What follows belongs to an exercise in optimizing a design on an open flow for small area and a short achievable clock period; a production flow would make more cautious choices. At most, simulation tests tie the RTL to the original design; equivalence was not proved. Not every run is shown, and edits may drop behaviour that the tests do not exercise. Function not checked in runs 1 to 4: the RTL went through the layout flow alone.

## flow/design.v in outline (module list and top-level ports)
// module ROTATING_VECTORING: 3175 lines
module ROTATING_VECTORING(clk, xi, yi, xf, yf);
  // ...
==> flow/run.sh <==
#!/bin/bash
# synth_recipe.tcl (not shown) runs the flow's synth.tcl, then flattens the netlist and writes it again
# the make line also repeats each setting of config.mk as NAME=value (left out here)
make -C /OpenROAD-flow-scripts/flow DESIGN_CONFIG=/design/flow/config.mk WORK_HOME=/design/flow/orfs CLKGATE_MAP_FILE= SYNTH_SCRIPT=/design/flow/synth_recipe.tcl finish
==> flow/config.mk <==
export PLATFORM = sky130hd
export DESIGN_NAME = ROTATING_VECTORING
export DESIGN_NICKNAME = ROTATING_VECTORING
export VERILOG_FILES = /design/flow/design.v
export SDC_FILE = /design/flow/constraint.sdc
export NUM_CORES = 4
export LEC_CHECK = 0
export CAP_MARGIN = 20
export CORE_MARGIN = 2
export CORE_UTILIZATION = 40
export SETUP_SLACK_MARGIN = 5
export SLEW_MARGIN = 20
==> flow/constraint.sdc <==
create_clock -name core_clock -period 8.0 [get_ports {clk}]
set_input_delay 1.6000 -clock core_clock [delete_from_list [all_inputs] [get_ports {clk}]]
set_output_delay 1.6000 -clock core_clock [all_outputs]
set_load 0.01 [all_outputs]
**Run 1: placed cells, one color a class**

Scale: 1.5 px per um.
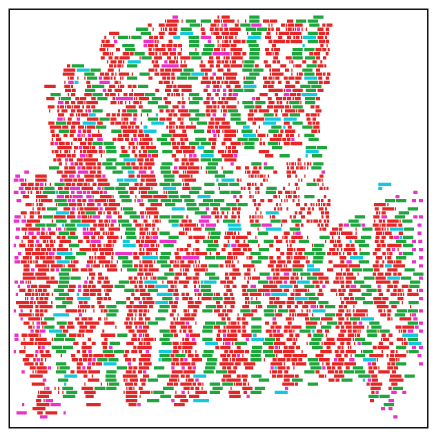
| color | class | cells |
|---|---|---|
| green | flip-flops | 481 |
| magenta | other buffers and delay cells | 260 |
| red | all other logic | 2264 |
| cyan | clock drivers and dummy loads | 95 |
sequential portion of the cell area: 0.259
core area: 0.0744 mm2

**Run 1: metal layers overlaid**

Scale: 1.5 px per um. Two of the layers only.
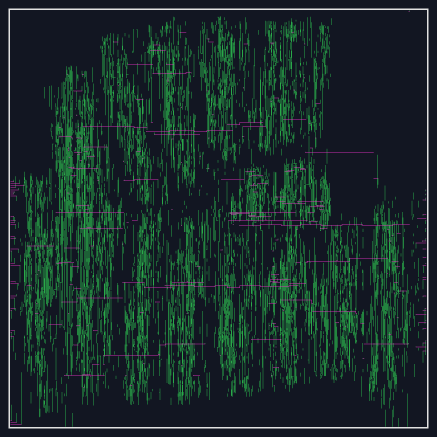
| color | layer | wire length |
|---|---|---|
| green | met2 | 33.6 mm |
| magenta | met3 | 1730 um |
routed wire length: 65400 um
total track usage: 0.169
Via Count: 19700

**Run 1: the whole layout, all layers**

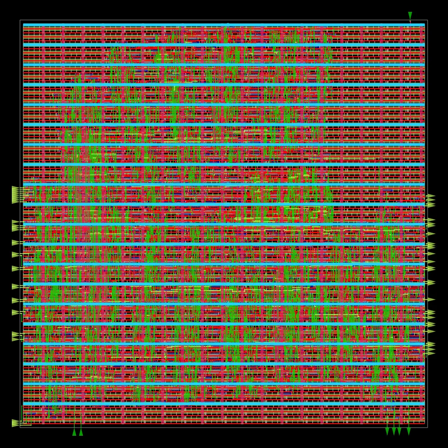
IO Pins: 65
post-route non-filler standard cell count: 4069

==> notes.md, run 1 <==
- Status: timing/DRC/antenna clean
- Vias in the first global route: 21600
- Ys Warns: 1
- Port Buffers: 64
- DR DRC count: 0
- Clk_skew: 34.2 ps
- Hold Slack: 324 ps
- Largest net degree at the start of global routing: 28
- Nets: 3665
- Total clock sinks: 481
- Gr ovfl total: 0
- Highest clock rate: 0.260 GHz
- Share of cells above drive strength 1: 0.249
- Setup crit start kind: flip-flop
- ANT nets after route: 0
- Row cnt: 100
- Most used DFF post-synth: dfxtp_1
- Period utilization: 0.481
- Setup Viol. Count Final: 0
- Ant. Diodes: 0
- Final Hold Vio Count: 0
- Library cells used by synthesis: 75
- Post-synth EDFFs: 0
- Setup TNS: 0 ps
- Worst Max-Slew Pin Slew: 869 ps
- Crit Path Category: reg2reg
- Cell area after placement: 0.0323 mm2
- Busiest grt layer: met2
- Synth async-reset ratio: 0
- Fillers: 6463
- HP Class: reg2reg
- Synth Register Bits: 481
- Initial core utilization: 0.403
- Synth area leader: dfxtp_1
- Number of slew-limit violations in the final report: 0
- CTS Buf Count: 53
- Syn Nets: 3412
- Crit. End Element: flip-flop
- R2R depth: 14
- Dpl cells: 3788
- Vias per inst: 4.84
- Final instance area: 0.0375 mm2
- Slew headroom: 0.420
- Seq/Total Area, Yosys: 0.321
- H-tree depth: 2
- Clock insertion delay at the later pin of the skew report: 610 ps
- Worst endpoint required time: 8490 ps
- Clk root buf: clkbuf_16
- Area growth from synthesis to layout: 25.0%
- Mapped cell area: 0.0300 mm2
-- run 1: cell type report --
cell class | instances | area (um2) | share of cell area
inverter | 385 | 1470 | 0.0391
sequential | 481 | 9730 | 0.259
timing repair buffer | 260 | 2530 | 0.0674
clock buffer | 72 | 1520 | 0.0405
tap | 969 | 1210 | 0.0323
multi-input combinational | 1879 | 20700 | 0.552
clock inverter | 23 | 377 | 0.0100
-- run 1: cells in the mapped netlist (all sizes together), types with 3 or more instances --
cell type / instances
o21bai: 25
a211o: 19
mux2i: 12
o31ai: 10
o21ai: 61
nor2: 53
a221o: 6
nand2b: 17
nor2b: 28
a21oi: 86
clkbuf: 18
dfxtp: 481
a2111oi: 22
o2111ai: 5
or4: 12
ha: 341
a31oi: 7
maj3: 8
fa: 231
nand4: 5
a22oi: 3
or2: 3
and3: 5
xnor2: 277
xor2: 245
buf: 45
a21o: 123
a22o: 3
a221oi: 3
o41ai: 8
nand2: 81
o22ai: 6
nor4: 3
or3: 20
nor3b: 4
nor4b: 3
nor3: 45
o211ai: 3
o21a: 48
inv: 385
mux2: 14
o221ai: 5
nand3: 9
-- run 1: cell families (layout without fill, tap and decap cells) --
kind of cell               after synthesis  after routing  synth area share
AOI/OAI and AO/OA                      458            459             0.112
xor gates and xnor gates               522            522             0.152
adders and majority gates              580            580             0.299
buffers and inverters                  448            740            0.0581
DFF                                    481            481             0.321
muxes                                   26             26           0.00925
and+or+nand+nor                        292            292            0.0489
-- run 1: cells in the final DEF, fill, tap and decap left out, types with 19 or more instances in the layout --
master and instances:
dfxtp_1 433, buf_6 38, xnor2_2 33, nor2_1 50
xnor2_1 241, ha_1 324, fa_2 139, inv_1 333
a21oi_2 23, a21oi_1 62, inv_2 48, buf_4 134
dfxtp_2 32, o21ai_0 43, o21bai_1 22, a211o_1 19
a21o_1 123, nand2_1 77, a2111oi_4 22, fa_1 92
dlygate4sd2_1 38, nor3_1 40, clkbuf_16 54, xor2_1 232
o21a_1 48
-- run 1: critical path, stage by stage (launching register included) --
cell and delay, ps:
dfxtp_2 320, or4_4 540, o41ai_4 280, xnor2_2 150, fa_2 350, inv_2 60
fa_2 190, a21o_1 110, a21o_1 200, a2111oi_4 110, or3_4 410, a211o_1 290
o21a_1 210, fa_1 380, xnor2_1 140
-- run 1: routing by layer --
layer / vias to the layer above / routed length (um)
li1: 9720 / -
met1: 9466 / 26000
met2: 341 / 33600
met3: 176 / 1730
met4: 0 / 4120
met5: - / 0
-- run 1: metrics by stage --
step	setup WS, ps	utilization
floorplan	4380	-
global placement	3340	0.434
detailed placement	3290	0.434
CTS	4110	0.491
global route	4050	0.504
finish	4150	0.504
-- run 1: repair_timing --
action	CTS	global route
pin swaps	181	129
cloned	7	0
gates resized for setup	372	167
hold buffers	0	0
buffers inserted	127	52
setup endpoints to repair	295	223
==> run 2, diff against run 1 <==
--- a/flow/config.mk
+++ b/flow/config.mk
@@ -9,4 +9,3 @@
 export CORE_MARGIN = 2
 export CORE_UTILIZATION = 40
-export SETUP_SLACK_MARGIN = 5
 export SLEW_MARGIN = 20
**Run 2: I/O nets highlighted**

Scale: 1.5 px per um.
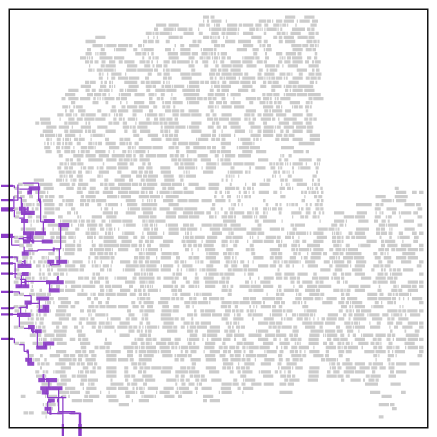
| color | port | bits | direction | edge | end cells | buffers | wire |
|---|---|---|---|---|---|---|---|
| purple | yi | 16 | input | 13 left, 3 bottom | 58 | 16 | 598 um |
Port Buffers: 64

**Run 2: wiring heat map**

Scale: 1.5 px per um. The die is cut into 28 by 28 equal tiles; dark purple is low, yellow is high, scaled to the fullest tile. Values are wire area over tile area, all layers added.
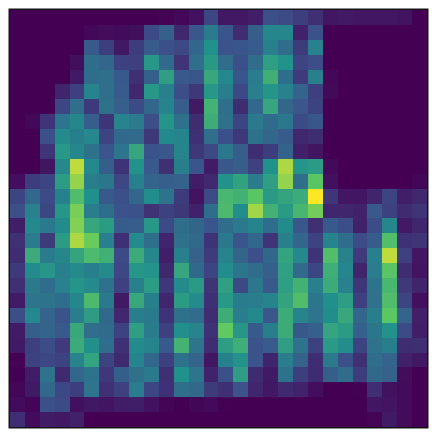
nearly empty tiles: 20%
densest ninth of the die: middle left
mean over tiles: 0.12
routed wire length: 59200 um
total track usage: 0.157
Via Count: 18500
wire per inst: 15.2 um

==> notes.md, run 2 <==
- Most common cell in the synthesized netlist: dfxtp_1
- Gr ovfl total: 0
- RSZ-0062 raised after global routing: false
- DRT Pass-1 Iters: 5
- ANT nets after route: 0
- Clk root buf: clkbuf_16
- Worst slack at placement: 3220 ps
- Status: timing/DRC/antenna clean
- Worst endpoint required time: 8480 ps
- Seq/Total Area, Yosys: 0.321
- Setup Viol. Count Final: 0
- Die Ht: 278 um
- Final critical-path required period: 4630 ps
- DR DRC count: 0
- Crit. End Element: flip-flop
- Post-synth EDFFs: 0
- Fillers: 6886
- H-tree depth: 2
- Worst path slowest cell: a21oi_4
- HP Class: reg2reg
- Clock tree buffer depth: 3
- Share of cells above drive strength 1: 0.0542
- Avg Inst Size Synth: 10.7 um2
- Critical path peak fanout: 38
- Synth area leader: dfxtp_1
- Setup TNS: 0 ps
- Most used DFF post-synth: dfxtp_1
- Die area: 0.0773 mm2
- IO Pins: 65
- Max incr delay on CP: 860 ps
- Crit path max-delay family: compound AO/OA/AOI/OAI gates
- Max-Cap Viols: 0
- Slew headroom: 0.259
- Crit path cell chain: buf_4 -> nor2b_1 -> a21oi_4 -> xor2_1 -> fa_1 -> inv_1 -> fa_1 -> a21o_1 -> a21o_1 -> a2111oi_4 -> nor2_1 -> nor4b_2 -> nor3_1 -> fa_1 -> xor2_1
- Reg-to-reg setup timing slack: 3370 ps
- Setup Fix Bufs, Post-CTS: 0
- Row cnt: 100
- Synth async-reset ratio: 0
- Leading cell types in the layout, fill and taps excluded: 478 x dfxtp_1, 381 x inv_1, 341 x ha_1, 277 x xnor2_1, 245 x xor2_1
- Area growth from synthesis to layout: 11.8%
- Nets: 3480
- DR iter-0 viols: 573
- Largest net degree at the start of global routing: 39
- CTS resizes: 0
- Library cells used by synthesis: 75
- Vias per inst: 4.77
- Period utilization: 0.578
- Highest clock rate: 0.216 GHz
- Total clock sinks: 481
- DP Wirelength: 48900 um
- # hold bufs at CTS: 0
- Crit path DAT: 5110 ps
- Worst Path Buf+Inv: 2
- Ant. Diodes: 0
- Number of slew-limit violations in the final report: 0
- Worst Max-Slew Pin Slew: 1110 ps
- CTS Buf Count: 54
- Final Hold Vio Count: 0
- Hold path depth: 0
- Crit Path Category: reg2reg
- R2R depth: 15
- Initial core utilization: 0.403
- Synth cell count leaders: 481 x dfxtp_1, 381 x inv_1, 341 x ha_1
- Final instance area: 0.0336 mm2
- Top cell type's share of synthesized area: 0.321
- First-pass GRT wire length: 100000 um
- GPL Wtd Cong: 0.879
- Post-Synthesis Cells: 2807
- Mapped cell area: 0.0300 mm2
- Syn Nets: 3412
- Clk_skew: 29.9 ps
- Setup ws final: 3370 ps
- Clock insertion delay at the later pin of the skew report: 600 ps
- Commonest non-fill, non-tap cell in the layout: dfxtp_1
- Core area: 0.0744 mm2
- Ys Warns: 1
- Crit. path cell count: 15
- Top post-synthesis cells by area: dfxtp_1 32%, fa_1 15%, ha_1 14%
- Cell mode on critical path: fa_1
- Clock Pin Slew Worst Setup and Hold Paths: 60 ps
- Synth Register Bits: 481
- Initial antenna violation count: 0
- Setup crit start kind: flip-flop
- TritonCTS clock tree: built
- Vias in the first global route: 20300
- Cell area after placement: 0.0317 mm2
- Chip width: 278 um
- Final Core Density: 0.451
-- run 2: worst register-to-register path, delay by kind of cell, from the launching register on --
family | cells | cell delay [ps]
compound gates | 4 | 1710
fa+ha+maj | 3 | 970
simple gates | 4 | 650
buf+inv | 2 | 460
xor+xnor | 2 | 430
flops | 1 | 310
-- run 2: stage by stage --
| stage | hold WS (ps) | instances |
|---|---|---|
| final | 321 | 3885 |
| after global routing | 328 | 3885 |
| after CTS | 323 | 3885 |
| after detailed placement | 312 | 3788 |
| after global placement | 310 | 3788 |
| after floorplan | 310 | 2807 |
-- run 2: per-layer routing --
metal  GRT usage  vias up  part of all wire
met5           0        -                 0
met4      0.0665        0             0.041
met3      0.0194      138             0.026
met2       0.296      269              0.52
met1       0.177     8776              0.42
li1            -     9334                 -
-- run 2: layout make-up --
| cell class | count | area [um2] | area share |
|---|---|---|---|
| Sequential cell | 481 | 9630 | 0.287 |
| Tap cell | 969 | 1210 | 0.0361 |
| Clock buffer | 74 | 1530 | 0.0454 |
| Inverter | 385 | 1450 | 0.0431 |
| Timing Repair Buffer | 75 | 723 | 0.0215 |
| Clock inverter | 23 | 368 | 0.0110 |
| Multi-Input combinational cell | 1878 | 18700 | 0.556 |
-- run 2: kinds of logic (layout without fill, tap and decap cells) --
logic type | Yosys count | count (layout) | share of synthesized area
AO/OA/AOI/OAI | 458 | 458 | 0.112
XOR/XNOR | 522 | 522 | 0.152
adder cells (fa/ha/maj) | 580 | 580 | 0.299
buffers and inverters | 448 | 557 | 0.0581
flip-flops | 481 | 481 | 0.321
multiplexers | 26 | 26 | 0.00925
AND/OR/NAND/NOR | 292 | 292 | 0.0489
--- run 3: outline of the changes from run 2 ---
flow/design.v: 3175 -> 3317 lines; modules unchanged: 0
  ROTATING_VECTORING: edited, 3175 -> 3317 lines
--- a/flow/config.mk
+++ b/flow/config.mk
@@ -6,6 +6,8 @@
 export NUM_CORES = 4
 export LEC_CHECK = 0
+export ABC_AREA = 1
 export CAP_MARGIN = 20
 export CORE_MARGIN = 2
 export CORE_UTILIZATION = 40
+export SETUP_SLACK_MARGIN = 5
 export SLEW_MARGIN = 20
**Run 3: metal layers overlaid**

Scale: 1.5 px per um. Two of the layers only.
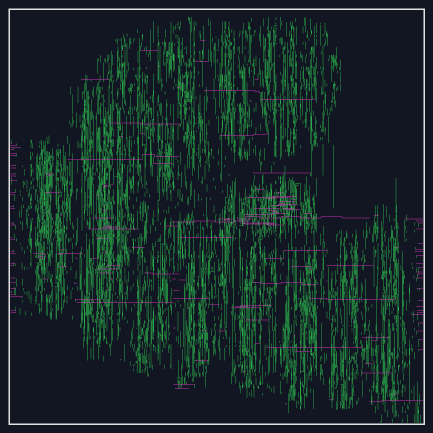
| color | layer | wire length |
|---|---|---|
| green | met2 | 30.4 mm |
| magenta | met3 | 1770 um |
wire per inst: 14.2 um
total track usage: 0.158
routed wire length: 59900 um

**Run 3: wiring heat map**

Scale: 1.5 px per um. The die is cut into 28 by 28 equal tiles; dark purple is low, yellow is high, scaled to the fullest tile. Values are wire area over tile area, all layers added.
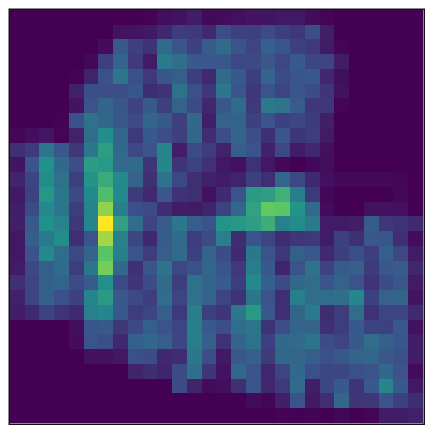
fullest tile: 0.68
emptiest ninth of the die: upper right
densest ninth of the die: middle left
Via Count: 19500

==> notes.md, run 3 <==
- Chip width: 276 um
- Max incr delay on CP: 580 ps
- Area growth from synthesis to layout: 23.0%
- Fillers: 6528
- Commonest non-fill, non-tap cell in the layout: inv_1
- H-tree depth: 2
- Hold path depth: 0
- Row cnt: 99
- Crit path DAT: 3750 ps
- Nets: 3793
- Initial antenna violation count: 0
- Core area: 0.0730 mm2
- Crit. End Element: flip-flop
- Setup ws final: 4790 ps
- Gr ovfl total: 0
- TritonCTS clock tree: built
- Setup crit start kind: flip-flop
- Synth Register Bits: 476
- Ys Warns: 1
- Synth cell count leaders: 488 x inv_1, 476 x dfxtp_1, 347 x ha_1
- DRT Pass-1 Iters: 5
- Final Hold Vio Count: 0
- Die Ht: 276 um
- Setup Viol. Count Final: 0
- Top post-synthesis cells by area: dfxtp_1 32%, ha_1 15%, fa_1 14%
- Die area: 0.0760 mm2
- Largest net degree at the start of global routing: 32
- Highest clock rate: 0.311 GHz
- Mapped cell area: 0.0295 mm2
- Post-Synthesis Cells: 2990
- Worst endpoint required time: 8540 ps
- Synth area leader: dfxtp_1
- Clock insertion delay at the later pin of the skew report: 620 ps
- Share of cells above drive strength 1: 0.196
- Vias in the first global route: 19900
- CTS Buf Count: 53
- Initial core utilization: 0.404
- Worst path slowest cell: o21ai_0
- Post-synth EDFFs: 0
- Hold Slack: 310 ps
- Ant. Diodes: 0
- Slew headroom: 0.391
- Vias per inst: 4.65
- Library cells used by synthesis: 52
- Worst slack at placement: 3770 ps
- ANT nets after route: 0
- Most common cell in the synthesized netlist: inv_1
- Clock Pin Slew Worst Setup and Hold Paths: 60 ps
- DR iter-0 viols: 652
- HP Class: reg2reg
- Crit path cell chain: buf_6 -> o21ai_0 -> xor2_1 -> ha_1 -> a21o_1 -> a221oi_1 -> nand2_2 -> a31oi_4 -> o21ai_2 -> a21boi_2 -> fa_2 -> inv_1
- Setup TNS: 0 ps
- Leading cell types in the layout, fill and taps excluded: 461 x inv_1, 440 x dfxtp_1, 331 x ha_1, 288 x xor2_1, 227 x xnor2_1
- Synth async-reset ratio: 0
- Final critical-path required period: 3210 ps
- Clock tree buffer depth: 3
- Worst Max-Slew Pin Slew: 904 ps
- R2R depth: 12
- Total clock sinks: 476
- Crit Path Category: reg2reg
- Status: timing/DRC/antenna clean
- GPL Wtd Cong: 0.880
- DP Wirelength: 45500 um
- Post-route non-filler standard cell count: 4206
- Critical path peak fanout: 16
- Max-Cap Viols: 0
- First-pass GRT wire length: 97500 um
- Clk_skew: 28.6 ps
- Clk root buf: clkbuf_16
- DR DRC count: 0
- Reg-to-reg setup timing slack: 4790 ps
- Dpl cells: 3960
- Port Buffers: 64
- Top cell type's share of synthesized area: 0.323
- Seq/Total Area, Yosys: 0.323
- Syn Nets: 3580
- Most used DFF post-synth: dfxtp_1
- Number of slew-limit violations in the final report: 0
- Avg Inst Size Synth: 9.87 um2
- RSZ-0062 raised after global routing: true
- Period utilization: 0.401
- IO Pins: 65
==> run 3: cells by family after synthesis <==
logic type,share of synthesized area
AOI/OAI and AO/OA,0.0891
xor gates and xnor gates,0.158
DFF,0.323
adders and majority gates,0.290
buffers and inverters,0.0744
and+or+nand+nor,0.0655
==> run 3: area by class of cell <==
| class | instances | area [um2] | area share |
|---|---|---|---|
| clock buffer | 64 | 1440 | 0.0396 |
| tap | 959 | 1200 | 0.0331 |
| inverter | 492 | 1860 | 0.0514 |
| clock inverter | 35 | 636 | 0.0175 |
| sequential | 476 | 9590 | 0.264 |
| timing repair buffer | 220 | 2160 | 0.0597 |
| multi-input combinational | 1960 | 19400 | 0.534 |
==> run 3: through the flow <==
stage               cell area, um2  utilization
finish                       36300        0.497
floorplan                    29700            -
CTS                          34900        0.478
detailed placement           31200        0.428
global placement             31200        0.428
global route                 36300        0.497
==> run 3: worst max-delay path, delay by kind of cell (launching register included) <==
family	cells	cell delay, ps
flops	1	390
fa+ha+maj	2	680
simple gates	1	130
xor+xnor	1	210
compound gates	6	1490
buf+inv	2	250
==> run 3: what timing repair did <==
item	4_1_cts	5_1_grt
hold buffers	0	0
endpoints found under the setup margin	198	148
gates resized for setup	276	212
buffers inserted	79	61
pin swaps	55	112
cloned	3	4
==> run 3: layer usage <==
layer  GRT usage  part of all wire
met1       0.186              0.42
met2       0.288              0.51
met3      0.0198             0.030
met4      0.0673             0.039
met5           0                 0
--- run 4: outline of the changes from run 3 ---
flow/design.v: 3317 -> 3485 lines; modules unchanged: 0
  ROTATING_VECTORING: edited, 3317 -> 3485 lines
**Run 4: the whole layout, all layers**

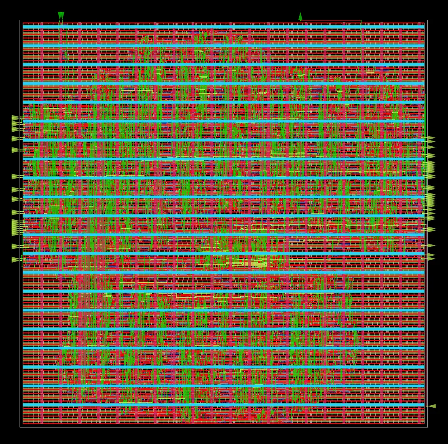
row cnt: 106
final instance area: 0.0377 mm2
routed wire length: 77500 um
post-route non-filler standard cell count: 5592
chip width: 293 um

**Run 4: I/O nets highlighted**

Scale: 1.5 px per um.
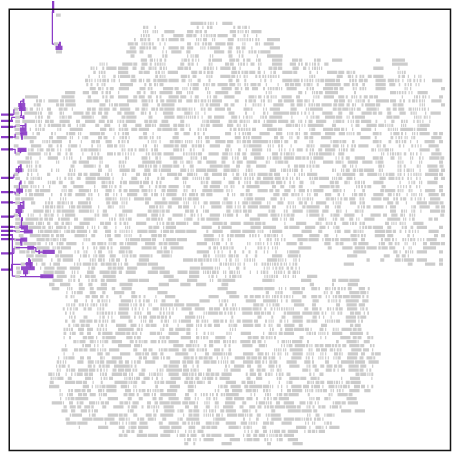
| color | port | bits | direction | edge | end cells | buffers | wire |
|---|---|---|---|---|---|---|---|
| purple | yi | 16 | input | 15 left, 1 top | 34 | 16 | 252 um |

==> notes.md, run 4 <==
- Hold path depth: 0
- Synth Register Bits: 476
- HP Class: reg2reg
- H-tree depth: 2
- GPL Wtd Cong: 0.894
- Area growth from synthesis to layout: 12.7%
- Highest clock rate: 0.341 GHz
- Post-synth EDFFs: 0
- Crit path DAT: 3430 ps
- TritonCTS clock tree: built
- Leading cell types in the layout, fill and taps excluded: 825 x nand2_1, 502 x inv_1, 473 x dfxtp_1, 405 x xor2_1, 376 x ha_1
- Die area: 0.0859 mm2
- Number of slew-limit violations in the final report: 0
- Wire per inst: 13.9 um
- Clk root buf: clkbuf_16
- Commonest non-fill, non-tap cell in the layout: nand2_1
- Gr ovfl total: 0
- # hold bufs at CTS: 0
- CTS Buf Count: 56
- DR iter-0 viols: 1240
- First-pass GRT wire length: 127000 um
- Crit Path Category: in2reg
- Vias in the first global route: 26000
- Synth area leader: dfxtp_1
- Clock Pin Slew Worst Setup and Hold Paths: 60 ps
- Status: timing/DRC/antenna clean
- Vias per inst: 4.86
- Reg-to-reg setup timing slack: 5120 ps
- Synth cell count leaders: 830 x nand2_1, 506 x inv_1, 476 x dfxtp_1
- Ant. Diodes: 0
- Setup Viol. Count Final: 0
- Share of cells above drive strength 1: 0.0512
- Period utilization: 0.367
- Port Buffers: 64
- Clock tree buffer depth: 3
- Setup crit start kind: input port
- Library cells used by synthesis: 58
- Worst endpoint required time: 8500 ps
- Initial antenna violation count: 0
- Synth async-reset ratio: 0
- DRT Pass-1 Iters: 5
- Post-Synthesis Cells: 4386
- Syn Nets: 4836
- Final Hold Vio Count: 0
- Ys Warns: 1
- Critical path peak fanout: 8
- Avg Inst Size Synth: 7.63 um2
- Hold Slack: 317 ps
- Total track usage: 0.179
- Core area: 0.0832 mm2
- Crit. End Element: flip-flop
- Final critical-path required period: 2930 ps
- DP Wirelength: 63500 um
- Worst Max-Slew Pin Slew: 778 ps
- Top cell type's share of synthesized area: 0.285
- Top post-synthesis cells by area: dfxtp_1 28%, ha_1 15%, xor2_1 11%
- ANT nets after route: 0
- Mapped cell area: 0.0334 mm2
- RSZ-0062 raised after global routing: true
- IO Pins: 65
- Most used DFF post-synth: dfxtp_1
- Most common cell in the synthesized netlist: nand2_1
- Nets: 4917
- Slew headroom: 0.466
## run 4: per-layer routing
| metal | GRT usage | vias up | share of wire |
|---|---|---|---|
| met5 | 0 | - | 0 |
| met4 | 0.0833 | 0 | 0.047 |
| met3 | 0.0220 | 165 | 0.031 |
| met2 | 0.332 | 477 | 0.50 |
| met1 | 0.203 | 11900 | 0.43 |
| li1 | - | 14600 | - |
## run 4: critical path: stages
cell and delay (ps):
clkdlybuf4s50_1 480, inv_1 70, ha_4 260, a21oi_2 190, o21ai_1 140, a21oi_4 200, o21ai_2 120, a21oi_2 190
nand2_1 70, nand2_1 60, nand2_1 50
## run 4: repair_timing
action                                  in CTS  in global routing
hold endpoints to repair                     0                  0
buffers inserted                             3                 15
pin swaps                                    3                 15
gates resized for setup                     58                 52
endpoints found under the setup margin      85                 36
## run 4: area by class of cell
| cell class | instances | area, um2 |
|---|---|---|
| Sequential cell | 476 | 9540 |
| Timing Repair Buffer | 92 | 833 |
| Clock buffer | 75 | 1580 |
| Fill cell | 8304 | 45500 |
| Clock inverter | 28 | 422 |
| Multi-Input combinational cell | 3315 | 22000 |
| Tap cell | 1080 | 1350 |
| Inverter | 526 | 1980 |
## run 4: per-stage QoR
stage | instance area [um2] | setup WS (ps) | util | cells
4_1_cts | 37400 | 4940 | 0.449 | 5577
5_1_grt | 37700 | 4960 | 0.453 | 5592
3_3_place_gp | 35300 | 4050 | 0.424 | 5471
6_report | 37700 | 5070 | 0.453 | 5592
3_5_place_dp | 35300 | 4050 | 0.424 | 5471
2_1_floorplan | 33500 | 4980 | - | 4386
## run 4: cell families (layout without fill, tap and decap cells)
family,count (synthesis),in the layout,synth area share
XOR/XNOR,616,616,0.162
adder cells (fa/ha/maj),417,417,0.162
multiplexers,2,2,0.000636
flip-flops,476,476,0.285
buffers and inverters,595,721,0.0691
AND/OR/NAND/NOR,1676,1676,0.217
AO/OA/AOI/OAI,604,604,0.105
## Run 5: large edit since run 4, in outline
flow/design.v: 3485 -> 3485 lines; modules unchanged: 0
  ROTATING_VECTORING: edited, 3485 -> 3485 lines
**Run 5: metal layers overlaid**

Scale: 1.5 px per um. Two of the layers only.
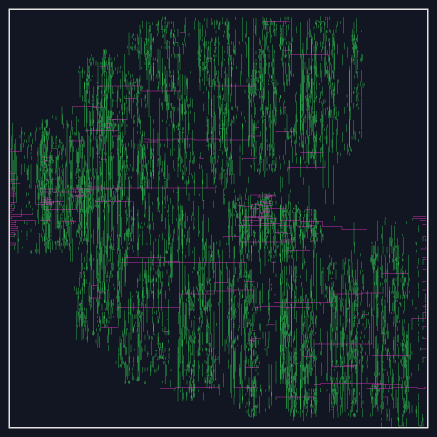
| color | layer | wire length |
|---|---|---|
| green | met2 | 29.8 mm |
| magenta | met3 | 1980 um |
Via Count: 21400
routed wire length: 60800 um

**Run 5: placed cells, one color a class**

Scale: 1.5 px per um.
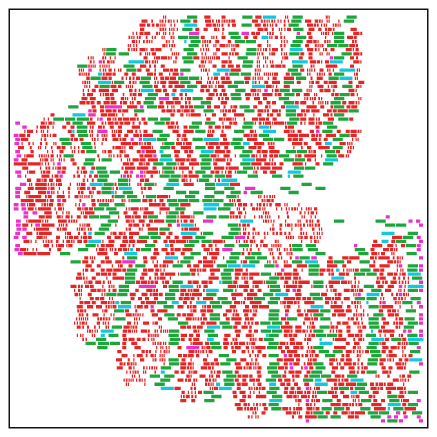
| color | class | cells |
|---|---|---|
| cyan | clock drivers and dummy loads | 97 |
| magenta | other buffers and delay cells | 127 |
| red | all other logic | 2909 |
| green | flip-flops | 476 |
sequential portion of the cell area: 0.274
row cnt: 100
Final Core Density: 0.469
final instance area: 0.0349 mm2

==> notes.md, run 5 <==
- Port Buffers: 64
- Synth Register Bits: 476
- Largest family of logic cells by synthesized area: adder cells
- Dpl cells: 4431
- Synth Area in XOR/XNOR: 0.164
- Crit path DAT: 3480 ps
- First-pass GRT wire length: 102000 um
- Setup crit start kind: flip-flop
- Number of slew-limit violations in the final report: 0
- Vias in the first global route: 21100
- Share of cells above drive strength 1: 0.0995
- Leading cell types in the layout, fill and taps excluded: 555 x nand2_1, 460 x dfxtp_1, 351 x inv_1, 338 x xor2_1, 329 x ha_1
- Crit path cell chain: or4_4 -> o21ai_2 -> xor2_1 -> fa_2 -> inv_2 -> fa_2 -> nand3_2 -> nand2_2 -> nand3_2 -> nand2_2 -> nand3_2 -> nand2_4 -> fa_2 -> xor2_1
- Total clock sinks: 476
- Clock Pin Slew Worst Setup and Hold Paths: 60 ps
- Chip width: 278 um
- Top post-synthesis cells by area: dfxtp_1 32%, ha_1 14%, xor2_1 9.9%
- HP Class: reg2reg
- Critical path peak fanout: 4
- Crit. path cell count: 14
- Wire per inst: 13.3 um
- Max incr delay on CP: 530 ps
- Clk root buf: clkbuf_16
- H-tree depth: 2
- Worst slack at placement: 4000 ps
- Top cell type's share of synthesized area: 0.317
- Gr ovfl total: 0
- Period utilization: 0.374
- RSZ-0062 raised after global routing: true
- Slew headroom: 0.492
- DRT Pass-1 Iters: 5
- GPL Wtd Cong: 0.895
- Die Ht: 278 um
- Reg-to-reg setup timing slack: 5010 ps
- Worst Max-Slew Pin Slew: 754 ps
- Final critical-path required period: 2990 ps
- Post-synth EDFFs: 0
- Crit. End Element: flip-flop
- Total track usage: 0.157
- Post-route non-filler standard cell count: 4578
- TritonCTS clock tree: built
- Vias per inst: 4.68
- Max-Cap Viols: 0
- Crit path max-delay family: adder cells
- Synth area leader: dfxtp_1
- Area growth from synthesis to layout: 16.1%
- Largest net degree at the start of global routing: 36
- Ys Warns: 1
- Most common cell in the synthesized netlist: nand2_1
- Highest clock rate: 0.334 GHz
- Avg Inst Size Synth: 8.73 um2
- Seq/Total Area, Yosys: 0.317
- CTS Buf Count: 53
- IO Pins: 65
- Worst path slowest cell: or4_4
- Post-Synth Adder-Cell Area: 0.224
- Ant. Diodes: 0
- Setup TNS: 0 ps
- Synth Area in Compound Gates: 0.0916
- Mapped cell area: 0.0300 mm2
- ANT nets after route: 0
- Status: timing/DRC/antenna clean
- DP Wirelength: 48300 um
- Core area: 0.0744 mm2
- Synth cell count leaders: 587 x nand2_1, 476 x dfxtp_1, 363 x inv_1
- Die area: 0.0773 mm2
- Setup Viol. Count Final: 0
- Worst Path Buf+Inv: 1
- Post-synthesis mux area share: 0.000375
- Clk_skew: 26.6 ps
- Library cells used by synthesis: 47
- Worst endpoint required time: 8490 ps
- Syn Nets: 3941
- Clock insertion delay at the later pin of the skew report: 610 ps
- Synth async-reset ratio: 0
- Crit Path Category: reg2reg
- Initial core utilization: 0.404
- DR iter-0 viols: 799
- DR DRC count: 0
- Hold path depth: 0
- Final Hold Vio Count: 0
- Setup ws final: 5010 ps
- Clock tree buffer depth: 3
- Post-Synthesis Cells: 3443
- R2R depth: 14
- Commonest non-fill, non-tap cell in the layout: nand2_1
- Nets: 4065
- Most used DFF post-synth: dfxtp_1
- Simple-gate share of the synthesized area: 0.146
- Initial antenna violation count: 0
## run 5: cell count changes after synthesis, sizes merged, moves of 88 or more
cell	previous run	this run
nand4	119	8
nor2	273	185
nand2	837	589
fa	26	122
inv	518	370
nand3	355	223
## run 5: final cells by class
type	count	area [um2]
Clock buffer	66	1480
Clock inverter	31	452
Fill cell	7119	39600
Inverter	370	1390
Multi-Input combinational cell	2539	19500
Sequential cell	476	9560
Tap cell	969	1210
Timing Repair Buffer	127	1270
## run 5: logic make-up after synthesis
group	after synthesis
and+or+nand+nor	1056
xor gates and xnor gates	564
DFF	476
adders and majority gates	465
AOI/OAI and AO/OA	453
buffers and inverters	428
muxes	1
## run 5: metal layers
metal	wire length [um]	GRT usage	up-vias
met2	29800	0.285	335
met5	0	0	-
met1	26900	0.190	9566
met3	1980	0.0206	124
li1	-	-	11400
met4	2110	0.0550	0
## run 5: repair_timing
item / CTS / global route
gates resized for setup: 127 / 129
setup endpoints to repair: 132 / 94
hold buffers: 0 / 0
setup buffers: 22 / 24
pin swaps: 24 / 40
cloned: 2 / 2
## run 5: worst reg2reg max path, cell delays in order (launching register included)
cell	delay [ps]
dfxtp_2	330
or4_4	530
o21ai_2	160
xor2_1	230
fa_2	240
inv_2	40
fa_2	390
nand3_2	70
nand2_2	60
nand3_2	60
nand2_2	80
nand3_2	90
nand2_4	80
fa_2	390
xor2_1	140
## run 5: through the flow
step / hold slack [ps] / area [um2] / utilization
2_1_floorplan: 310 / 30100 / -
3_3_place_gp: 310 / 31700 / 0.426
4_1_cts: 327 / 34200 / 0.459
6_report: 325 / 34900 / 0.469
3_5_place_dp: 312 / 31700 / 0.426
5_1_grt: 334 / 34900 / 0.469
==> run 6, diff against run 5 <==
--- a/flow/config.mk
+++ b/flow/config.mk
@@ -10,4 +10,5 @@
 export CORE_MARGIN = 2
 export CORE_UTILIZATION = 40
+export PLACE_DENSITY = 0.75
 export SETUP_SLACK_MARGIN = 5
 export SLEW_MARGIN = 20
**Run 6: the whole layout, all layers**

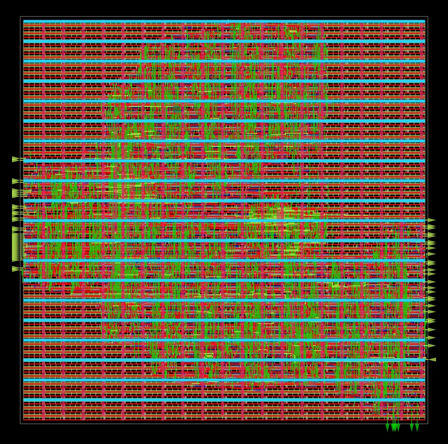
Final Core Density: 0.467
chip width: 278 um
post-route non-filler standard cell count: 4576
final instance area: 0.0347 mm2

**Run 6: wiring heat map**

Scale: 1.5 px per um. The die is cut into 28 by 28 equal tiles; dark purple is low, yellow is high, scaled to the fullest tile. Values are wire area over tile area, all layers added.
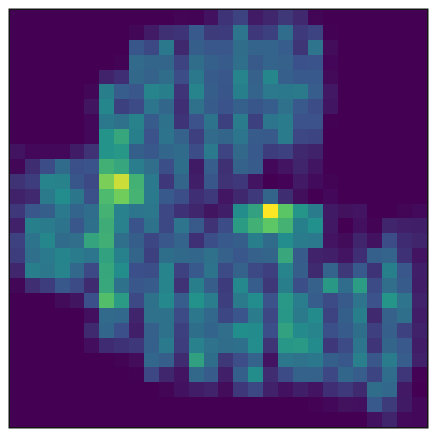
nearly empty tiles: 33%
mean over tiles: 0.13
densest ninth of the die: middle left
fullest tile: 0.67
tiles over half the peak: 5.1%
total track usage: 0.156
Via Count: 22200
routed wire length: 62300 um
wire per inst: 13.6 um

==> notes.md, run 6 <==
- Status: timing/DRC/antenna clean
- Synth Register Bits: 476
- Max-Cap Viols: 0
- Clock tree buffer depth: 3
- Crit. End Element: flip-flop
- Share of cells above drive strength 1: 0.0951
- Initial antenna violation count: 0
- Seq/Total Area, Yosys: 0.317
- Setup crit start kind: flip-flop
- Clock insertion delay at the later pin of the skew report: 630 ps
- Ant. Diodes: 0
- Clk_skew: 25.2 ps
- Synth async-reset ratio: 0
- Critical path peak fanout: 3
- Setup TNS: 0 ps
- Setup Viol. Count Final: 0
- Library cells used by synthesis: 47
- Vias in the first global route: 21800
- Leading cell types in the layout, fill and taps excluded: 556 x nand2_1, 460 x dfxtp_1, 352 x inv_1, 335 x xor2_1, 329 x ha_1
- Worst Max-Slew Pin Slew: 707 ps
- ANT nets after route: 0
- Top cell type's share of synthesized area: 0.317
- Crit path DAT: 3480 ps
- Commonest non-fill, non-tap cell in the layout: nand2_1
- Avg Inst Size Synth: 8.73 um2
- Crit. path cell count: 14
- Highest clock rate: 0.336 GHz
- Clock Pin Slew Worst Setup and Hold Paths: 60 ps
- Crit Path Category: reg2reg
- Area growth from synthesis to layout: 15.6%
- IO Pins: 65
- Slew headroom: 0.523
- Mapped cell area: 0.0300 mm2
- Post-synth EDFFs: 0
- Crit path max-delay family: adder cells
- Most used DFF post-synth: dfxtp_1
- Vias per inst: 4.86
- # hold bufs at CTS: 0
- Reg-to-reg setup timing slack: 5030 ps
- Top post-synthesis cells by area: dfxtp_1 32%, ha_1 14%, xor2_1 9.9%
- Total clock sinks: 476
- Synth area leader: dfxtp_1
- Cell area after placement: 0.0317 mm2
run 6: logic make-up after synthesis:
kind of cell | synth area share
DFF | 0.317
xor gates and xnor gates | 0.164
AOI/OAI and AO/OA | 0.0916
adders and majority gates | 0.224
buffers and inverters | 0.0562
and+or+nand+nor | 0.146
muxes | 0.000375
run 6: area by class of cell:
cell class,instances,area (um2),share of cell area
Timing Repair Buffer,124,1220,0.0352
Tap cell,969,1210,0.0349
Clock buffer,70,1500,0.0432
Sequential cell,476,9560,0.275
Multi-Input combinational cell,2540,19600,0.563
Clock inverter,27,298,0.00857
Inverter,370,1390,0.0401
run 6: repair_timing:
item / CTS / global route
pin swaps: 12 / 45
endpoints found under the hold margin: 0 / 0
resized for setup: 111 / 143
setup buffers: 14 / 32
setup endpoints to repair: 132 / 102
gates cloned: 3 / 1
run 6: stage by stage:
stage	util	hold slack [ps]	cells	worst slack, ps
2_1_floorplan	-	310	3443	4960
3_3_place_gp	0.426	310	4429	4060
3_5_place_dp	0.426	312	4429	4070
4_1_cts	0.455	323	4543	5000
5_1_grt	0.467	327	4576	4820
6_report	0.467	321	4576	5030
run 6: per-layer routing:
metal,part of all wire,vias up,global-route usage
met5,0,-,0
met4,0.039,0,0.0614
met3,0.033,146,0.0196
met2,0.51,424,0.297
met1,0.42,10200,0.176
li1,-,11400,-
run 6: worst reg2reg max path: cells and delay by family, from the launching register on:
kind,cells,cell delay [ps]
AO/OA/AOI/OAI,1,150
XOR/XNOR,2,350
adder cells (fa/ha/maj),3,1020
buffers and inverters,1,40
flip-flops,1,320
AND/OR/NAND/NOR,7,980
==> run 7, diff against run 6 <==
--- a/flow/config.mk
+++ b/flow/config.mk
@@ -10,4 +10,5 @@
 export CORE_MARGIN = 2
 export CORE_UTILIZATION = 40
+export CTS_CLUSTER_SIZE = 24
 export PLACE_DENSITY = 0.75
 export SETUP_SLACK_MARGIN = 5
**Run 7: I/O nets highlighted**

Scale: 1.5 px per um.
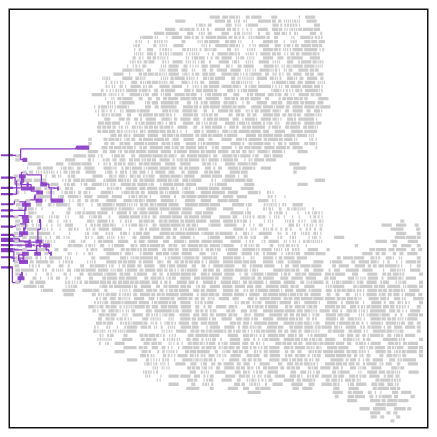
| color | port | bits | direction | edge | end cells | buffers | wire |
|---|---|---|---|---|---|---|---|
| purple | yi | 16 | input | left | 34 | 16 | 381 um |

**Run 7: metal layers overlaid**

Scale: 1.5 px per um. Two of the layers only.
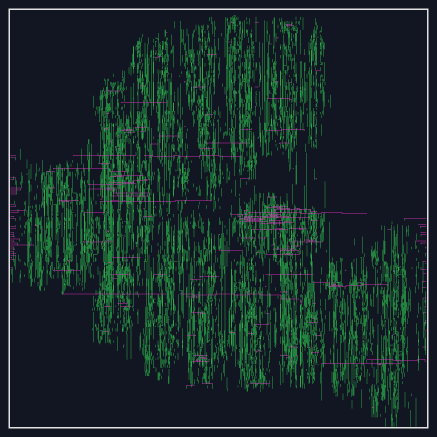
| color | layer | wire length |
|---|---|---|
| magenta | met3 | 2060 um |
| green | met2 | 31.7 mm |

==> notes.md, run 7 <==
- Avg Inst Size Synth: 8.73 um2
- Commonest non-fill, non-tap cell in the layout: nand2_1
- Clock Pin Slew Worst Setup and Hold Paths: 60 ps
- Post-synthesis mux area share: 0.000375
- Slew headroom: 0.523
- Synth cell count leaders: 587 x nand2_1, 476 x dfxtp_1, 363 x inv_1
- Most used DFF post-synth: dfxtp_1
- Die Ht: 278 um
- Critical path peak fanout: 3
- Initial core utilization: 0.404
- Synth Area in Compound Gates: 0.0916
- ANT nets after route: 0
- Worst Path Buf+Inv: 1
- Period utilization: 0.372
- Max-Cap Viols: 0
- Setup crit start kind: flip-flop
- Chip width: 278 um
- Crit. End Element: flip-flop
- Synth Area in XOR/XNOR: 0.164
- Post-synth EDFFs: 0
- RSZ-0062 raised after global routing: true
- TritonCTS clock tree: built
- Setup TNS: 0 ps
- DRT Pass-1 Iters: 6
- Status: timing/DRC/antenna clean
- Worst endpoint required time: 8510 ps
- Wire per inst: 13.6 um
- Crit path DAT: 3480 ps
- Worst path slowest cell: or4_4
- Ys Warns: 1
- GPL Wtd Cong: 0.908
- Dpl cells: 4429
- Max incr delay on CP: 540 ps
- Vias per inst: 4.86
- Gr ovfl total: 0
- Post-route non-filler standard cell count: 4576
- Nets: 4063
- Number of slew-limit violations in the final report: 0
- Row cnt: 100
- DP Wirelength: 47900 um
- Simple-gate share of the synthesized area: 0.146
- Routed wire length: 62300 um
- HP Class: reg2reg
- Reg-to-reg setup timing slack: 5030 ps
- Most common cell in the synthesized netlist: nand2_1
- Clock tree buffer depth: 3
- Library cells used by synthesis: 47
- Largest family of logic cells by synthesized area: adder cells
- Ant. Diodes: 0
- Share of cells above drive strength 1: 0.0951
- Via Count: 22200
- First-pass GRT wire length: 102000 um
- Final critical-path required period: 2970 ps
- Seq/Total Area, Yosys: 0.317
- Largest net degree at the start of global routing: 31
- Leading cell types in the layout, fill and taps excluded: 556 x nand2_1, 460 x dfxtp_1, 352 x inv_1, 335 x xor2_1, 329 x ha_1
- Top cell type's share of synthesized area: 0.317
- Clk_skew: 25.2 ps
- Synth async-reset ratio: 0
- DR DRC count: 0
- Crit Path Category: reg2reg
- CTS Buf Count: 53
- Clk root buf: clkbuf_16
- Total track usage: 0.156
- Post-Synthesis Cells: 3443
- Synth area leader: dfxtp_1
- Port Buffers: 64
- IO Pins: 65
## run 7: final cells by class
cell class | count | area, um2
multi-input cells | 2540 | 19600
flip-flops and latches | 476 | 9560
well taps | 969 | 1210
clock buffers | 70 | 1500
fillers | 6847 | 39700
repair buffers | 124 | 1220
clock inverters | 27 | 298
inverters | 370 | 1390
## run 7: kinds of logic (layout without fill, tap and decap cells)
logic type	count (synthesis)	in the layout
AND/OR/NAND/NOR	1056	1056
XOR/XNOR	564	564
flip-flops	476	476
adder cells (fa/ha/maj)	465	465
AO/OA/AOI/OAI	453	454
buffers and inverters	428	591
multiplexers	1	1
## run 7: per-layer routing
metal / vias up / share of wire / track usage
met5: - / 0 / 0
met4: 0 / 0.039 / 0.0614
met3: 146 / 0.033 / 0.0196
met2: 424 / 0.51 / 0.297
met1: 10200 / 0.42 / 0.176
li1: 11400 / - / -
## run 7: per-stage QoR
step                hold WS (ps)  worst slack (ps)
global placement             310              4060
CTS                          323              5000
global route                 327              4820
floorplan                    310              4960
detailed placement           312              4070
finish                       321              5030
## run 7: timing repair
action / in CTS / in global routing
hold buffers: 0 / 0
setup buffers: 14 / 32
pin swaps: 12 / 45
endpoints found under the setup margin: 132 / 102
gates resized for setup: 111 / 143
cloned: 3 / 1
==> run 8, diff against run 7 <==
--- a/flow/config.mk
+++ b/flow/config.mk
@@ -10,4 +10,5 @@
 export CORE_MARGIN = 2
 export CORE_UTILIZATION = 40
+export CTS_CLUSTER_DIAMETER = 100
 export CTS_CLUSTER_SIZE = 24
 export PLACE_DENSITY = 0.75
**Run 8: metal layers overlaid**

Scale: 1.5 px per um. Two of the layers only.
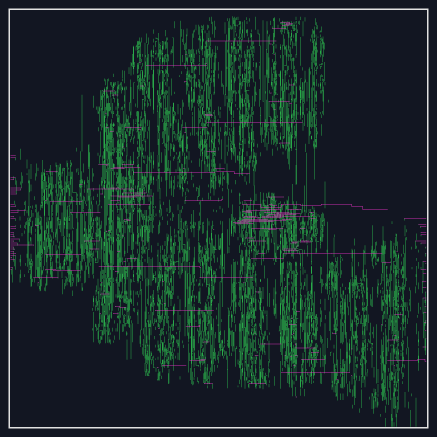
| color | layer | wire length |
|---|---|---|
| green | met2 | 31.2 mm |
| magenta | met3 | 1840 um |
wire per inst: 13.4 um
total track usage: 0.153
routed wire length: 60400 um
Via Count: 21900

**Run 8: I/O nets highlighted**

Scale: 1.5 px per um.
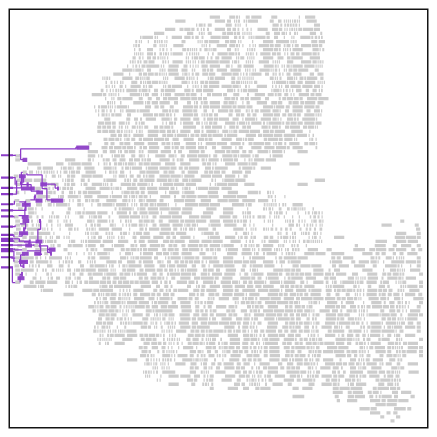
| color | port | bits | direction | edge | end cells | buffers | wire |
|---|---|---|---|---|---|---|---|
| purple | yi | 16 | input | left | 34 | 16 | 399 um |

==> notes.md, run 8 <==
- Syn Nets: 3941
- Status: timing/DRC/antenna clean
- Setup crit start kind: flip-flop
- Crit. End Element: flip-flop
- Top cell type's share of synthesized area: 0.317
- Worst Max-Slew Pin Slew: 832 ps
- Chip width: 278 um
- Final critical-path required period: 2960 ps
- DR DRC count: 0
- Crit path cell chain: or4_4 -> o21ai_4 -> xor2_2 -> fa_2 -> inv_2 -> fa_2 -> nand3_2 -> nand2_2 -> nand3_2 -> nand2_2 -> nand3_2 -> nand2_4 -> fa_2 -> xor2_1
- Final instance area: 0.0337 mm2
- Row cnt: 100
- Total clock sinks: 476
- Clock tree buffer depth: 3
- Synth async-reset ratio: 0
- GPL Wtd Cong: 0.908
- Critical path peak fanout: 2
- DRT Pass-1 Iters: 5
- Max-Cap Viols: 0
- Slew headroom: 0.445
- Share of cells above drive strength 1: 0.0826
- Most used DFF post-synth: dfxtp_1
- Vias per inst: 4.84
- Initial antenna violation count: 0
- Highest clock rate: 0.337 GHz
- Crit Path Category: reg2reg
- IO Pins: 65
- Commonest non-fill, non-tap cell in the layout: nand2_1
- Initial core utilization: 0.404
- Ant. Diodes: 0
- Max incr delay on CP: 540 ps
- Setup TNS: 0 ps
- Synth area leader: dfxtp_1
- ANT nets after route: 0
- Clk_skew: 23.6 ps
- Fillers: 6981
- Synth Register Bits: 476
- Largest net degree at the start of global routing: 31
- Clock Pin Slew Worst Setup and Hold Paths: 90 ps
- Clk root buf: clkbuf_16
- R2R depth: 14
- Worst endpoint required time: 8490 ps
- Number of slew-limit violations in the final report: 0
- Ys Warns: 1
- Top post-synthesis cells by area: dfxtp_1 32%, ha_1 14%, xor2_1 9.9%
- Post-Synthesis Cells: 3443
- Core area: 0.0744 mm2
- Period utilization: 0.370
- Dpl cells: 4429
- Reg-to-reg setup timing slack: 5040 ps
- Crit path DAT: 3450 ps
- Die Ht: 278 um
- RSZ-0062 raised after global routing: true
- Seq/Total Area, Yosys: 0.317
- Final Hold Vio Count: 0
- Setup Viol. Count Final: 0
[run 8: timing repair]
item                                    CTS  global route
cloned                                    3             0
resized for setup                       115           134
endpoints found under the setup margin  132            98
pin swaps                                20            48
buffers inserted                         21            25
[run 8: worst max-delay path, delay by kind of cell, from the launching register on]
kind	cells	cell delay, ps
AOI/OAI and AO/OA	1	180
xor gates and xnor gates	2	320
adders and majority gates	3	1000
buffers and inverters	1	40
DFF	1	330
and+or+nand+nor	7	980
[run 8: cells by family after synthesis]
group / share of synthesized area
compound gates: 0.0916
buf+inv: 0.0562
fa+ha+maj: 0.224
simple gates: 0.146
mux: 0.000375
flops: 0.317
xor+xnor: 0.164
[run 8: per-stage QoR]
step	worst slack [ps]	utilization
2_1_floorplan	4960	-
3_3_place_gp	4060	0.426
3_5_place_dp	4070	0.426
4_1_cts	4940	0.443
5_1_grt	4800	0.453
6_report	5040	0.453
[run 8: cell type report]
type                       count  area, um2  area share
clock buffer                  29        693      0.0206
clock inverter                11        138     0.00408
inverter                     370       1390      0.0413
multi-input combinational   2540      19500       0.579
sequential                   476       9560       0.284
tap                          969       1210      0.0360
timing repair buffer         123       1210      0.0360
[run 8: per-layer routing]
| layer | part of all wire | global-route usage | vias up |
|---|---|---|---|
| met5 | 0 | 0 | - |
| met4 | 0.030 | 0.0462 | 0 |
| met3 | 0.030 | 0.0146 | 111 |
| met2 | 0.52 | 0.298 | 357 |
| met1 | 0.42 | 0.175 | 10100 |
| li1 | - | - | 11400 |
==> run 9, diff against run 8 <==
--- a/flow/config.mk
+++ b/flow/config.mk
@@ -15,2 +15,3 @@
 export SETUP_SLACK_MARGIN = 5
 export SLEW_MARGIN = 20
+export TNS_END_PERCENT = 50
**Run 9: wiring heat map**

Scale: 1.5 px per um. The die is cut into 28 by 28 equal tiles; dark purple is low, yellow is high, scaled to the fullest tile. Values are wire area over tile area, all layers added.
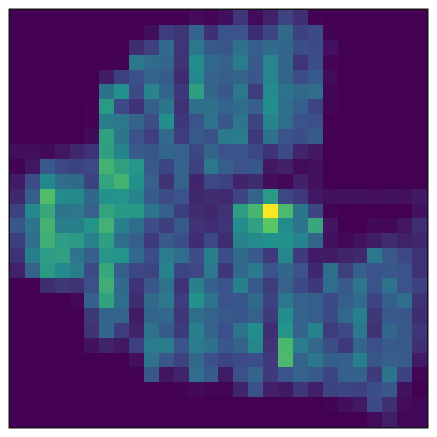
mean over tiles: 0.12
tiles over half the peak: 5.7%
fullest tile: 0.64
densest ninth of the die: middle left
nearly empty tiles: 33%
wire per inst: 13.2 um
routed wire length: 59300 um
total track usage: 0.151
Via Count: 21600

**Run 9: placed cells, one color a class**

Scale: 1.5 px per um.
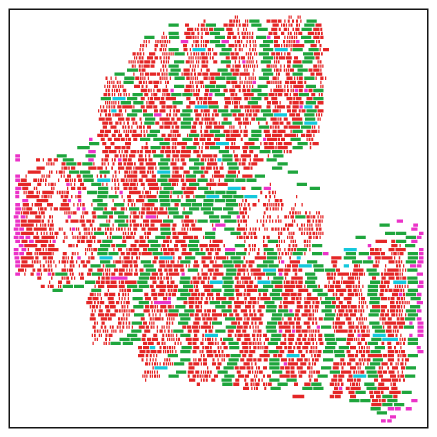
| color | class | cells |
|---|---|---|
| green | flip-flops | 476 |
| magenta | other buffers and delay cells | 119 |
| cyan | clock drivers and dummy loads | 32 |
| red | all other logic | 2910 |
final instance area: 0.0337 mm2
sequential portion of the cell area: 0.284

==> notes.md, run 9 <==
- GPL Wtd Cong: 0.920
- Most used DFF post-synth: dfxtp_1
- Setup TNS: 0 ps
- Crit Path Category: reg2out
- Grt met3 use: 0.0147
- Port Buffers: 64
- Leading cell types in the layout, fill and taps excluded: 552 x nand2_1, 462 x dfxtp_1, 351 x inv_1, 334 x xor2_1, 328 x ha_1
- Worst Max-Slew Pin Slew: 884 ps
- Clk root buf: clkbuf_16
- IO Pins: 65
- Share of cells above drive strength 1: 0.0803
- Post-Synthesis Cells: 3443
- Top post-synthesis cells by area: dfxtp_1 32%, ha_1 14%, xor2_1 9.9%
- Setup Viol. Count Final: 0
- Avg Inst Size Synth: 8.73 um2
- CTS Buf Count: 25
- Fillers: 6952
- Crit path DAT: 1420 ps
- Hold path depth: 0
- HP Class: reg2reg
- Seq/Total Area, Yosys: 0.317
- # hold bufs at CTS: 0
- Library cells used by synthesis: 47
- Reg-to-reg setup timing slack: 5050 ps
- Largest net degree at the start of global routing: 31
- Vias in the first global route: 21400
- Max-Cap Viols: 0
- Met1 GRT Util: 0.174
- Worst path slowest cell: clkdlybuf4s50_1
- Dpl cells: 4429
- DR iter-0 viols: 789
- DP Wirelength: 47400 um
- Post-synth EDFFs: 0
- Most common cell in the synthesized netlist: nand2_1
- Synth area leader: dfxtp_1
- Initial core utilization: 0.404
- Critical path peak fanout: 1
- Status: timing/DRC/antenna clean
- TritonCTS clock tree: built
- Slew headroom: 0.407
- Core area: 0.0744 mm2
- Nets: 4030
- First-pass GRT wire length: 99000 um
- Die Ht: 278 um
- Number of slew-limit violations in the final report: 0
- Worst Path Buf+Inv: 1
- Crit. path cell count: 1
- Syn Nets: 3941
- DRT Pass-1 Iters: 4
- Clock Pin Slew Worst Setup and Hold Paths: 90 ps
- Final Hold Vio Count: 0
- RSZ-0062 raised after global routing: true
- Setup crit start kind: flip-flop
- Gr ovfl total: 0
- Vias per inst: 4.79
- Top cell type's share of synthesized area: 0.317
- Clock insertion delay at the later pin of the skew report: 590 ps
- Mapped cell area: 0.0300 mm2
- ANT nets after route: 0
- Final critical-path required period: 3020 ps
- Die area: 0.0773 mm2
- Commonest non-fill, non-tap cell in the layout: nand2_1
- Setup ws final: 4980 ps
- Synth async-reset ratio: 0
- Synth Register Bits: 476
- Chip width: 278 um
- Crit path cell chain: clkdlybuf4s50_1
- Area growth from synthesis to layout: 12.2%
- Ys Warns: 1
- Highest clock rate: 0.331 GHz
- Crit path max-delay family: buffers and inverters
- R2R depth: 14
- Clock tree buffer depth: 3
- Initial antenna violation count: 0
- Grt met2 use: 0.288
- Cell area after placement: 0.0317 mm2
- Worst slack at placement: 4030 ps
- Crit. End Element: primary output
- Worst endpoint required time: 6400 ps
- Max incr delay on CP: 530 ps
- Synth cell count leaders: 587 x nand2_1, 476 x dfxtp_1, 363 x inv_1
-- run 9: cell counts after synthesis --
Identical to the previous run, type by type.
-- run 9: cells by family (layout without fill, tap and decap cells) --
kind of cell	Yosys count	count (layout)	share of synthesized area
AND/OR/NAND/NOR	1056	1056	0.146
XOR/XNOR	564	564	0.164
flip-flops	476	476	0.317
adder cells (fa/ha/maj)	465	465	0.224
AO/OA/AOI/OAI	453	454	0.0916
buffers and inverters	428	521	0.0562
multiplexers	1	1	0.000375
-- run 9: through the flow --
| step | hold WS [ps] | utilization |
|---|---|---|
| after global placement | 311 | 0.426 |
| after CTS | 328 | 0.442 |
| final | 330 | 0.453 |
| after global routing | 329 | 0.453 |
| after floorplan | 310 | - |
| after detailed placement | 312 | 0.426 |
-- run 9: per-layer routing --
layer / wire length (um) / vias up
li1: - / 11300
met3: 1740 / 105
met2: 30100 / 339
met5: 0 / -
met1: 25500 / 9834
met4: 1890 / 0
-- run 9: cell type report --
| type | count | area, um2 | area share |
|---|---|---|---|
| tap | 969 | 1210 | 0.0360 |
| sequential | 476 | 9560 | 0.284 |
| multi-input combinational | 2540 | 19600 | 0.581 |
| timing repair buffer | 119 | 1230 | 0.0366 |
| inverter | 370 | 1390 | 0.0414 |
| clock buffer | 25 | 626 | 0.0186 |
| clock inverter | 7 | 97.6 | 0.00290 |
-- run 9: worst reg2reg max path: cells and delay by family (launching register included) --
family                     cells  cell delay [ps]
adders and majority gates      3             1020
and+or+nand+nor                7              960
xor gates and xnor gates       2              350
DFF                            1              330
AOI/OAI and AO/OA              1              150
buffers and inverters          1               40
-- run 9: timing repair --
| item | CTS | global route |
|---|---|---|
| gates cloned | 3 | 0 |
| endpoints found under the setup margin | 130 | 134 |
| resized for setup | 89 | 153 |
| hold endpoints to repair | 0 | 0 |
| pin swaps | 17 | 48 |
| setup buffers | 18 | 24 |
==> run 10, diff against run 9 <==
--- a/flow/config.mk
+++ b/flow/config.mk
@@ -12,6 +12,6 @@
 export CTS_CLUSTER_DIAMETER = 100
 export CTS_CLUSTER_SIZE = 24
+export GPL_ROUTABILITY_DRIVEN = 0
 export PLACE_DENSITY = 0.75
 export SETUP_SLACK_MARGIN = 5
 export SLEW_MARGIN = 20
-export TNS_END_PERCENT = 50
**Run 10: metal layers overlaid**

Scale: 1.5 px per um. Two of the layers only.
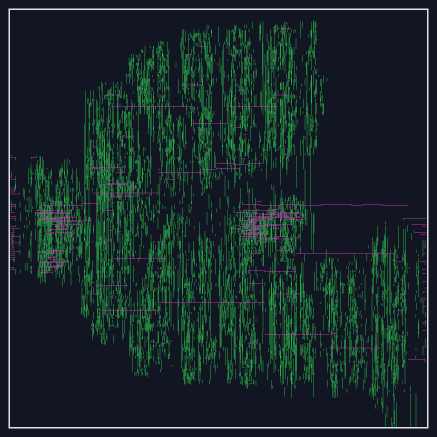
| color | layer | wire length |
|---|---|---|
| green | met2 | 28.7 mm |
| magenta | met3 | 2060 um |
Via Count: 21600
wire per inst: 12.7 um
total track usage: 0.146

**Run 10: wiring heat map**

Scale: 1.5 px per um. The die is cut into 28 by 28 equal tiles; dark purple is low, yellow is high, scaled to the fullest tile. Values are wire area over tile area, all layers added.
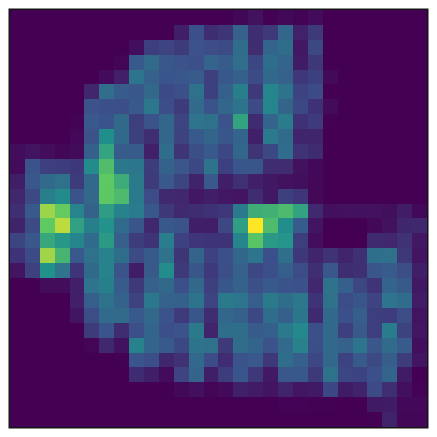
emptiest ninth of the die: upper right
mean over tiles: 0.12
nearly empty tiles: 34%
fullest tile: 0.70
routed wire length: 57300 um

==> notes.md, run 10 <==
- Post-synth EDFFs: 0
- Clock insertion delay at the later pin of the skew report: 590 ps
- Gr ovfl total: 0
- Crit path max-delay family: buffers and inverters
- Hold path depth: 0
- Avg Inst Size Synth: 8.73 um2
- Library cells used by synthesis: 47
- Most common cell in the synthesized netlist: nand2_1
- Synth cell count leaders: 587 x nand2_1, 476 x dfxtp_1, 363 x inv_1
- IO Pins: 65
- DR iter-0 viols: 888
- Crit Path Category: in2reg
- Highest clock rate: 0.333 GHz
- Worst Path Buf+Inv: 3
- Most used DFF post-synth: dfxtp_1
- Die Ht: 278 um
- Mapped cell area: 0.0300 mm2
- Crit. path cell count: 11
- Post-Synthesis Cells: 3443
- Initial core utilization: 0.404
- Clk root buf: clkbuf_16
- Total clock sinks: 476
- DP Wirelength: 45900 um
- Setup TNS: 0 ps
- Top cell type's share of synthesized area: 0.317
- Final Hold Vio Count: 0
- # hold bufs at CTS: 0
- Core area: 0.0744 mm2
- Worst path slowest cell: clkdlybuf4s50_1
- Max-Cap Viols: 0
- Slew headroom: 0.522
- Setup crit start kind: input port
- Ant. Diodes: 0
- Clk_skew: 33.3 ps
- Share of cells above drive strength 1: 0.0786
- DRT Pass-1 Iters: 6
- Row cnt: 100
- Port Buffers: 64
- Nets: 4029
- Leading cell types in the layout, fill and taps excluded: 557 x nand2_1, 458 x dfxtp_1, 353 x inv_1, 337 x xor2_1, 329 x ha_1
- Chip width: 278 um
- Synth Register Bits: 476
- Worst endpoint required time: 8490 ps
- Seq/Total Area, Yosys: 0.317
- RSZ-0062 raised after global routing: true
- Reg-to-reg setup timing slack: 5060 ps
- Clock tree buffer depth: 3
- HP Class: reg2reg
- Top post-synthesis cells by area: dfxtp_1 32%, ha_1 14%, xor2_1 9.9%
- Synth async-reset ratio: 0
- Area growth from synthesis to layout: 11.4%
- Period utilization: 0.376
- Vias in the first global route: 21300
- First-pass GRT wire length: 96700 um
- Setup Viol. Count Final: 0
- Syn Nets: 3941
- Vias per inst: 4.80
- TritonCTS clock tree: built
- Worst Max-Slew Pin Slew: 709 ps
- Crit path cell chain: clkdlybuf4s50_1 -> inv_1 -> ha_4 -> buf_4 -> o31ai_4 -> nand2_1 -> nand2_2 -> nand2_1 -> nand2_2 -> a21oi_2 -> xor2_1
- Max incr delay on CP: 480 ps
- ANT nets after route: 0
- Number of slew-limit violations in the final report: 0
- Largest net degree at the start of global routing: 36
- Ys Warns: 1
- Critical path peak fanout: 8
- Initial antenna violation count: 0
- DR DRC count: 0
- Synth area leader: dfxtp_1
- Status: timing/DRC/antenna clean
- Crit path DAT: 3500 ps
- Clock Pin Slew Worst Setup and Hold Paths: 90 ps
- CTS Buf Count: 24
- Final critical-path required period: 3010 ps
- Die area: 0.0773 mm2
- H-tree depth: 1
- R2R depth: 13
- Crit. End Element: flip-flop
- Commonest non-fill, non-tap cell in the layout: nand2_1
[run 10: cell type report]
type	count	area (um2)
clock buffers	25	604
well taps	969	1210
inverters	370	1390
repair buffers	119	1130
multi-input cells	2540	19500
clock inverters	5	53.8
fillers	6967	41000
flip-flops and latches	476	9560
[run 10: cell families after synthesis]
group / synth area share
and+or+nand+nor: 0.146
xor gates and xnor gates: 0.164
DFF: 0.317
adders and majority gates: 0.224
AOI/OAI and AO/OA: 0.0916
buffers and inverters: 0.0562
muxes: 0.000375
[run 10: per-stage QoR]
stage,instance area [um2],worst slack (ps),hold slack (ps),std cells,util
detailed placement,31700,4070,312,4429,0.426
floorplan,30100,4960,310,3443,-
finish,33500,4990,331,4504,0.450
global route,33500,4870,338,4504,0.450
global placement,31700,4150,311,4429,0.426
CTS,32800,4920,332,4479,0.440
[run 10: routing by layer]
| metal | share of wire | GRT usage | up-vias |
|---|---|---|---|
| li1 | - | - | 11300 |
| met1 | 0.43 | 0.172 | 9758 |
| met2 | 0.50 | 0.276 | 430 |
| met3 | 0.036 | 0.0142 | 129 |
| met4 | 0.033 | 0.0478 | 0 |
| met5 | 0 | 0 | - |
[run 10: what timing repair did]
| action | in CTS | in global routing |
|---|---|---|
| endpoints found under the setup margin | 118 | 106 |
| gates resized for setup | 109 | 136 |
| pin swaps | 20 | 34 |
| gates cloned | 2 | 0 |
| setup buffers | 18 | 25 |
==> run 11, diff against run 10 <==
--- a/flow/config.mk
+++ b/flow/config.mk
@@ -11,6 +11,5 @@
 export CORE_UTILIZATION = 40
 export CTS_CLUSTER_DIAMETER = 100
-export CTS_CLUSTER_SIZE = 24
-export GPL_ROUTABILITY_DRIVEN = 0
+export CTS_CLUSTER_SIZE = 30
 export PLACE_DENSITY = 0.75
 export SETUP_SLACK_MARGIN = 5
**Run 11: metal layers overlaid**

Scale: 1.5 px per um. Two of the layers only.
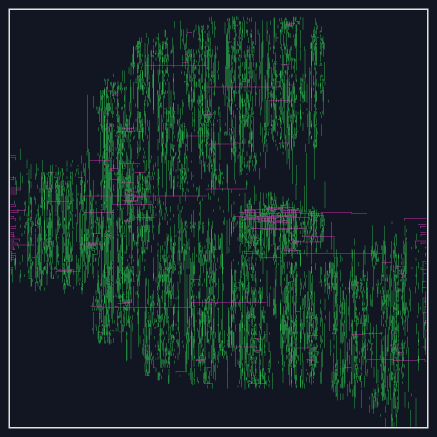
| color | layer | wire length |
|---|---|---|
| magenta | met3 | 1710 um |
| green | met2 | 30.6 mm |
wire per inst: 13.3 um
total track usage: 0.152
routed wire length: 60000 um
Via Count: 21800

**Run 11: wiring heat map**

Scale: 1.5 px per um. The die is cut into 28 by 28 equal tiles; dark purple is low, yellow is high, scaled to the fullest tile. Values are wire area over tile area, all layers added.
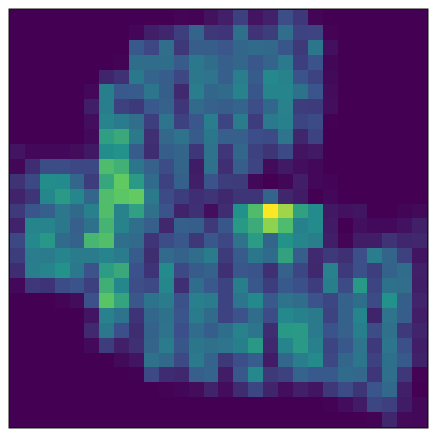
tiles over half the peak: 5.4%
mean over tiles: 0.12
densest ninth of the die: middle left
emptiest ninth of the die: upper right
fullest tile: 0.64

==> notes.md, run 11 <==
- Status: timing/DRC/antenna clean
- Clock Pin Slew Worst Setup and Hold Paths: 120 ps
- Setup ws final: 5020 ps
- Most common cell in the synthesized netlist: nand2_1
- First-pass GRT wire length: 100000 um
- DR DRC count: 0
- Total clock sinks: 476
- Commonest non-fill, non-tap cell in the layout: nand2_1
- Vias per inst: 4.83
- Slew headroom: 0.446
- Dpl cells: 4429
- Clk root buf: clkbuf_16
- Top post-synthesis cells by area: dfxtp_1 32%, ha_1 14%, xor2_1 9.9%
- Hold Slack: 333 ps
- Nets: 4032
- Most used DFF post-synth: dfxtp_1
- TritonCTS clock tree: built
- Post-Synthesis Cells: 3443
- Worst Max-Slew Pin Slew: 831 ps
- Synth async-reset ratio: 0
- Clk_skew: 47.0 ps
- DP Wirelength: 47900 um
- Ant. Diodes: 0
- Synth Register Bits: 476
- Setup Viol. Count Final: 0
- Largest net degree at the start of global routing: 31
- Post-route non-filler standard cell count: 4515
- Library cells used by synthesis: 47
- Initial core utilization: 0.404
- Initial antenna violation count: 0
- DRT Pass-1 Iters: 7
- Register Area: 0.00957 mm2
- Mapped cell area: 0.0300 mm2
- Ys Warns: 1
- Period utilization: 0.372
- Highest clock rate: 0.336 GHz
- Area of the multi-input gates: 0.0196 mm2
- Final instance area: 0.0337 mm2
- Crit path max-delay family: adder cells
- Area growth from synthesis to layout: 12.3%
- ANT nets after route: 0
- Row cnt: 100
- Die area: 0.0773 mm2
- Reg-to-reg setup timing slack: 5020 ps
- Crit path cell chain: inv_2 -> nand2_2 -> o21ai_4 -> buf_4 -> xnor2_1 -> fa_1 -> inv_1 -> fa_1 -> nand3_1 -> nand2_1 -> nand3_1 -> nand2_1 -> nand3_1 -> nand2_2 -> fa_1 -> xor2_1
- Syn Nets: 3941
- Cell area after placement: 0.0317 mm2
- Share of cells above drive strength 1: 0.0857
- Worst slack at placement: 4070 ps
- Crit path DAT: 3450 ps
- Synth cell count leaders: 587 x nand2_1, 476 x dfxtp_1, 363 x inv_1
- Crit. End Element: flip-flop
- Final critical-path required period: 2980 ps
- Max incr delay on CP: 400 ps
- Max-Cap Viols: 0
- Worst path slowest cell: fa_1
- Final Hold Vio Count: 0
- Final Core Density: 0.453
- Number of slew-limit violations in the final report: 0
- Avg Inst Size Synth: 8.73 um2
- Setup crit start kind: flip-flop
- H-tree depth: 1
- Leading cell types in the layout, fill and taps excluded: 551 x nand2_1, 457 x dfxtp_1, 350 x inv_1, 336 x xor2_1, 326 x ha_1
- Crit Path Category: reg2reg
- Clock insertion delay at the later pin of the skew report: 600 ps
- HP Class: reg2reg
==> run 11: cell families after synthesis <==
logic type                 synth area share
adders and majority gates             0.224
xor gates and xnor gates              0.164
buffers and inverters                0.0562
DFF                                   0.317
AOI/OAI and AO/OA                    0.0916
muxes                              0.000375
and+or+nand+nor                       0.146
==> run 11: layout make-up <==
| type | instances | share of cell area |
|---|---|---|
| timing repair buffer | 123 | 0.0358 |
| clock inverter | 12 | 0.00564 |
| sequential | 476 | 0.283 |
| inverter | 370 | 0.0414 |
| clock buffer | 25 | 0.0179 |
| multi-input combinational | 2540 | 0.580 |
| tap | 969 | 0.0359 |
==> run 11: timing repair <==
item / 4_1_cts / 5_1_grt
resized for setup: 123 / 143
cloned: 3 / 0
setup buffers: 21 / 25
pin swaps: 18 / 43
setup endpoints to repair: 135 / 99
hold buffers: 0 / 0
==> run 11: metal layers <==
layer  global-route usage  wire [um]  part of all wire  vias up
met5                    0          0                 0        -
met4               0.0507       1910             0.032        0
met3               0.0129       1710             0.029      119
met2                0.294      30600              0.51      370
met1                0.175      25700              0.43    10000
li1                     -          -                 -    11300
==> run 12, diff against run 11 <==
--- a/flow/config.mk
+++ b/flow/config.mk
@@ -10,5 +10,5 @@
 export CORE_MARGIN = 2
 export CORE_UTILIZATION = 40
-export CTS_CLUSTER_DIAMETER = 100
+export CTS_BUF_LIST = sky130_fd_sc_hd__clkbuf_8
 export CTS_CLUSTER_SIZE = 30
 export PLACE_DENSITY = 0.75
**Run 12: placed cells, one color a class**

Scale: 1.5 px per um.
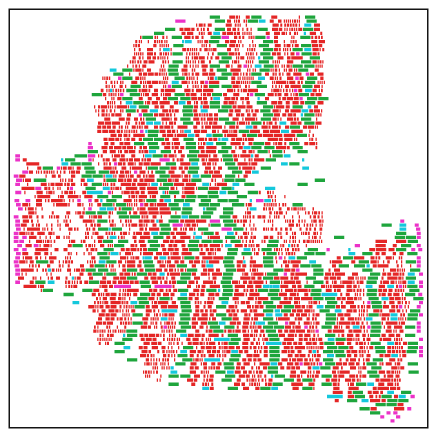
| color | class | cells |
|---|---|---|
| cyan | clock drivers and dummy loads | 156 |
| green | flip-flops | 476 |
| red | all other logic | 2910 |
| magenta | other buffers and delay cells | 115 |
Final Core Density: 0.466
sequential portion of the cell area: 0.276
final instance area: 0.0347 mm2

**Run 12: the whole layout, all layers**

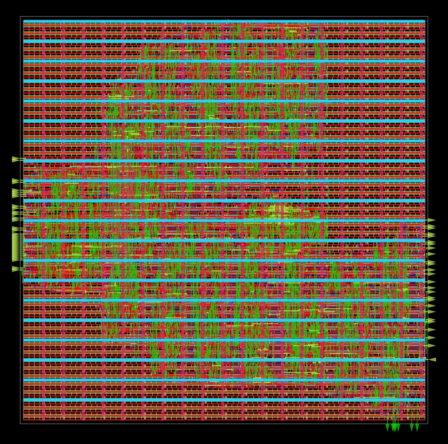
Die Ht: 278 um
die area: 0.0773 mm2

==> notes.md, run 12 <==
- DRT Pass-1 Iters: 5
- Top post-synthesis cells by area: dfxtp_1 32%, ha_1 14%, xor2_1 9.9%
- HP Class: reg2reg
- Top routing layer used: met4
- Total track usage: 0.157
- Core area: 0.0744 mm2
- Routed met3 length: 2150 um
- Setup TNS: 0 ps
- Period utilization: 0.372
- Post-synthesis mux area share: 0.000375
- Seq/Total Area, Yosys: 0.317
- Wire per inst: 13.4 um
- Crit path max-delay family: adder cells
- Syn Nets: 3941
- DR DRC count: 0
- Critical path peak fanout: 3
- Row cnt: 100
- Clk root buf: clkbuf_8
- TritonCTS clock tree: built
- Met2 WL: 31400 um
- Metal-1 WL: 25800 um
- Clock tree buffer depth: 3
- DP Wirelength: 47900 um
- RSZ-0062 raised after global routing: true
- Most used DFF post-synth: dfxtp_1
- Worst path slowest cell: or4_4
- Slew headroom: 0.468
- Share of cells above drive strength 1: 0.100
- Worst endpoint required time: 8560 ps
- Cell mode on critical path: fa_2
- Initial core utilization: 0.404
- Synth async-reset ratio: 0
- Area growth from synthesis to layout: 15.5%
- Status: timing/DRC/antenna clean
- Synth Area in XOR/XNOR: 0.164
- Most common cell in the synthesized netlist: nand2_1
- Largest net degree at the start of global routing: 31
- Gr ovfl total: 0
- Max incr delay on CP: 540 ps
- Ys Warns: 1
- Reg-to-reg setup timing slack: 5030 ps
- Worst Path Buf+Inv: 1
- Final critical-path required period: 2970 ps
- Max-Cap Viols: 0
- Worst slack at placement: 4070 ps
- Fillers: 6900
- Total clock sinks: 476
- Crit path cell chain: or4_4 -> o21ai_4 -> xor2_2 -> fa_2 -> inv_2 -> fa_2 -> nand3_2 -> nand2_2 -> nand3_2 -> nand2_4 -> nand3_4 -> nand2_4 -> fa_2 -> xor2_1
- GPL Wtd Cong: 0.908
- Clock insertion delay at the later pin of the skew report: 690 ps
- Chip width: 278 um
- Setup Viol. Count Final: 0
- Setup ws final: 5030 ps
- Leading cell types in the layout, fill and taps excluded: 556 x nand2_1, 461 x dfxtp_1, 374 x inv_1, 336 x xor2_1, 331 x ha_1
- Top cell type's share of synthesized area: 0.317
- Vias in the first global route: 22200
- Simple-gate share of the synthesized area: 0.146
- Vias per inst: 4.82
- Crit. path cell count: 14
- Port Buffers: 64
- Post-synth EDFFs: 0
- Routed wire length: 61900 um
- Initial antenna violation count: 1
- Synth Area in Compound Gates: 0.0916
- Nets: 4086
- Hold Slack: 311 ps
- Hold path depth: 0
- Worst Max-Slew Pin Slew: 789 ps
-- run 12: changes by cell type in the layout (fill, tap and decap cells not counted), sizes merged --
| cell | delta |
|---|---|
| clkbuf | +80 |
| inv | +21 |
| buf | -8 |
| clkinv | +8 |
| bufinv | +6 |
| clkinvlp | +4 |
| dlygate4sd2 | -3 |
| clkdlybuf4s50 | +2 |
| diode | +1 |
| dlymetal6s2s | +1 |
-- run 12: timing repair --
item	CTS	global route
setup endpoints to repair	110	92
setup buffers	11	27
hold buffers	0	0
gates cloned	3	0
gates resized for setup	90	145
pin swaps	6	36
-- run 12: metrics by stage --
step                utilization  instance area (um2)  instances
finish                    0.466                34700       4627
global route              0.466                34700       4627
CTS                       0.456                34000       4599
detailed placement        0.426                31700       4429
global placement          0.426                31700       4429
floorplan                     -                30100       3443
-- run 12: layer usage --
| metal | track usage | vias up |
|---|---|---|
| met2 | 0.294 | 426 |
| met5 | 0 | - |
| met3 | 0.0253 | 159 |
| li1 | - | 11500 |
| met4 | 0.0703 | 0 |
| met1 | 0.174 | 10200 |
-- run 12: kinds of logic after synthesis --
kind of cell	after synthesis
muxes	1
and+or+nand+nor	1056
DFF	476
xor gates and xnor gates	564
buffers and inverters	428
AOI/OAI and AO/OA	453
adders and majority gates	465
-- run 12: cell type report --
cell class / count / area, um2 / area share
clock inverter: 51 / 484 / 0.0140
clock buffer: 105 / 1450 / 0.0416
antenna: 1 / 2.50 / 0.0000721
timing repair buffer: 115 / 1140 / 0.0327
sequential: 476 / 9560 / 0.276
tap: 969 / 1210 / 0.0349
multi-input combinational: 2540 / 19500 / 0.561
inverter: 370 / 1390 / 0.0401
==> run 13, diff against run 12 <==
--- a/flow/config.mk
+++ b/flow/config.mk
@@ -10,5 +10,5 @@
 export CORE_MARGIN = 2
 export CORE_UTILIZATION = 40
-export CTS_BUF_LIST = sky130_fd_sc_hd__clkbuf_8
+export CTS_CLUSTER_DIAMETER = 80
 export CTS_CLUSTER_SIZE = 30
 export PLACE_DENSITY = 0.75
**Run 13: the whole layout, all layers**

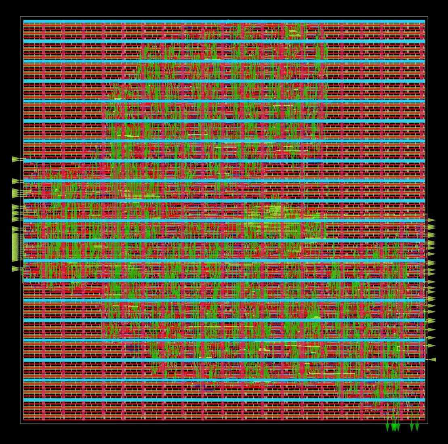
final instance area: 0.0338 mm2
post-route non-filler standard cell count: 4519

**Run 13: metal layers overlaid**

Scale: 1.5 px per um. Two of the layers only.
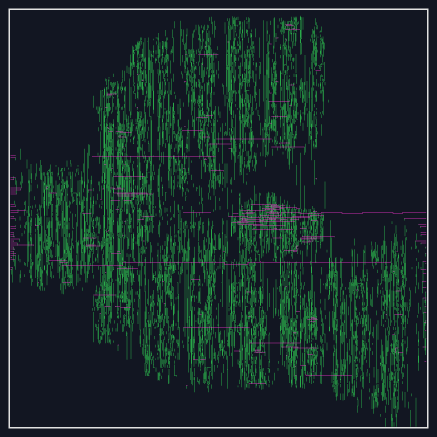
| color | layer | wire length |
|---|---|---|
| magenta | met3 | 1760 um |
| green | met2 | 30.7 mm |
routed wire length: 60300 um
total track usage: 0.153
Via Count: 21900

==> notes.md, run 13 <==
- Crit path DAT: 3480 ps
- Final Core Density: 0.454
- # hold bufs at CTS: 0
- Max incr delay on CP: 520 ps
- Post-synth EDFFs: 0
- Clock insertion delay at the later pin of the skew report: 630 ps
- Gr ovfl total: 0
- Worst path slowest cell: clkdlybuf4s50_1
- Crit. End Element: flip-flop
- Core area: 0.0744 mm2
- Row cnt: 100
- DR iter-0 viols: 887
- Top post-synthesis cells by area: dfxtp_1 32%, ha_1 14%, xor2_1 9.9%
- GPL Wtd Cong: 0.908
- Mapped cell area: 0.0300 mm2
- Avg Inst Size Synth: 8.73 um2
- Die area: 0.0773 mm2
- Synth area leader: dfxtp_1
- Total clock sinks: 476
- Fillers: 7011
- Crit Path Category: in2reg
- Synth cell count leaders: 587 x nand2_1, 476 x dfxtp_1, 363 x inv_1
- Clk root buf: clkbuf_16
- Period utilization: 0.370
- Clk_skew: 36.6 ps
- TritonCTS clock tree: built
- Seq/Total Area, Yosys: 0.317
- Top cell type's share of synthesized area: 0.317
- Chip width: 278 um
- CTS Buf Count: 27
- Area growth from synthesis to layout: 12.6%
- Setup TNS: 0 ps
- Die Ht: 278 um
- Final Hold Vio Count: 0
- Clock tree buffer depth: 3
- Vias per inst: 4.84
- Synth Register Bits: 476
- Crit path cell chain: clkdlybuf4s50_1 -> ha_2 -> inv_2 -> nand2_1 -> nor3_1 -> nand4_1 -> nand3_2 -> a21oi_1 -> xor2_1
- DP Wirelength: 47900 um
- Ant. Diodes: 0
- Share of cells above drive strength 1: 0.0823
- Highest clock rate: 0.337 GHz
- Initial core utilization: 0.404
- First-pass GRT wire length: 100000 um
- Worst endpoint required time: 8510 ps
- Number of slew-limit violations in the final report: 0
- IO Pins: 65
- Commonest non-fill, non-tap cell in the layout: nand2_1
- Clock Pin Slew Worst Setup and Hold Paths: 110 ps
- Leading cell types in the layout, fill and taps excluded: 554 x nand2_1, 458 x dfxtp_1, 352 x inv_1, 336 x xor2_1, 328 x ha_1
- Post-Synthesis Cells: 3443
- HP Class: reg2reg
- DR DRC count: 0
- Hold Slack: 328 ps
- R2R depth: 14
- Critical path peak fanout: 6
- Vias in the first global route: 21600
- Largest net degree at the start of global routing: 31
- Hold path depth: 0
- Nets: 4028
- Wire per inst: 13.3 um
- Ys Warns: 1
- Most used DFF post-synth: dfxtp_1
- Slew headroom: 0.442
- Library cells used by synthesis: 47
- Initial antenna violation count: 0
- RSZ-0062 raised after global routing: true
- Worst Max-Slew Pin Slew: 837 ps
- Setup Viol. Count Final: 0
- Port Buffers: 64
- Final critical-path required period: 2960 ps
- Synth async-reset ratio: 0
- Reg-to-reg setup timing slack: 5040 ps
- Most common cell in the synthesized netlist: nand2_1
- DRT Pass-1 Iters: 5
- ANT nets after route: 0
- Setup crit start kind: input port
- H-tree depth: 1
- Syn Nets: 3941
- Max-Cap Viols: 0
- Status: timing/DRC/antenna clean
==> run 13: cell type report <==
| class | instances | area (um2) | share of cell area |
|---|---|---|---|
| Clock inverter | 21 | 357 | 0.0105 |
| Clock buffer | 28 | 679 | 0.0201 |
| Timing Repair Buffer | 115 | 1150 | 0.0339 |
| Inverter | 370 | 1390 | 0.0412 |
| Sequential cell | 476 | 9560 | 0.283 |
| Multi-Input combinational cell | 2540 | 19500 | 0.576 |
| Tap cell | 969 | 1210 | 0.0358 |
==> run 13: what timing repair did <==
action | CTS | global route
endpoints found under the setup margin | 129 | 102
pin swaps | 18 | 39
gates cloned | 3 | 0
buffers inserted | 19 | 19
resized for setup | 112 | 132
==> run 13: through the flow <==
step | setup slack [ps] | area [um2] | cells
after floorplan | 4960 | 30100 | 3443
after CTS | 4940 | 33200 | 4500
final | 5040 | 33800 | 4519
after detailed placement | 4070 | 31700 | 4429
after global placement | 4060 | 31700 | 4429
after global routing | 4820 | 33800 | 4519
==> run 13: cell families (layout without fill, tap and decap cells) <==
group                    count (synthesis)  count (layout)  share of synthesized area
AND/OR/NAND/NOR                       1056            1056                      0.146
XOR/XNOR                               564             564                      0.164
flip-flops                             476             476                      0.317
adder cells (fa/ha/maj)                465             465                      0.224
AO/OA/AOI/OAI                          453             454                     0.0916
buffers and inverters                  428             534                     0.0562
multiplexers                             1               1                   0.000375
==> run 13: metal layers <==
| metal | up-vias | track usage | part of all wire |
|---|---|---|---|
| li1 | 11300 | - | - |
| met1 | 10000 | 0.174 | 0.43 |
| met2 | 366 | 0.294 | 0.51 |
| met4 | 0 | 0.0521 | 0.035 |
| met5 | - | 0 | 0 |
| met3 | 119 | 0.0139 | 0.029 |
==> run 13: critical path: cells and delay by family <==
family | cells | cell delay, ps
xor gates and xnor gates | 1 | 140
AOI/OAI and AO/OA | 1 | 90
and+or+nand+nor | 4 | 620
adders and majority gates | 1 | 340
buffers and inverters | 2 | 680
==> run 14, diff against run 13 <==
--- a/flow/config.mk
+++ b/flow/config.mk
@@ -10,7 +10,7 @@
 export CORE_MARGIN = 2
 export CORE_UTILIZATION = 40
-export CTS_CLUSTER_DIAMETER = 80
-export CTS_CLUSTER_SIZE = 30
-export PLACE_DENSITY = 0.75
+export CTS_CLUSTER_DIAMETER = 100
+export CTS_CLUSTER_SIZE = 24
+export PLACE_DENSITY = 0.85
 export SETUP_SLACK_MARGIN = 5
 export SLEW_MARGIN = 20
**Run 14: metal layers overlaid**

Scale: 1.5 px per um. Two of the layers only.
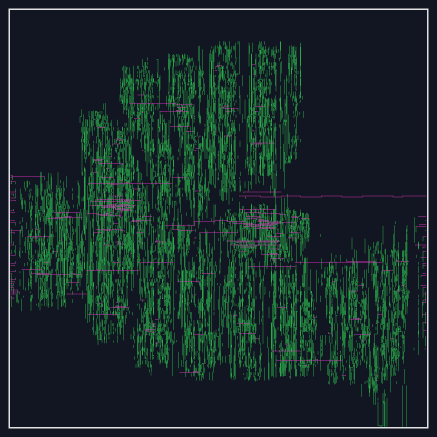
| color | layer | wire length |
|---|---|---|
| green | met2 | 31.6 mm |
| magenta | met3 | 2000 um |
total track usage: 0.153
wire per inst: 13.5 um
routed wire length: 61200 um

**Run 14: I/O nets highlighted**

Scale: 1.5 px per um.
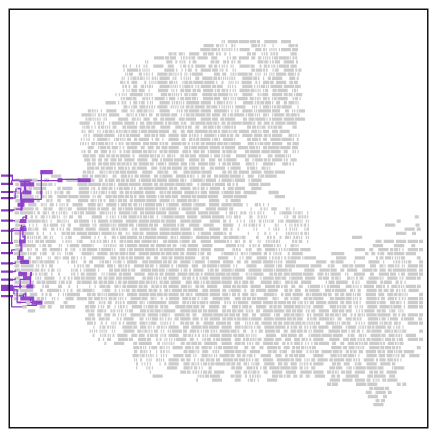
| color | port | bits | direction | edge | end cells | buffers | wire |
|---|---|---|---|---|---|---|---|
| purple | yi | 16 | input | left | 34 | 16 | 324 um |

==> notes.md, run 14 <==
- Status: timing/DRC/antenna clean
- Critical path peak fanout: 6
- Port Buffers: 64
- Hold Slack: 332 ps
- Final critical-path required period: 2950 ps
- DR iter-0 viols: 1082
- Via Count: 22200
- IO Pins: 65
- Chip width: 278 um
- DR DRC count: 0
- Final instance area: 0.0337 mm2
- RSZ-0062 raised after global routing: true
- DP Wirelength: 47800 um
- Avg Inst Size Synth: 8.73 um2
- Hold path depth: 0
- Gr ovfl total: 0
- Setup Viol. Count Final: 0
- Worst endpoint required time: 8490 ps
- Top cell type's share of synthesized area: 0.317
- Initial antenna violation count: 0
- Clock insertion delay at the later pin of the skew report: 590 ps
- Max-Cap Viols: 0
- DRT Pass-1 Iters: 5
- Final Hold Vio Count: 0
- Register Area: 0.00956 mm2
- Reg-to-reg setup timing slack: 5050 ps
- Highest clock rate: 0.338 GHz
- Fillers: 6681
- R2R depth: 16
- Synth area leader: dfxtp_1
- Clk_skew: 18.8 ps
- Share of cells above drive strength 1: 0.0857
- H-tree depth: 1
- Setup TNS: 0 ps
- Number of slew-limit violations in the final report: 0
- CTS Buf Count: 25
- Clk root buf: clkbuf_16
- Commonest non-fill, non-tap cell in the layout: nand2_1
- Row cnt: 100
- Die area: 0.0773 mm2
- Post-Synthesis Cells: 3443
- Die Ht: 278 um
- Final Core Density: 0.453
- Synth async-reset ratio: 0
- Worst Max-Slew Pin Slew: 865 ps
- Crit path DAT: 3440 ps
- Period utilization: 0.369
- Mapped cell area: 0.0300 mm2
- Synth Register Bits: 476
[run 14: logic make-up after synthesis]
group                    Yosys count  synth area share
multiplexers                       1          0.000375
adder cells (fa/ha/maj)          465             0.224
AO/OA/AOI/OAI                    453            0.0916
AND/OR/NAND/NOR                 1056             0.146
XOR/XNOR                         564             0.164
flip-flops                       476             0.317
buffers and inverters            428            0.0562
[run 14: worst max-delay path: stages (launching register included)]
cell,delay (ps)
dfxtp_4,380
buf_4,170
o21ai_4,270
inv_2,100
buf_4,160
xor2_1,160
ha_1,350
nand3_1,140
nand3_2,110
nand3_1,90
nand2_2,100
nand2_1,50
nand2_1,70
o21a_4,150
inv_1,50
fa_1,370
xnor2_1,130
[run 14: area by class of cell]
class,instances,area share
repair buffers,129,0.0371
clock inverters,6,0.00223
multi-input cells,2540,0.581
clock buffers,26,0.0187
well taps,969,0.0360
flip-flops and latches,476,0.284
inverters,370,0.0414
[run 14: metrics by stage]
| stage | cells | setup WS [ps] |
|---|---|---|
| finish | 4516 | 5050 |
| global route | 4516 | 4910 |
| CTS | 4483 | 4960 |
| detailed placement | 4429 | 4050 |
| global placement | 4429 | 4170 |
| floorplan | 3443 | 4960 |
[run 14: timing repair]
action                     CTS  global route
pin swaps                   19            48
setup endpoints to repair  135            89
setup buffers               20            32
resized for setup          122           153
gates cloned                 2             1
[run 14: layer usage]
metal / global-route usage / up-vias / wire (um)
met2: 0.294 / 436 / 31600
met4: 0.0531 / 0 / 2250
li1: - / 11300 / -
met3: 0.0155 / 152 / 2000
met1: 0.173 / 10300 / 25400
met5: 0 / - / 0
==> run 15, diff against run 14 <==
--- a/flow/config.mk
+++ b/flow/config.mk
@@ -10,7 +10,8 @@
 export CORE_MARGIN = 2
 export CORE_UTILIZATION = 40
+export CTS_BUF_LIST = sky130_fd_sc_hd__clkbuf_8 sky130_fd_sc_hd__clkbuf_16
 export CTS_CLUSTER_DIAMETER = 100
 export CTS_CLUSTER_SIZE = 24
-export PLACE_DENSITY = 0.85
+export PLACE_DENSITY = 0.75
 export SETUP_SLACK_MARGIN = 5
 export SLEW_MARGIN = 20
**Run 15: placed cells, one color a class**

Scale: 1.5 px per um.
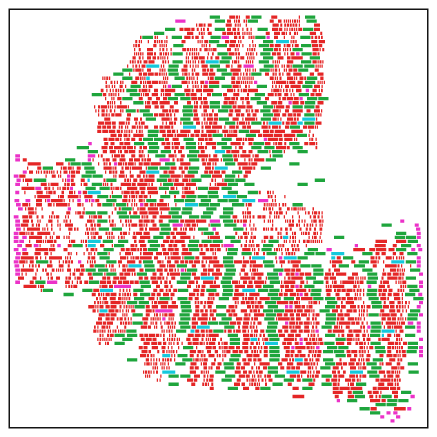
| color | class | cells |
|---|---|---|
| magenta | other buffers and delay cells | 123 |
| cyan | clock drivers and dummy loads | 40 |
| red | all other logic | 2910 |
| green | flip-flops | 476 |
sequential portion of the cell area: 0.284
Final Core Density: 0.453
final instance area: 0.0337 mm2

**Run 15: wiring heat map**

Scale: 1.5 px per um. The die is cut into 28 by 28 equal tiles; dark purple is low, yellow is high, scaled to the fullest tile. Values are wire area over tile area, all layers added.
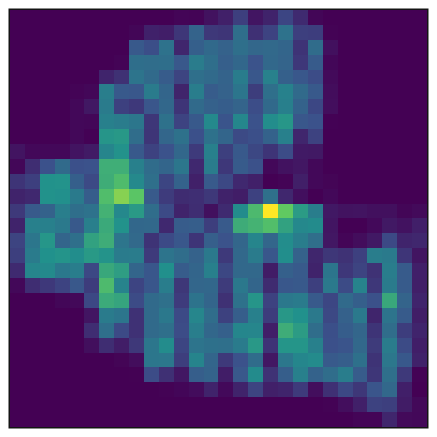
tiles over half the peak: 5.9%
nearly empty tiles: 33%
mean over tiles: 0.12
densest ninth of the die: middle left
total track usage: 0.153
wire per inst: 13.4 um

==> notes.md, run 15 <==
- DRT Pass-1 Iters: 5
- Hold path depth: 0
- Synth area leader: dfxtp_1
- Final critical-path required period: 2960 ps
- Port Buffers: 64
- Synth cell count leaders: 587 x nand2_1, 476 x dfxtp_1, 363 x inv_1
- Total clock sinks: 476
- Synth Register Bits: 476
- Die Ht: 278 um
- Seq/Total Area, Yosys: 0.317
- Commonest non-fill, non-tap cell in the layout: nand2_1
- Avg Inst Size Synth: 8.73 um2
- TritonCTS clock tree: built
- Clk_skew: 23.5 ps
- Clock tree buffer depth: 3
- Ys Warns: 1
- Ant. Diodes: 0
- Vias in the first global route: 21700
- Core area: 0.0744 mm2
- Leading cell types in the layout, fill and taps excluded: 553 x nand2_1, 458 x dfxtp_1, 353 x inv_1, 336 x xor2_1, 329 x ha_1
- # hold bufs at CTS: 0
- HP Class: reg2reg
- Status: timing/DRC/antenna clean
- Library cells used by synthesis: 47
- ANT nets after route: 0
- Post-route non-filler standard cell count: 4518
- Routed wire length: 60500 um
- Row cnt: 100
- Clk root buf: clkbuf_16
- Post-synth EDFFs: 0
- IO Pins: 65
- GPL Wtd Cong: 0.908
- Most used DFF post-synth: dfxtp_1
- Slew headroom: 0.445
- Via Count: 21900
- Setup TNS: 0 ps
- DP Wirelength: 47900 um
- Post-Synthesis Cells: 3443
- Initial antenna violation count: 0
- Die area: 0.0773 mm2
- Crit. End Element: flip-flop
- Most common cell in the synthesized netlist: nand2_1
- Max-Cap Viols: 0
- Chip width: 278 um
- Reg-to-reg setup timing slack: 5040 ps
- Clock Pin Slew Worst Setup and Hold Paths: 90 ps
- Dpl cells: 4429
- Crit path DAT: 3450 ps
- H-tree depth: 1
- Clock insertion delay at the later pin of the skew report: 610 ps
- Period utilization: 0.370
- Worst Max-Slew Pin Slew: 832 ps
- Synth async-reset ratio: 0
- Area growth from synthesis to layout: 12.2%
- Final Hold Vio Count: 0
- Number of slew-limit violations in the final report: 0
- Setup crit start kind: flip-flop
- DR DRC count: 0
- DR iter-0 viols: 796
- Worst endpoint required time: 8490 ps
- CTS Buf Count: 27
- Largest net degree at the start of global routing: 31
- Mapped cell area: 0.0300 mm2
- Share of cells above drive strength 1: 0.0826
- Top post-synthesis cells by area: dfxtp_1 32%, ha_1 14%, xor2_1 9.9%
- First-pass GRT wire length: 101000 um
- Nets: 4036
- Crit Path Category: reg2reg
- Vias per inst: 4.84
- R2R depth: 14
- RSZ-0062 raised after global routing: true
- Top cell type's share of synthesized area: 0.317
- Syn Nets: 3941
- Gr ovfl total: 0
- Initial core utilization: 0.404
- Critical path peak fanout: 2
- Highest clock rate: 0.337 GHz
- Setup Viol. Count Final: 0
==> run 15: routing by layer <==
metal | routed length, um | vias up | track usage
li1 | - | 11400 | -
met1 | 25600 | 10100 | 0.175
met2 | 31200 | 345 | 0.298
met3 | 1790 | 111 | 0.0146
met4 | 1810 | 0 | 0.0462
met5 | 0 | - | 0
==> run 15: worst max-delay path: stages (launching register included) <==
cell and delay [ps]:
dfxtp_2 330, or4_4 540, o21ai_4 180, xor2_2 180
fa_2 220, inv_2 40, fa_2 390, nand3_2 80
nand2_2 70, nand3_2 70, nand2_2 70, nand3_2 80
nand2_4 70, fa_2 390, xor2_1 140
==> run 15: logic make-up (layout without fill, tap and decap cells) <==
logic type / count (synthesis) / count (layout) / synth area share
AO/OA/AOI/OAI: 453 / 454 / 0.0916
XOR/XNOR: 564 / 564 / 0.164
AND/OR/NAND/NOR: 1056 / 1056 / 0.146
multiplexers: 1 / 1 / 0.000375
buffers and inverters: 428 / 533 / 0.0562
flip-flops: 476 / 476 / 0.317
adder cells (fa/ha/maj): 465 / 465 / 0.224
==> run 15: final cells by class <==
| type | instances | area [um2] |
|---|---|---|
| timing repair buffer | 123 | 1210 |
| inverter | 370 | 1390 |
| fill | 6981 | 40700 |
| clock inverter | 12 | 141 |
| tap | 969 | 1210 |
| sequential | 476 | 9560 |
| multi-input combinational | 2540 | 19500 |
| clock buffer | 28 | 689 |
==> run 15: timing repair <==
item,CTS,global route
endpoints found under the hold margin,0,0
cloned,3,0
setup endpoints to repair,132,98
gates resized for setup,115,134
pin swaps,20,48
buffers inserted,21,25
==> run 15: through the flow <==
step	hold WS, ps	cell area (um2)	setup WS [ps]	utilization
global placement	310	31700	4060	0.426
detailed placement	312	31700	4070	0.426
CTS	332	33000	4940	0.443
global route	337	33700	4800	0.453
floorplan	310	30100	4960	-
finish	329	33700	5040	0.453
==> run 16, diff against run 15 <==
--- a/flow/config.mk
+++ b/flow/config.mk
@@ -9,6 +9,5 @@
 export CAP_MARGIN = 20
 export CORE_MARGIN = 2
-export CORE_UTILIZATION = 40
-export CTS_BUF_LIST = sky130_fd_sc_hd__clkbuf_8 sky130_fd_sc_hd__clkbuf_16
+export CORE_UTILIZATION = 50
 export CTS_CLUSTER_DIAMETER = 100
 export CTS_CLUSTER_SIZE = 24
**Run 16: wiring heat map**

Scale: 1.5 px per um. The die is cut into 25 by 25 equal tiles; dark purple is low, yellow is high, scaled to the fullest tile. Values are wire area over tile area, all layers added.
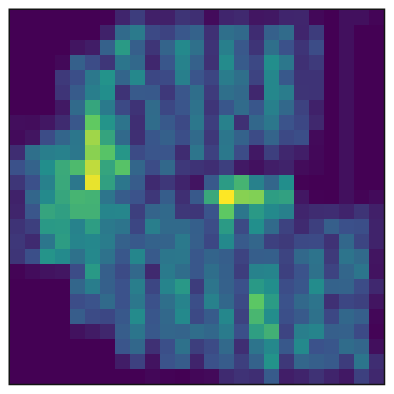
emptiest ninth of the die: lower left
mean over tiles: 0.15
nearly empty tiles: 19%
fullest tile: 0.64
routed wire length: 59600 um
wire per inst: 13.8 um
total track usage: 0.184

**Run 16: metal layers overlaid**

Scale: 2 px per um. Two of the layers only.
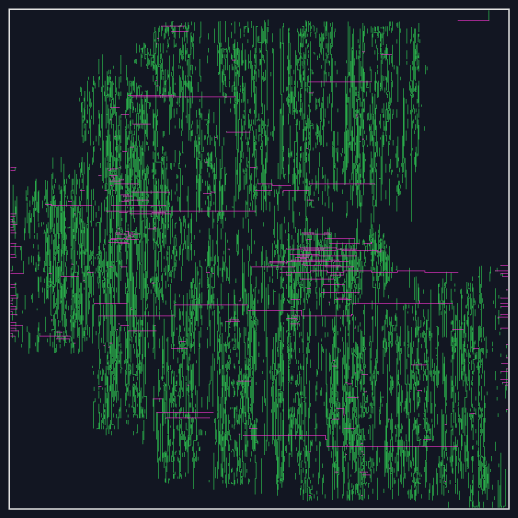
| color | layer | wire length |
|---|---|---|
| magenta | met3 | 1730 um |
| green | met2 | 30.2 mm |
Via Count: 21700

==> notes.md, run 16 <==
- DP Wirelength: 47000 um
- Final critical-path required period: 2990 ps
- Highest clock rate: 0.334 GHz
- Setup crit start kind: flip-flop
- DR iter-0 viols: 986
- Setup Viol. Count Final: 0
- Avg Inst Size Synth: 8.73 um2
- Post-synth EDFFs: 0
- Worst Path Buf+Inv: 1
- Status: timing/DRC/antenna clean
- Worst endpoint required time: 8470 ps
- Synth async-reset ratio: 0
- Nets: 4037
- Setup TNS: 0 ps
- Top cell type's share of synthesized area: 0.317
- Vias in the first global route: 20800
- Crit path DAT: 3460 ps
- Share of cells above drive strength 1: 0.0877
- Period utilization: 0.374
- Syn Nets: 3941
- Critical path peak fanout: 5
- Cell area after placement: 0.0315 mm2
- TritonCTS clock tree: built
- Clock Pin Slew Worst Setup and Hold Paths: 90 ps
- Area growth from synthesis to layout: 11.7%
- Top post-synthesis cells by area: dfxtp_1 32%, ha_1 14%, xor2_1 9.9%
- Crit path cell chain: or4_4 -> o21ai_4 -> xor2_2 -> fa_2 -> inv_2 -> fa_2 -> nand3_2 -> nand2_2 -> nand3_2 -> nand2_4 -> nand3_4 -> nand2_4 -> fa_2 -> xor2_1
- Row cnt: 89
- Leading cell types in the layout, fill and taps excluded: 551 x nand2_1, 454 x dfxtp_1, 350 x inv_1, 338 x xor2_1, 328 x ha_1
- Die Ht: 249 um
- Clk_skew: 15.9 ps
- Reg-to-reg setup timing slack: 5010 ps
- Synth Register Bits: 476
- Gr ovfl total: 0
- Max incr delay on CP: 560 ps
- Most common cell in the synthesized netlist: nand2_1
- CTS Buf Count: 25
- Post-Synthesis Cells: 3443
- Ys Warns: 1
- Die area: 0.0621 mm2
- ANT nets after route: 0
- Commonest non-fill, non-tap cell in the layout: nand2_1
- Chip width: 249 um
run 16: cell counts after synthesis:
Identical to the previous run, type by type.
run 16: cell type report:
type | count | area [um2]
timing repair buffer | 126 | 1240
fill | 5187 | 25700
clock inverter | 8 | 121
clock buffer | 25 | 626
inverter | 370 | 1390
multi-input combinational | 2540 | 19600
tap | 773 | 967
sequential | 476 | 9570
run 16: logic make-up (layout without fill, tap and decap cells):
logic type	Yosys count	after routing	share of synthesized area
simple gates	1056	1056	0.146
xor+xnor	564	564	0.164
flops	476	476	0.317
fa+ha+maj	465	465	0.224
compound gates	453	454	0.0916
buf+inv	428	529	0.0562
mux	1	1	0.000375
run 16: routing by layer:
metal / wire [um] / vias to the layer above / track usage
li1: - / 11300 / -
met1: 25200 / 9870 / 0.213
met2: 30200 / 347 / 0.348
met3: 1730 / 119 / 0.0159
met4: 2360 / 2 / 0.0706
met5: 13 / - / 0
run 16: through the flow:
step                worst slack, ps  hold slack (ps)  utilization
global route                   4910              338        0.566
CTS                            4970              329        0.550
detailed placement             4030              312        0.531
global placement               4150              311        0.531
finish                         5010              327        0.566
floorplan                      4960              310            -
run 16: timing repair:
item / 4_1_cts / 5_1_grt
pin swaps: 17 / 45
hold buffers: 0 / 0
setup endpoints to repair: 127 / 101
cloned: 2 / 2
buffers inserted: 13 / 35
gates resized for setup: 124 / 163
run 16: worst register-to-register path, stage by stage (launching register included):
cell and delay (ps):
dfxtp_2 340, or4_4 560, o21ai_4 180, xor2_2 180, fa_2 220, inv_2 40, fa_2 390, nand3_2 80
nand2_2 60, nand3_2 90, nand2_4 70, nand3_4 70, nand2_4 80, fa_2 400, xor2_1 140
==> run 17, diff against run 16 <==
--- a/flow/config.mk
+++ b/flow/config.mk
@@ -9,7 +9,7 @@
 export CAP_MARGIN = 20
 export CORE_MARGIN = 2
-export CORE_UTILIZATION = 50
-export CTS_CLUSTER_DIAMETER = 100
-export CTS_CLUSTER_SIZE = 24
+export CORE_UTILIZATION = 40
+export CTS_CLUSTER_DIAMETER = 120
+export CTS_CLUSTER_SIZE = 20
 export PLACE_DENSITY = 0.75
 export SETUP_SLACK_MARGIN = 5
**Run 17: metal layers overlaid**

Scale: 1.5 px per um. Two of the layers only.
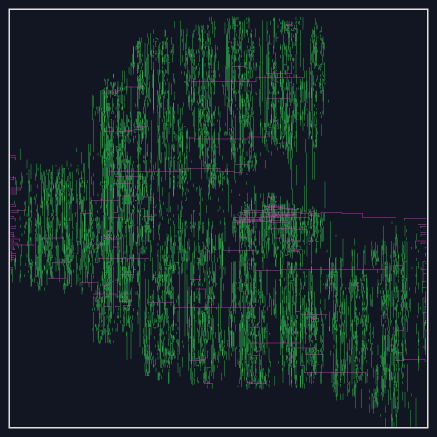
| color | layer | wire length |
|---|---|---|
| magenta | met3 | 1720 um |
| green | met2 | 30.9 mm |
wire per inst: 13.3 um
Via Count: 21900

**Run 17: the whole layout, all layers**

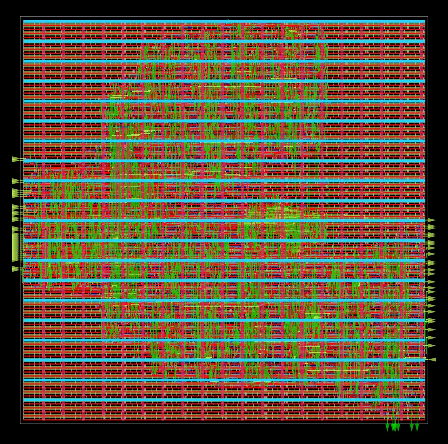
final instance area: 0.0337 mm2
routed wire length: 60200 um
Final Core Density: 0.453
post-route non-filler standard cell count: 4511

==> notes.md, run 17 <==
- Status: timing/DRC/antenna clean
- Worst path slowest cell: clkdlybuf4s50_1
- Die Ht: 278 um
- Vias in the first global route: 21500
- Clk root buf: clkbuf_16
- Nets: 4038
- Seq/Total Area, Yosys: 0.317
- Max incr delay on CP: 520 ps
- Total track usage: 0.152
- Avg Inst Size Synth: 8.73 um2
- Worst Path Buf+Inv: 2
- Clock Pin Slew Worst Setup and Hold Paths: 90 ps
- Most used DFF post-synth: dfxtp_1
- Initial core utilization: 0.404
- First-pass GRT wire length: 100000 um
- Mapped cell area: 0.0300 mm2
- Post-Synthesis Cells: 3443
- Reg-to-reg setup timing slack: 5060 ps
- Busiest grt layer: met2
- Core area: 0.0744 mm2
- Grt met2 use: 0.294
- Setup Viol. Count Final: 0
- Worst Max-Slew Pin Slew: 788 ps
- Synth async-reset ratio: 0
- DP Wirelength: 47900 um
- R2R depth: 14
- Leading cell types in the layout, fill and taps excluded: 549 x nand2_1, 459 x dfxtp_1, 351 x inv_1, 336 x xor2_1, 327 x ha_1
- Synth cell count leaders: 587 x nand2_1, 476 x dfxtp_1, 363 x inv_1
- Met1 GRT Util: 0.175
- IO Pins: 65
- DR DRC count: 0
- Setup TNS: 0 ps
- Syn Nets: 3941
- Area growth from synthesis to layout: 12.1%
- Crit. End Element: flip-flop
- Top cell type's share of synthesized area: 0.317
- Vias per inst: 4.85
- Hold path depth: 0
- Crit. path cell count: 9
- HP Class: reg2reg
- Max-Cap Viols: 0
- DRT Pass-1 Iters: 7
- DR iter-0 viols: 828
- Critical path peak fanout: 6
- Clk_skew: 41.8 ps
- Commonest non-fill, non-tap cell in the layout: nand2_1
- GPL Wtd Cong: 0.908
- Port Buffers: 64
- ANT nets after route: 0
- Final Hold Vio Count: 0
- Clock tree buffer depth: 3
- Most common cell in the synthesized netlist: nand2_1
- Initial antenna violation count: 0
- TritonCTS clock tree: built
- Final critical-path required period: 2940 ps
- Crit path max-delay family: buffers and inverters
- H-tree depth: 1
- Slew headroom: 0.469
- Worst endpoint required time: 8510 ps
- Fillers: 6991
- Chip width: 278 um
- Crit path cell chain: clkdlybuf4s50_1 -> ha_2 -> inv_2 -> nand2_1 -> nor3_1 -> nand4_1 -> nand3_2 -> a21oi_1 -> xor2_1
- Synth area leader: dfxtp_1
- RSZ-0062 raised after global routing: true
- # hold bufs at CTS: 0
- Hold Slack: 328 ps
- Row cnt: 100
- Largest net degree at the start of global routing: 31
- Gr ovfl total: 0
- Top post-synthesis cells by area: dfxtp_1 32%, ha_1 14%, xor2_1 9.9%
- Ys Warns: 1
- Grt met3 use: 0.0139
- Crit Path Category: in2reg
- Highest clock rate: 0.340 GHz
- CTS Buf Count: 28
- Die area: 0.0773 mm2
- Post-synth EDFFs: 0
## run 17: cell types whose count changed in the layout (fill, tap and decap cells not counted), moves of 4 or more
cell,previous run,this run
dfxtp_2,17,12
dfxtp_1,454,459
a21oi_1,214,218
fa_1,100,94
fa_2,22,28
## run 17: routing by layer
| metal | wire (um) | vias to the layer above |
|---|---|---|
| li1 | - | 11300 |
| met1 | 25700 | 10000 |
| met2 | 30900 | 365 |
| met3 | 1720 | 116 |
| met4 | 1830 | 0 |
| met5 | 0 | - |
## run 17: kinds of logic after synthesis
family	Yosys count	share of synthesized area
AND/OR/NAND/NOR	1056	0.146
AO/OA/AOI/OAI	453	0.0916
buffers and inverters	428	0.0562
multiplexers	1	0.000375
flip-flops	476	0.317
XOR/XNOR	564	0.164
adder cells (fa/ha/maj)	465	0.224
## run 17: cell type report
class	instances	area (um2)	area share
clock buffer	29	714	0.0212
timing repair buffer	124	1200	0.0355
inverter	370	1400	0.0414
clock inverter	3	41.3	0.00123
sequential	476	9560	0.284
multi-input combinational	2540	19600	0.581
tap	969	1210	0.0360
## run 17: repair_timing
item / CTS / global route
gates cloned: 3 / 0
resized for setup: 115 / 153
buffers inserted: 19 / 28
endpoints found under the setup margin: 130 / 105
pin swaps: 17 / 45
## run 17: through the flow
stage          cells  area (um2)   util  setup WS (ps)
2_1_floorplan   3443       30100      -           4960
3_3_place_gp    4429       31700  0.426           4060
3_5_place_dp    4429       31700  0.426           4070
4_1_cts         4483       32900  0.442           5000
5_1_grt         4511       33700  0.453           4930
6_report        4511       33700  0.453           5060
==> run 18, diff against run 17 <==
==> flow/flow/run.sh (new file) <==
#!/bin/bash
# The standard layout, with timing repair aimed at a 2.7 ns clock (setup margin 5.3 ns
# on the design's 8 ns clock); constraints and clock period are the design's.
set -euo pipefail
bash standard.sh SETUP_SLACK_MARGIN=5.3 finish > standard.log 2>&1
==> flow/standard.sh (new file) <==
#!/bin/bash
# synth_recipe.tcl (not shown) runs the flow's synth.tcl, then flattens the netlist and writes it again
# the make line also repeats each setting of config.mk as NAME=value (left out here)
make -C /OpenROAD-flow-scripts/flow DESIGN_CONFIG=/design/flow/config.mk WORK_HOME=/design/flow/orfs CLKGATE_MAP_FILE= SYNTH_SCRIPT=/design/flow/synth_recipe.tcl "${@:-finish}"
--- a/flow/config.mk
+++ b/flow/config.mk
@@ -10,7 +10,4 @@
 export CORE_MARGIN = 2
 export CORE_UTILIZATION = 40
-export CTS_CLUSTER_DIAMETER = 120
-export CTS_CLUSTER_SIZE = 20
-export PLACE_DENSITY = 0.75
 export SETUP_SLACK_MARGIN = 5
 export SLEW_MARGIN = 20
removed: flow/run.sh
**Run 18: I/O nets highlighted**

Scale: 1.5 px per um.
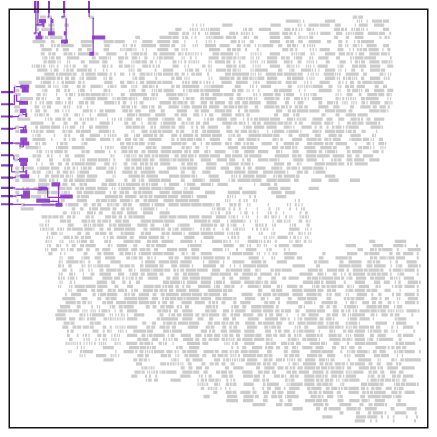
| color | port | bits | direction | edge | end cells | buffers | wire |
|---|---|---|---|---|---|---|---|
| purple | yi | 16 | input | 11 left, 5 top | 34 | 16 | 321 um |

**Run 18: metal layers overlaid**

Scale: 1.5 px per um. Two of the layers only.
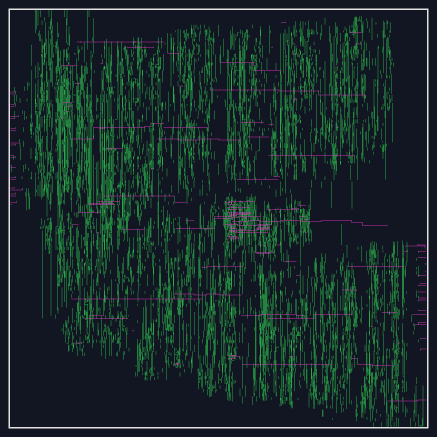
| color | layer | wire length |
|---|---|---|
| green | met2 | 31.4 mm |
| magenta | met3 | 1870 um |
Via Count: 21900
wire per inst: 13.6 um

==> notes.md, run 18 <==
- Reg-to-reg setup timing slack: 5190 ps
- Synth Area in Compound Gates: 0.0916
- Crit path cell chain: or4_4 -> o21ai_4 -> xnor2_2 -> fa_2 -> inv_2 -> fa_2 -> nand3_2 -> nand2_2 -> nand3_2 -> nand2_2 -> nand2_2 -> a21oi_4 -> fa_2
- Top post-synthesis cells by area: dfxtp_1 32%, ha_1 14%, xor2_1 9.9%
- First-pass GRT wire length: 105000 um
- Routed wire length: 63600 um
- GPL Wtd Cong: 0.864
- Top cell type's share of synthesized area: 0.317
- Setup Viol. Count Final: 0
- Syn Nets: 3941
- Most used DFF post-synth: dfxtp_1
- TritonCTS clock tree: built
- Crit path DAT: 3280 ps
- Period utilization: 0.351
- Crit. path cell count: 13
- Total track usage: 0.163
- R2R depth: 13
- Area growth from synthesis to layout: 23.0%
- Share of cells above drive strength 1: 0.216
- Post-synth EDFFs: 0
- Initial core utilization: 0.404
- Worst Path Buf+Inv: 1
- Initial antenna violation count: 0
- Leading cell types in the layout, fill and taps excluded: 481 x nand2_1, 430 x dfxtp_1, 329 x xor2_1, 327 x ha_1, 320 x inv_1
- Post-synthesis mux area share: 0.000375
- Worst Max-Slew Pin Slew: 655 ps
- HP Class: reg2reg
- Synth cell count leaders: 587 x nand2_1, 476 x dfxtp_1, 363 x inv_1
- Row cnt: 100
- Ant. Diodes: 0
- Commonest non-fill, non-tap cell in the layout: nand2_1
- Critical path peak fanout: 2
- Die Ht: 278 um
- H-tree depth: 2
- Largest net degree at the start of global routing: 31
- IO Pins: 65
- Setup TNS: 0 ps
- Synth async-reset ratio: 0
- Clock tree buffer depth: 3
- DR DRC count: 0
- Hold Slack: 317 ps
- Avg Inst Size Synth: 8.73 um2
- Final critical-path required period: 2810 ps
- # hold bufs at CTS: 0
- Core area: 0.0744 mm2
- Largest family of logic cells by synthesized area: adder cells
- Synth area leader: dfxtp_1
- ANT nets after route: 0
- Worst endpoint required time: 8480 ps
- Clk_skew: 35.5 ps
- Worst path slowest cell: or4_4
- Clock insertion delay at the later pin of the skew report: 600 ps
- Clk root buf: clkbuf_16
- Max-Cap Viols: 0
- Library cells used by synthesis: 47
- Setup crit start kind: flip-flop
- DR iter-0 viols: 927
- Fillers: 6939
- Status: timing/DRC/antenna clean
[run 18: cell counts after synthesis]
Identical to the previous run, type by type.
[run 18: repair_timing]
item                       in CTS  in global routing
pin swaps                     117                115
gates resized for setup       434                222
setup endpoints to repair     272                191
buffers inserted              117                 41
cloned                          4                  2
[run 18: stage by stage]
step,cell area [um2],std cells,worst slack [ps]
after global routing,36900,4685,5050
after CTS,35800,4642,5110
after global placement,32300,4428,4100
final,36900,4685,5190
after detailed placement,32300,4428,4050
after floorplan,30800,3443,5020
[run 18: area by class of cell]
class,count,area share
inverters,370,0.0395
repair buffers,238,0.0565
clock buffers,69,0.0388
clock inverters,24,0.00630
well taps,969,0.0328
flip-flops and latches,476,0.261
multi-input cells,2539,0.565
[run 18: cell families (layout without fill, tap and decap cells)]
family,after synthesis,after routing
simple gates,1056,1056
compound gates,453,453
fa+ha+maj,465,465
mux,1,1
flops,476,476
buf+inv,428,701
xor+xnor,564,564
[run 18: worst register-to-register path: cells and delay by family (launching register included)]
family,cells,cell delay [ps]
AO/OA/AOI/OAI,2,340
XOR/XNOR,1,80
adder cells (fa/ha/maj),3,980
buffers and inverters,1,60
flip-flops,1,320
AND/OR/NAND/NOR,6,920
[run 18: routing by layer]
metal  vias up  GRT usage  routed length, um
met4         0     0.0471               1680
met5         -          0                  0
met2       274      0.295              31400
met3       100     0.0220               1870
li1      11600          -                  -
met1      9885      0.201              28600

==> layout pictures side by side <==
I/O nets highlighted.
Scale: 1.5 px per um.
(a)
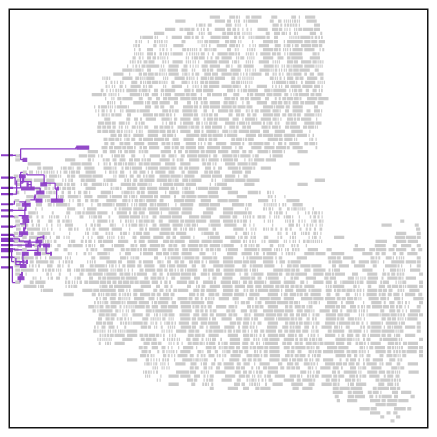
(b)
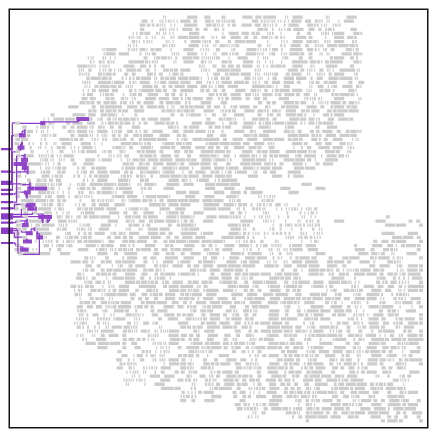
(c)
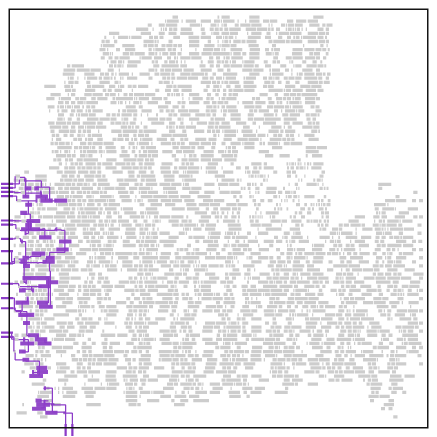
(b) is run 5.
(c) is run 1.
(a) is run 11.


==> screenshots <==
Placed cells, one color a class.
picture 1
Scale: 1.5 px per um.
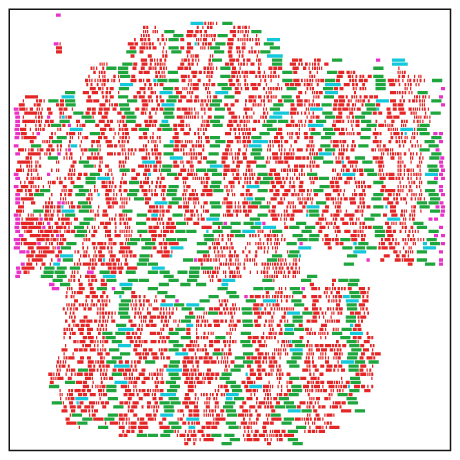
picture 2
Scale: 1.5 px per um.
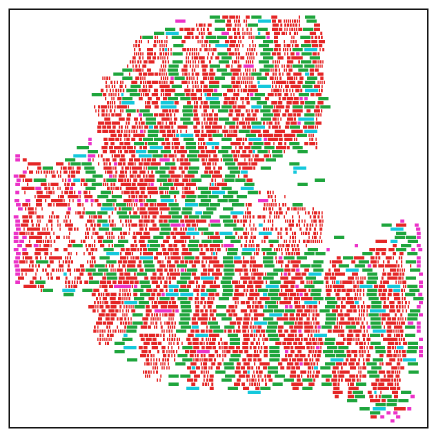
picture 3
Scale: 2 px per um.
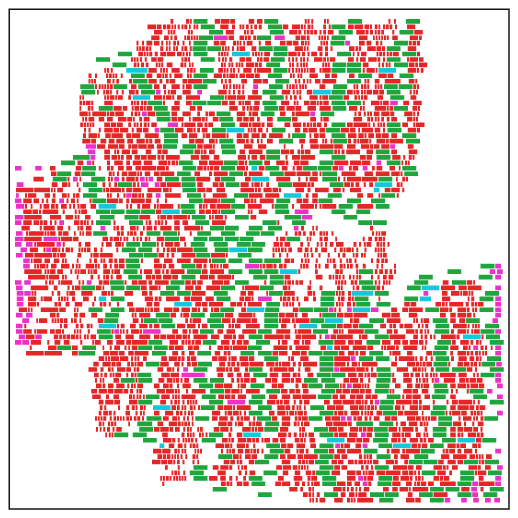
picture 4
Scale: 1.5 px per um.
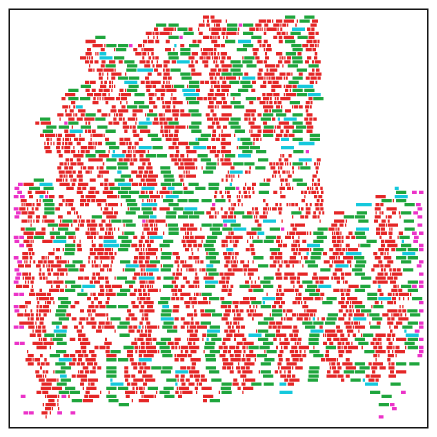
picture 5
Scale: 1.5 px per um.
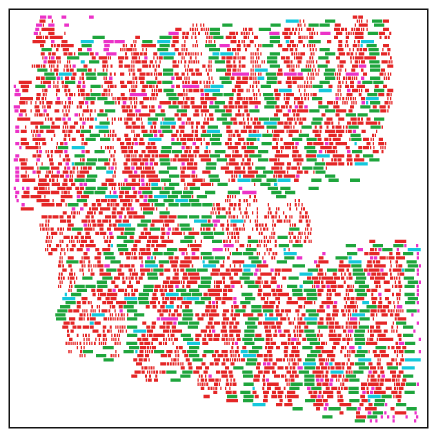
- run 18 = picture 5
- run 2 = picture 4
- run 4 = picture 1
- run 6 = picture 2
- run 16 = picture 3
The one with the smallest die is picture 3.

==> afterwards: timing with drivers on the ports <==
Ports are ideal in the flow. The routed layouts listed here were re-timed in OpenROAD.
Step 1, drivers: a clkbuf_16 drives clk and a buf_2 each remaining input, both assumed.
Step 2, shift: input delay + t, output delay - t, t = (earliest + latest rising clock arrival at the registers) / 2. This alone moves slack from input paths to output paths.
a / b / c = no drivers / after step 1 / after step 2; a / b = the first two.
run | t (ns) | slack for setup (ns) | worst hold slack (ns) | worst register clock-pin slew, ns
run 1 | 0.653 | 4.148 / 4.148 / 4.071 | 0.324 / 0.324 / 0.324 | 0.06 / 0.06
run 2 | 0.655 | 3.374 / 3.374 / 3.262 | 0.321 / 0.321 / 0.321 | 0.06 / 0.06
run 3 | 0.659 | 4.790 / 4.790 / 4.403 | 0.310 / 0.310 / 0.310 | 0.07 / 0.07
run 4 | 0.664 | 5.066 / 5.086 / 4.441 | 0.317 / 0.317 / 0.317 | 0.06 / 0.06
run 5 | 0.654 | 5.010 / 5.010 / 4.432 | 0.325 / 0.325 / 0.325 | 0.07 / 0.07
run 6 | 0.672 | 5.025 / 5.025 / 4.444 | 0.321 / 0.321 / 0.321 | 0.06 / 0.06
run 7 | 0.672 | 5.025 / 5.025 / 4.444 | 0.321 / 0.321 / 0.321 | 0.06 / 0.06
run 8 | 0.653 | 5.036 / 5.036 / 4.453 | 0.329 / 0.329 / 0.329 | 0.10 / 0.10
run 9 | 0.627 | 4.978 / 4.922 / 4.423 | 0.330 / 0.330 / 0.330 | 0.10 / 0.10
run 10 | 0.630 | 4.993 / 5.026 / 4.396 | 0.331 / 0.331 / 0.331 | 0.09 / 0.09
run 11 | 0.640 | 5.023 / 5.023 / 4.486 | 0.333 / 0.333 / 0.333 | 0.12 / 0.12
run 12 | 0.724 | 5.027 / 5.027 / 4.366 | 0.311 / 0.311 / 0.311 | 0.07 / 0.07
run 13 | 0.667 | 5.037 / 5.040 / 4.407 | 0.328 / 0.328 / 0.328 | 0.11 / 0.11
run 14 | 0.633 | 5.046 / 5.046 / 4.448 | 0.332 / 0.332 / 0.332 | 0.10 / 0.10
run 15 | 0.653 | 5.036 / 5.036 / 4.453 | 0.329 / 0.329 / 0.329 | 0.10 / 0.10
run 16 | 0.625 | 5.007 / 5.007 / 4.447 | 0.327 / 0.327 / 0.327 | 0.09 / 0.09
run 17 | 0.655 | 5.059 / 5.065 / 4.441 | 0.328 / 0.328 / 0.328 | 0.09 / 0.09
run 18 | 0.650 | 5.192 / 5.192 / 4.728 | 0.317 / 0.317 / 0.317 | 0.07 / 0.07
After both steps setup and hold are still met in every run listed. For run 12, which loses most, drivers alone change the setup slack by 0.000 ns; drivers and shift together by -0.661 ns.
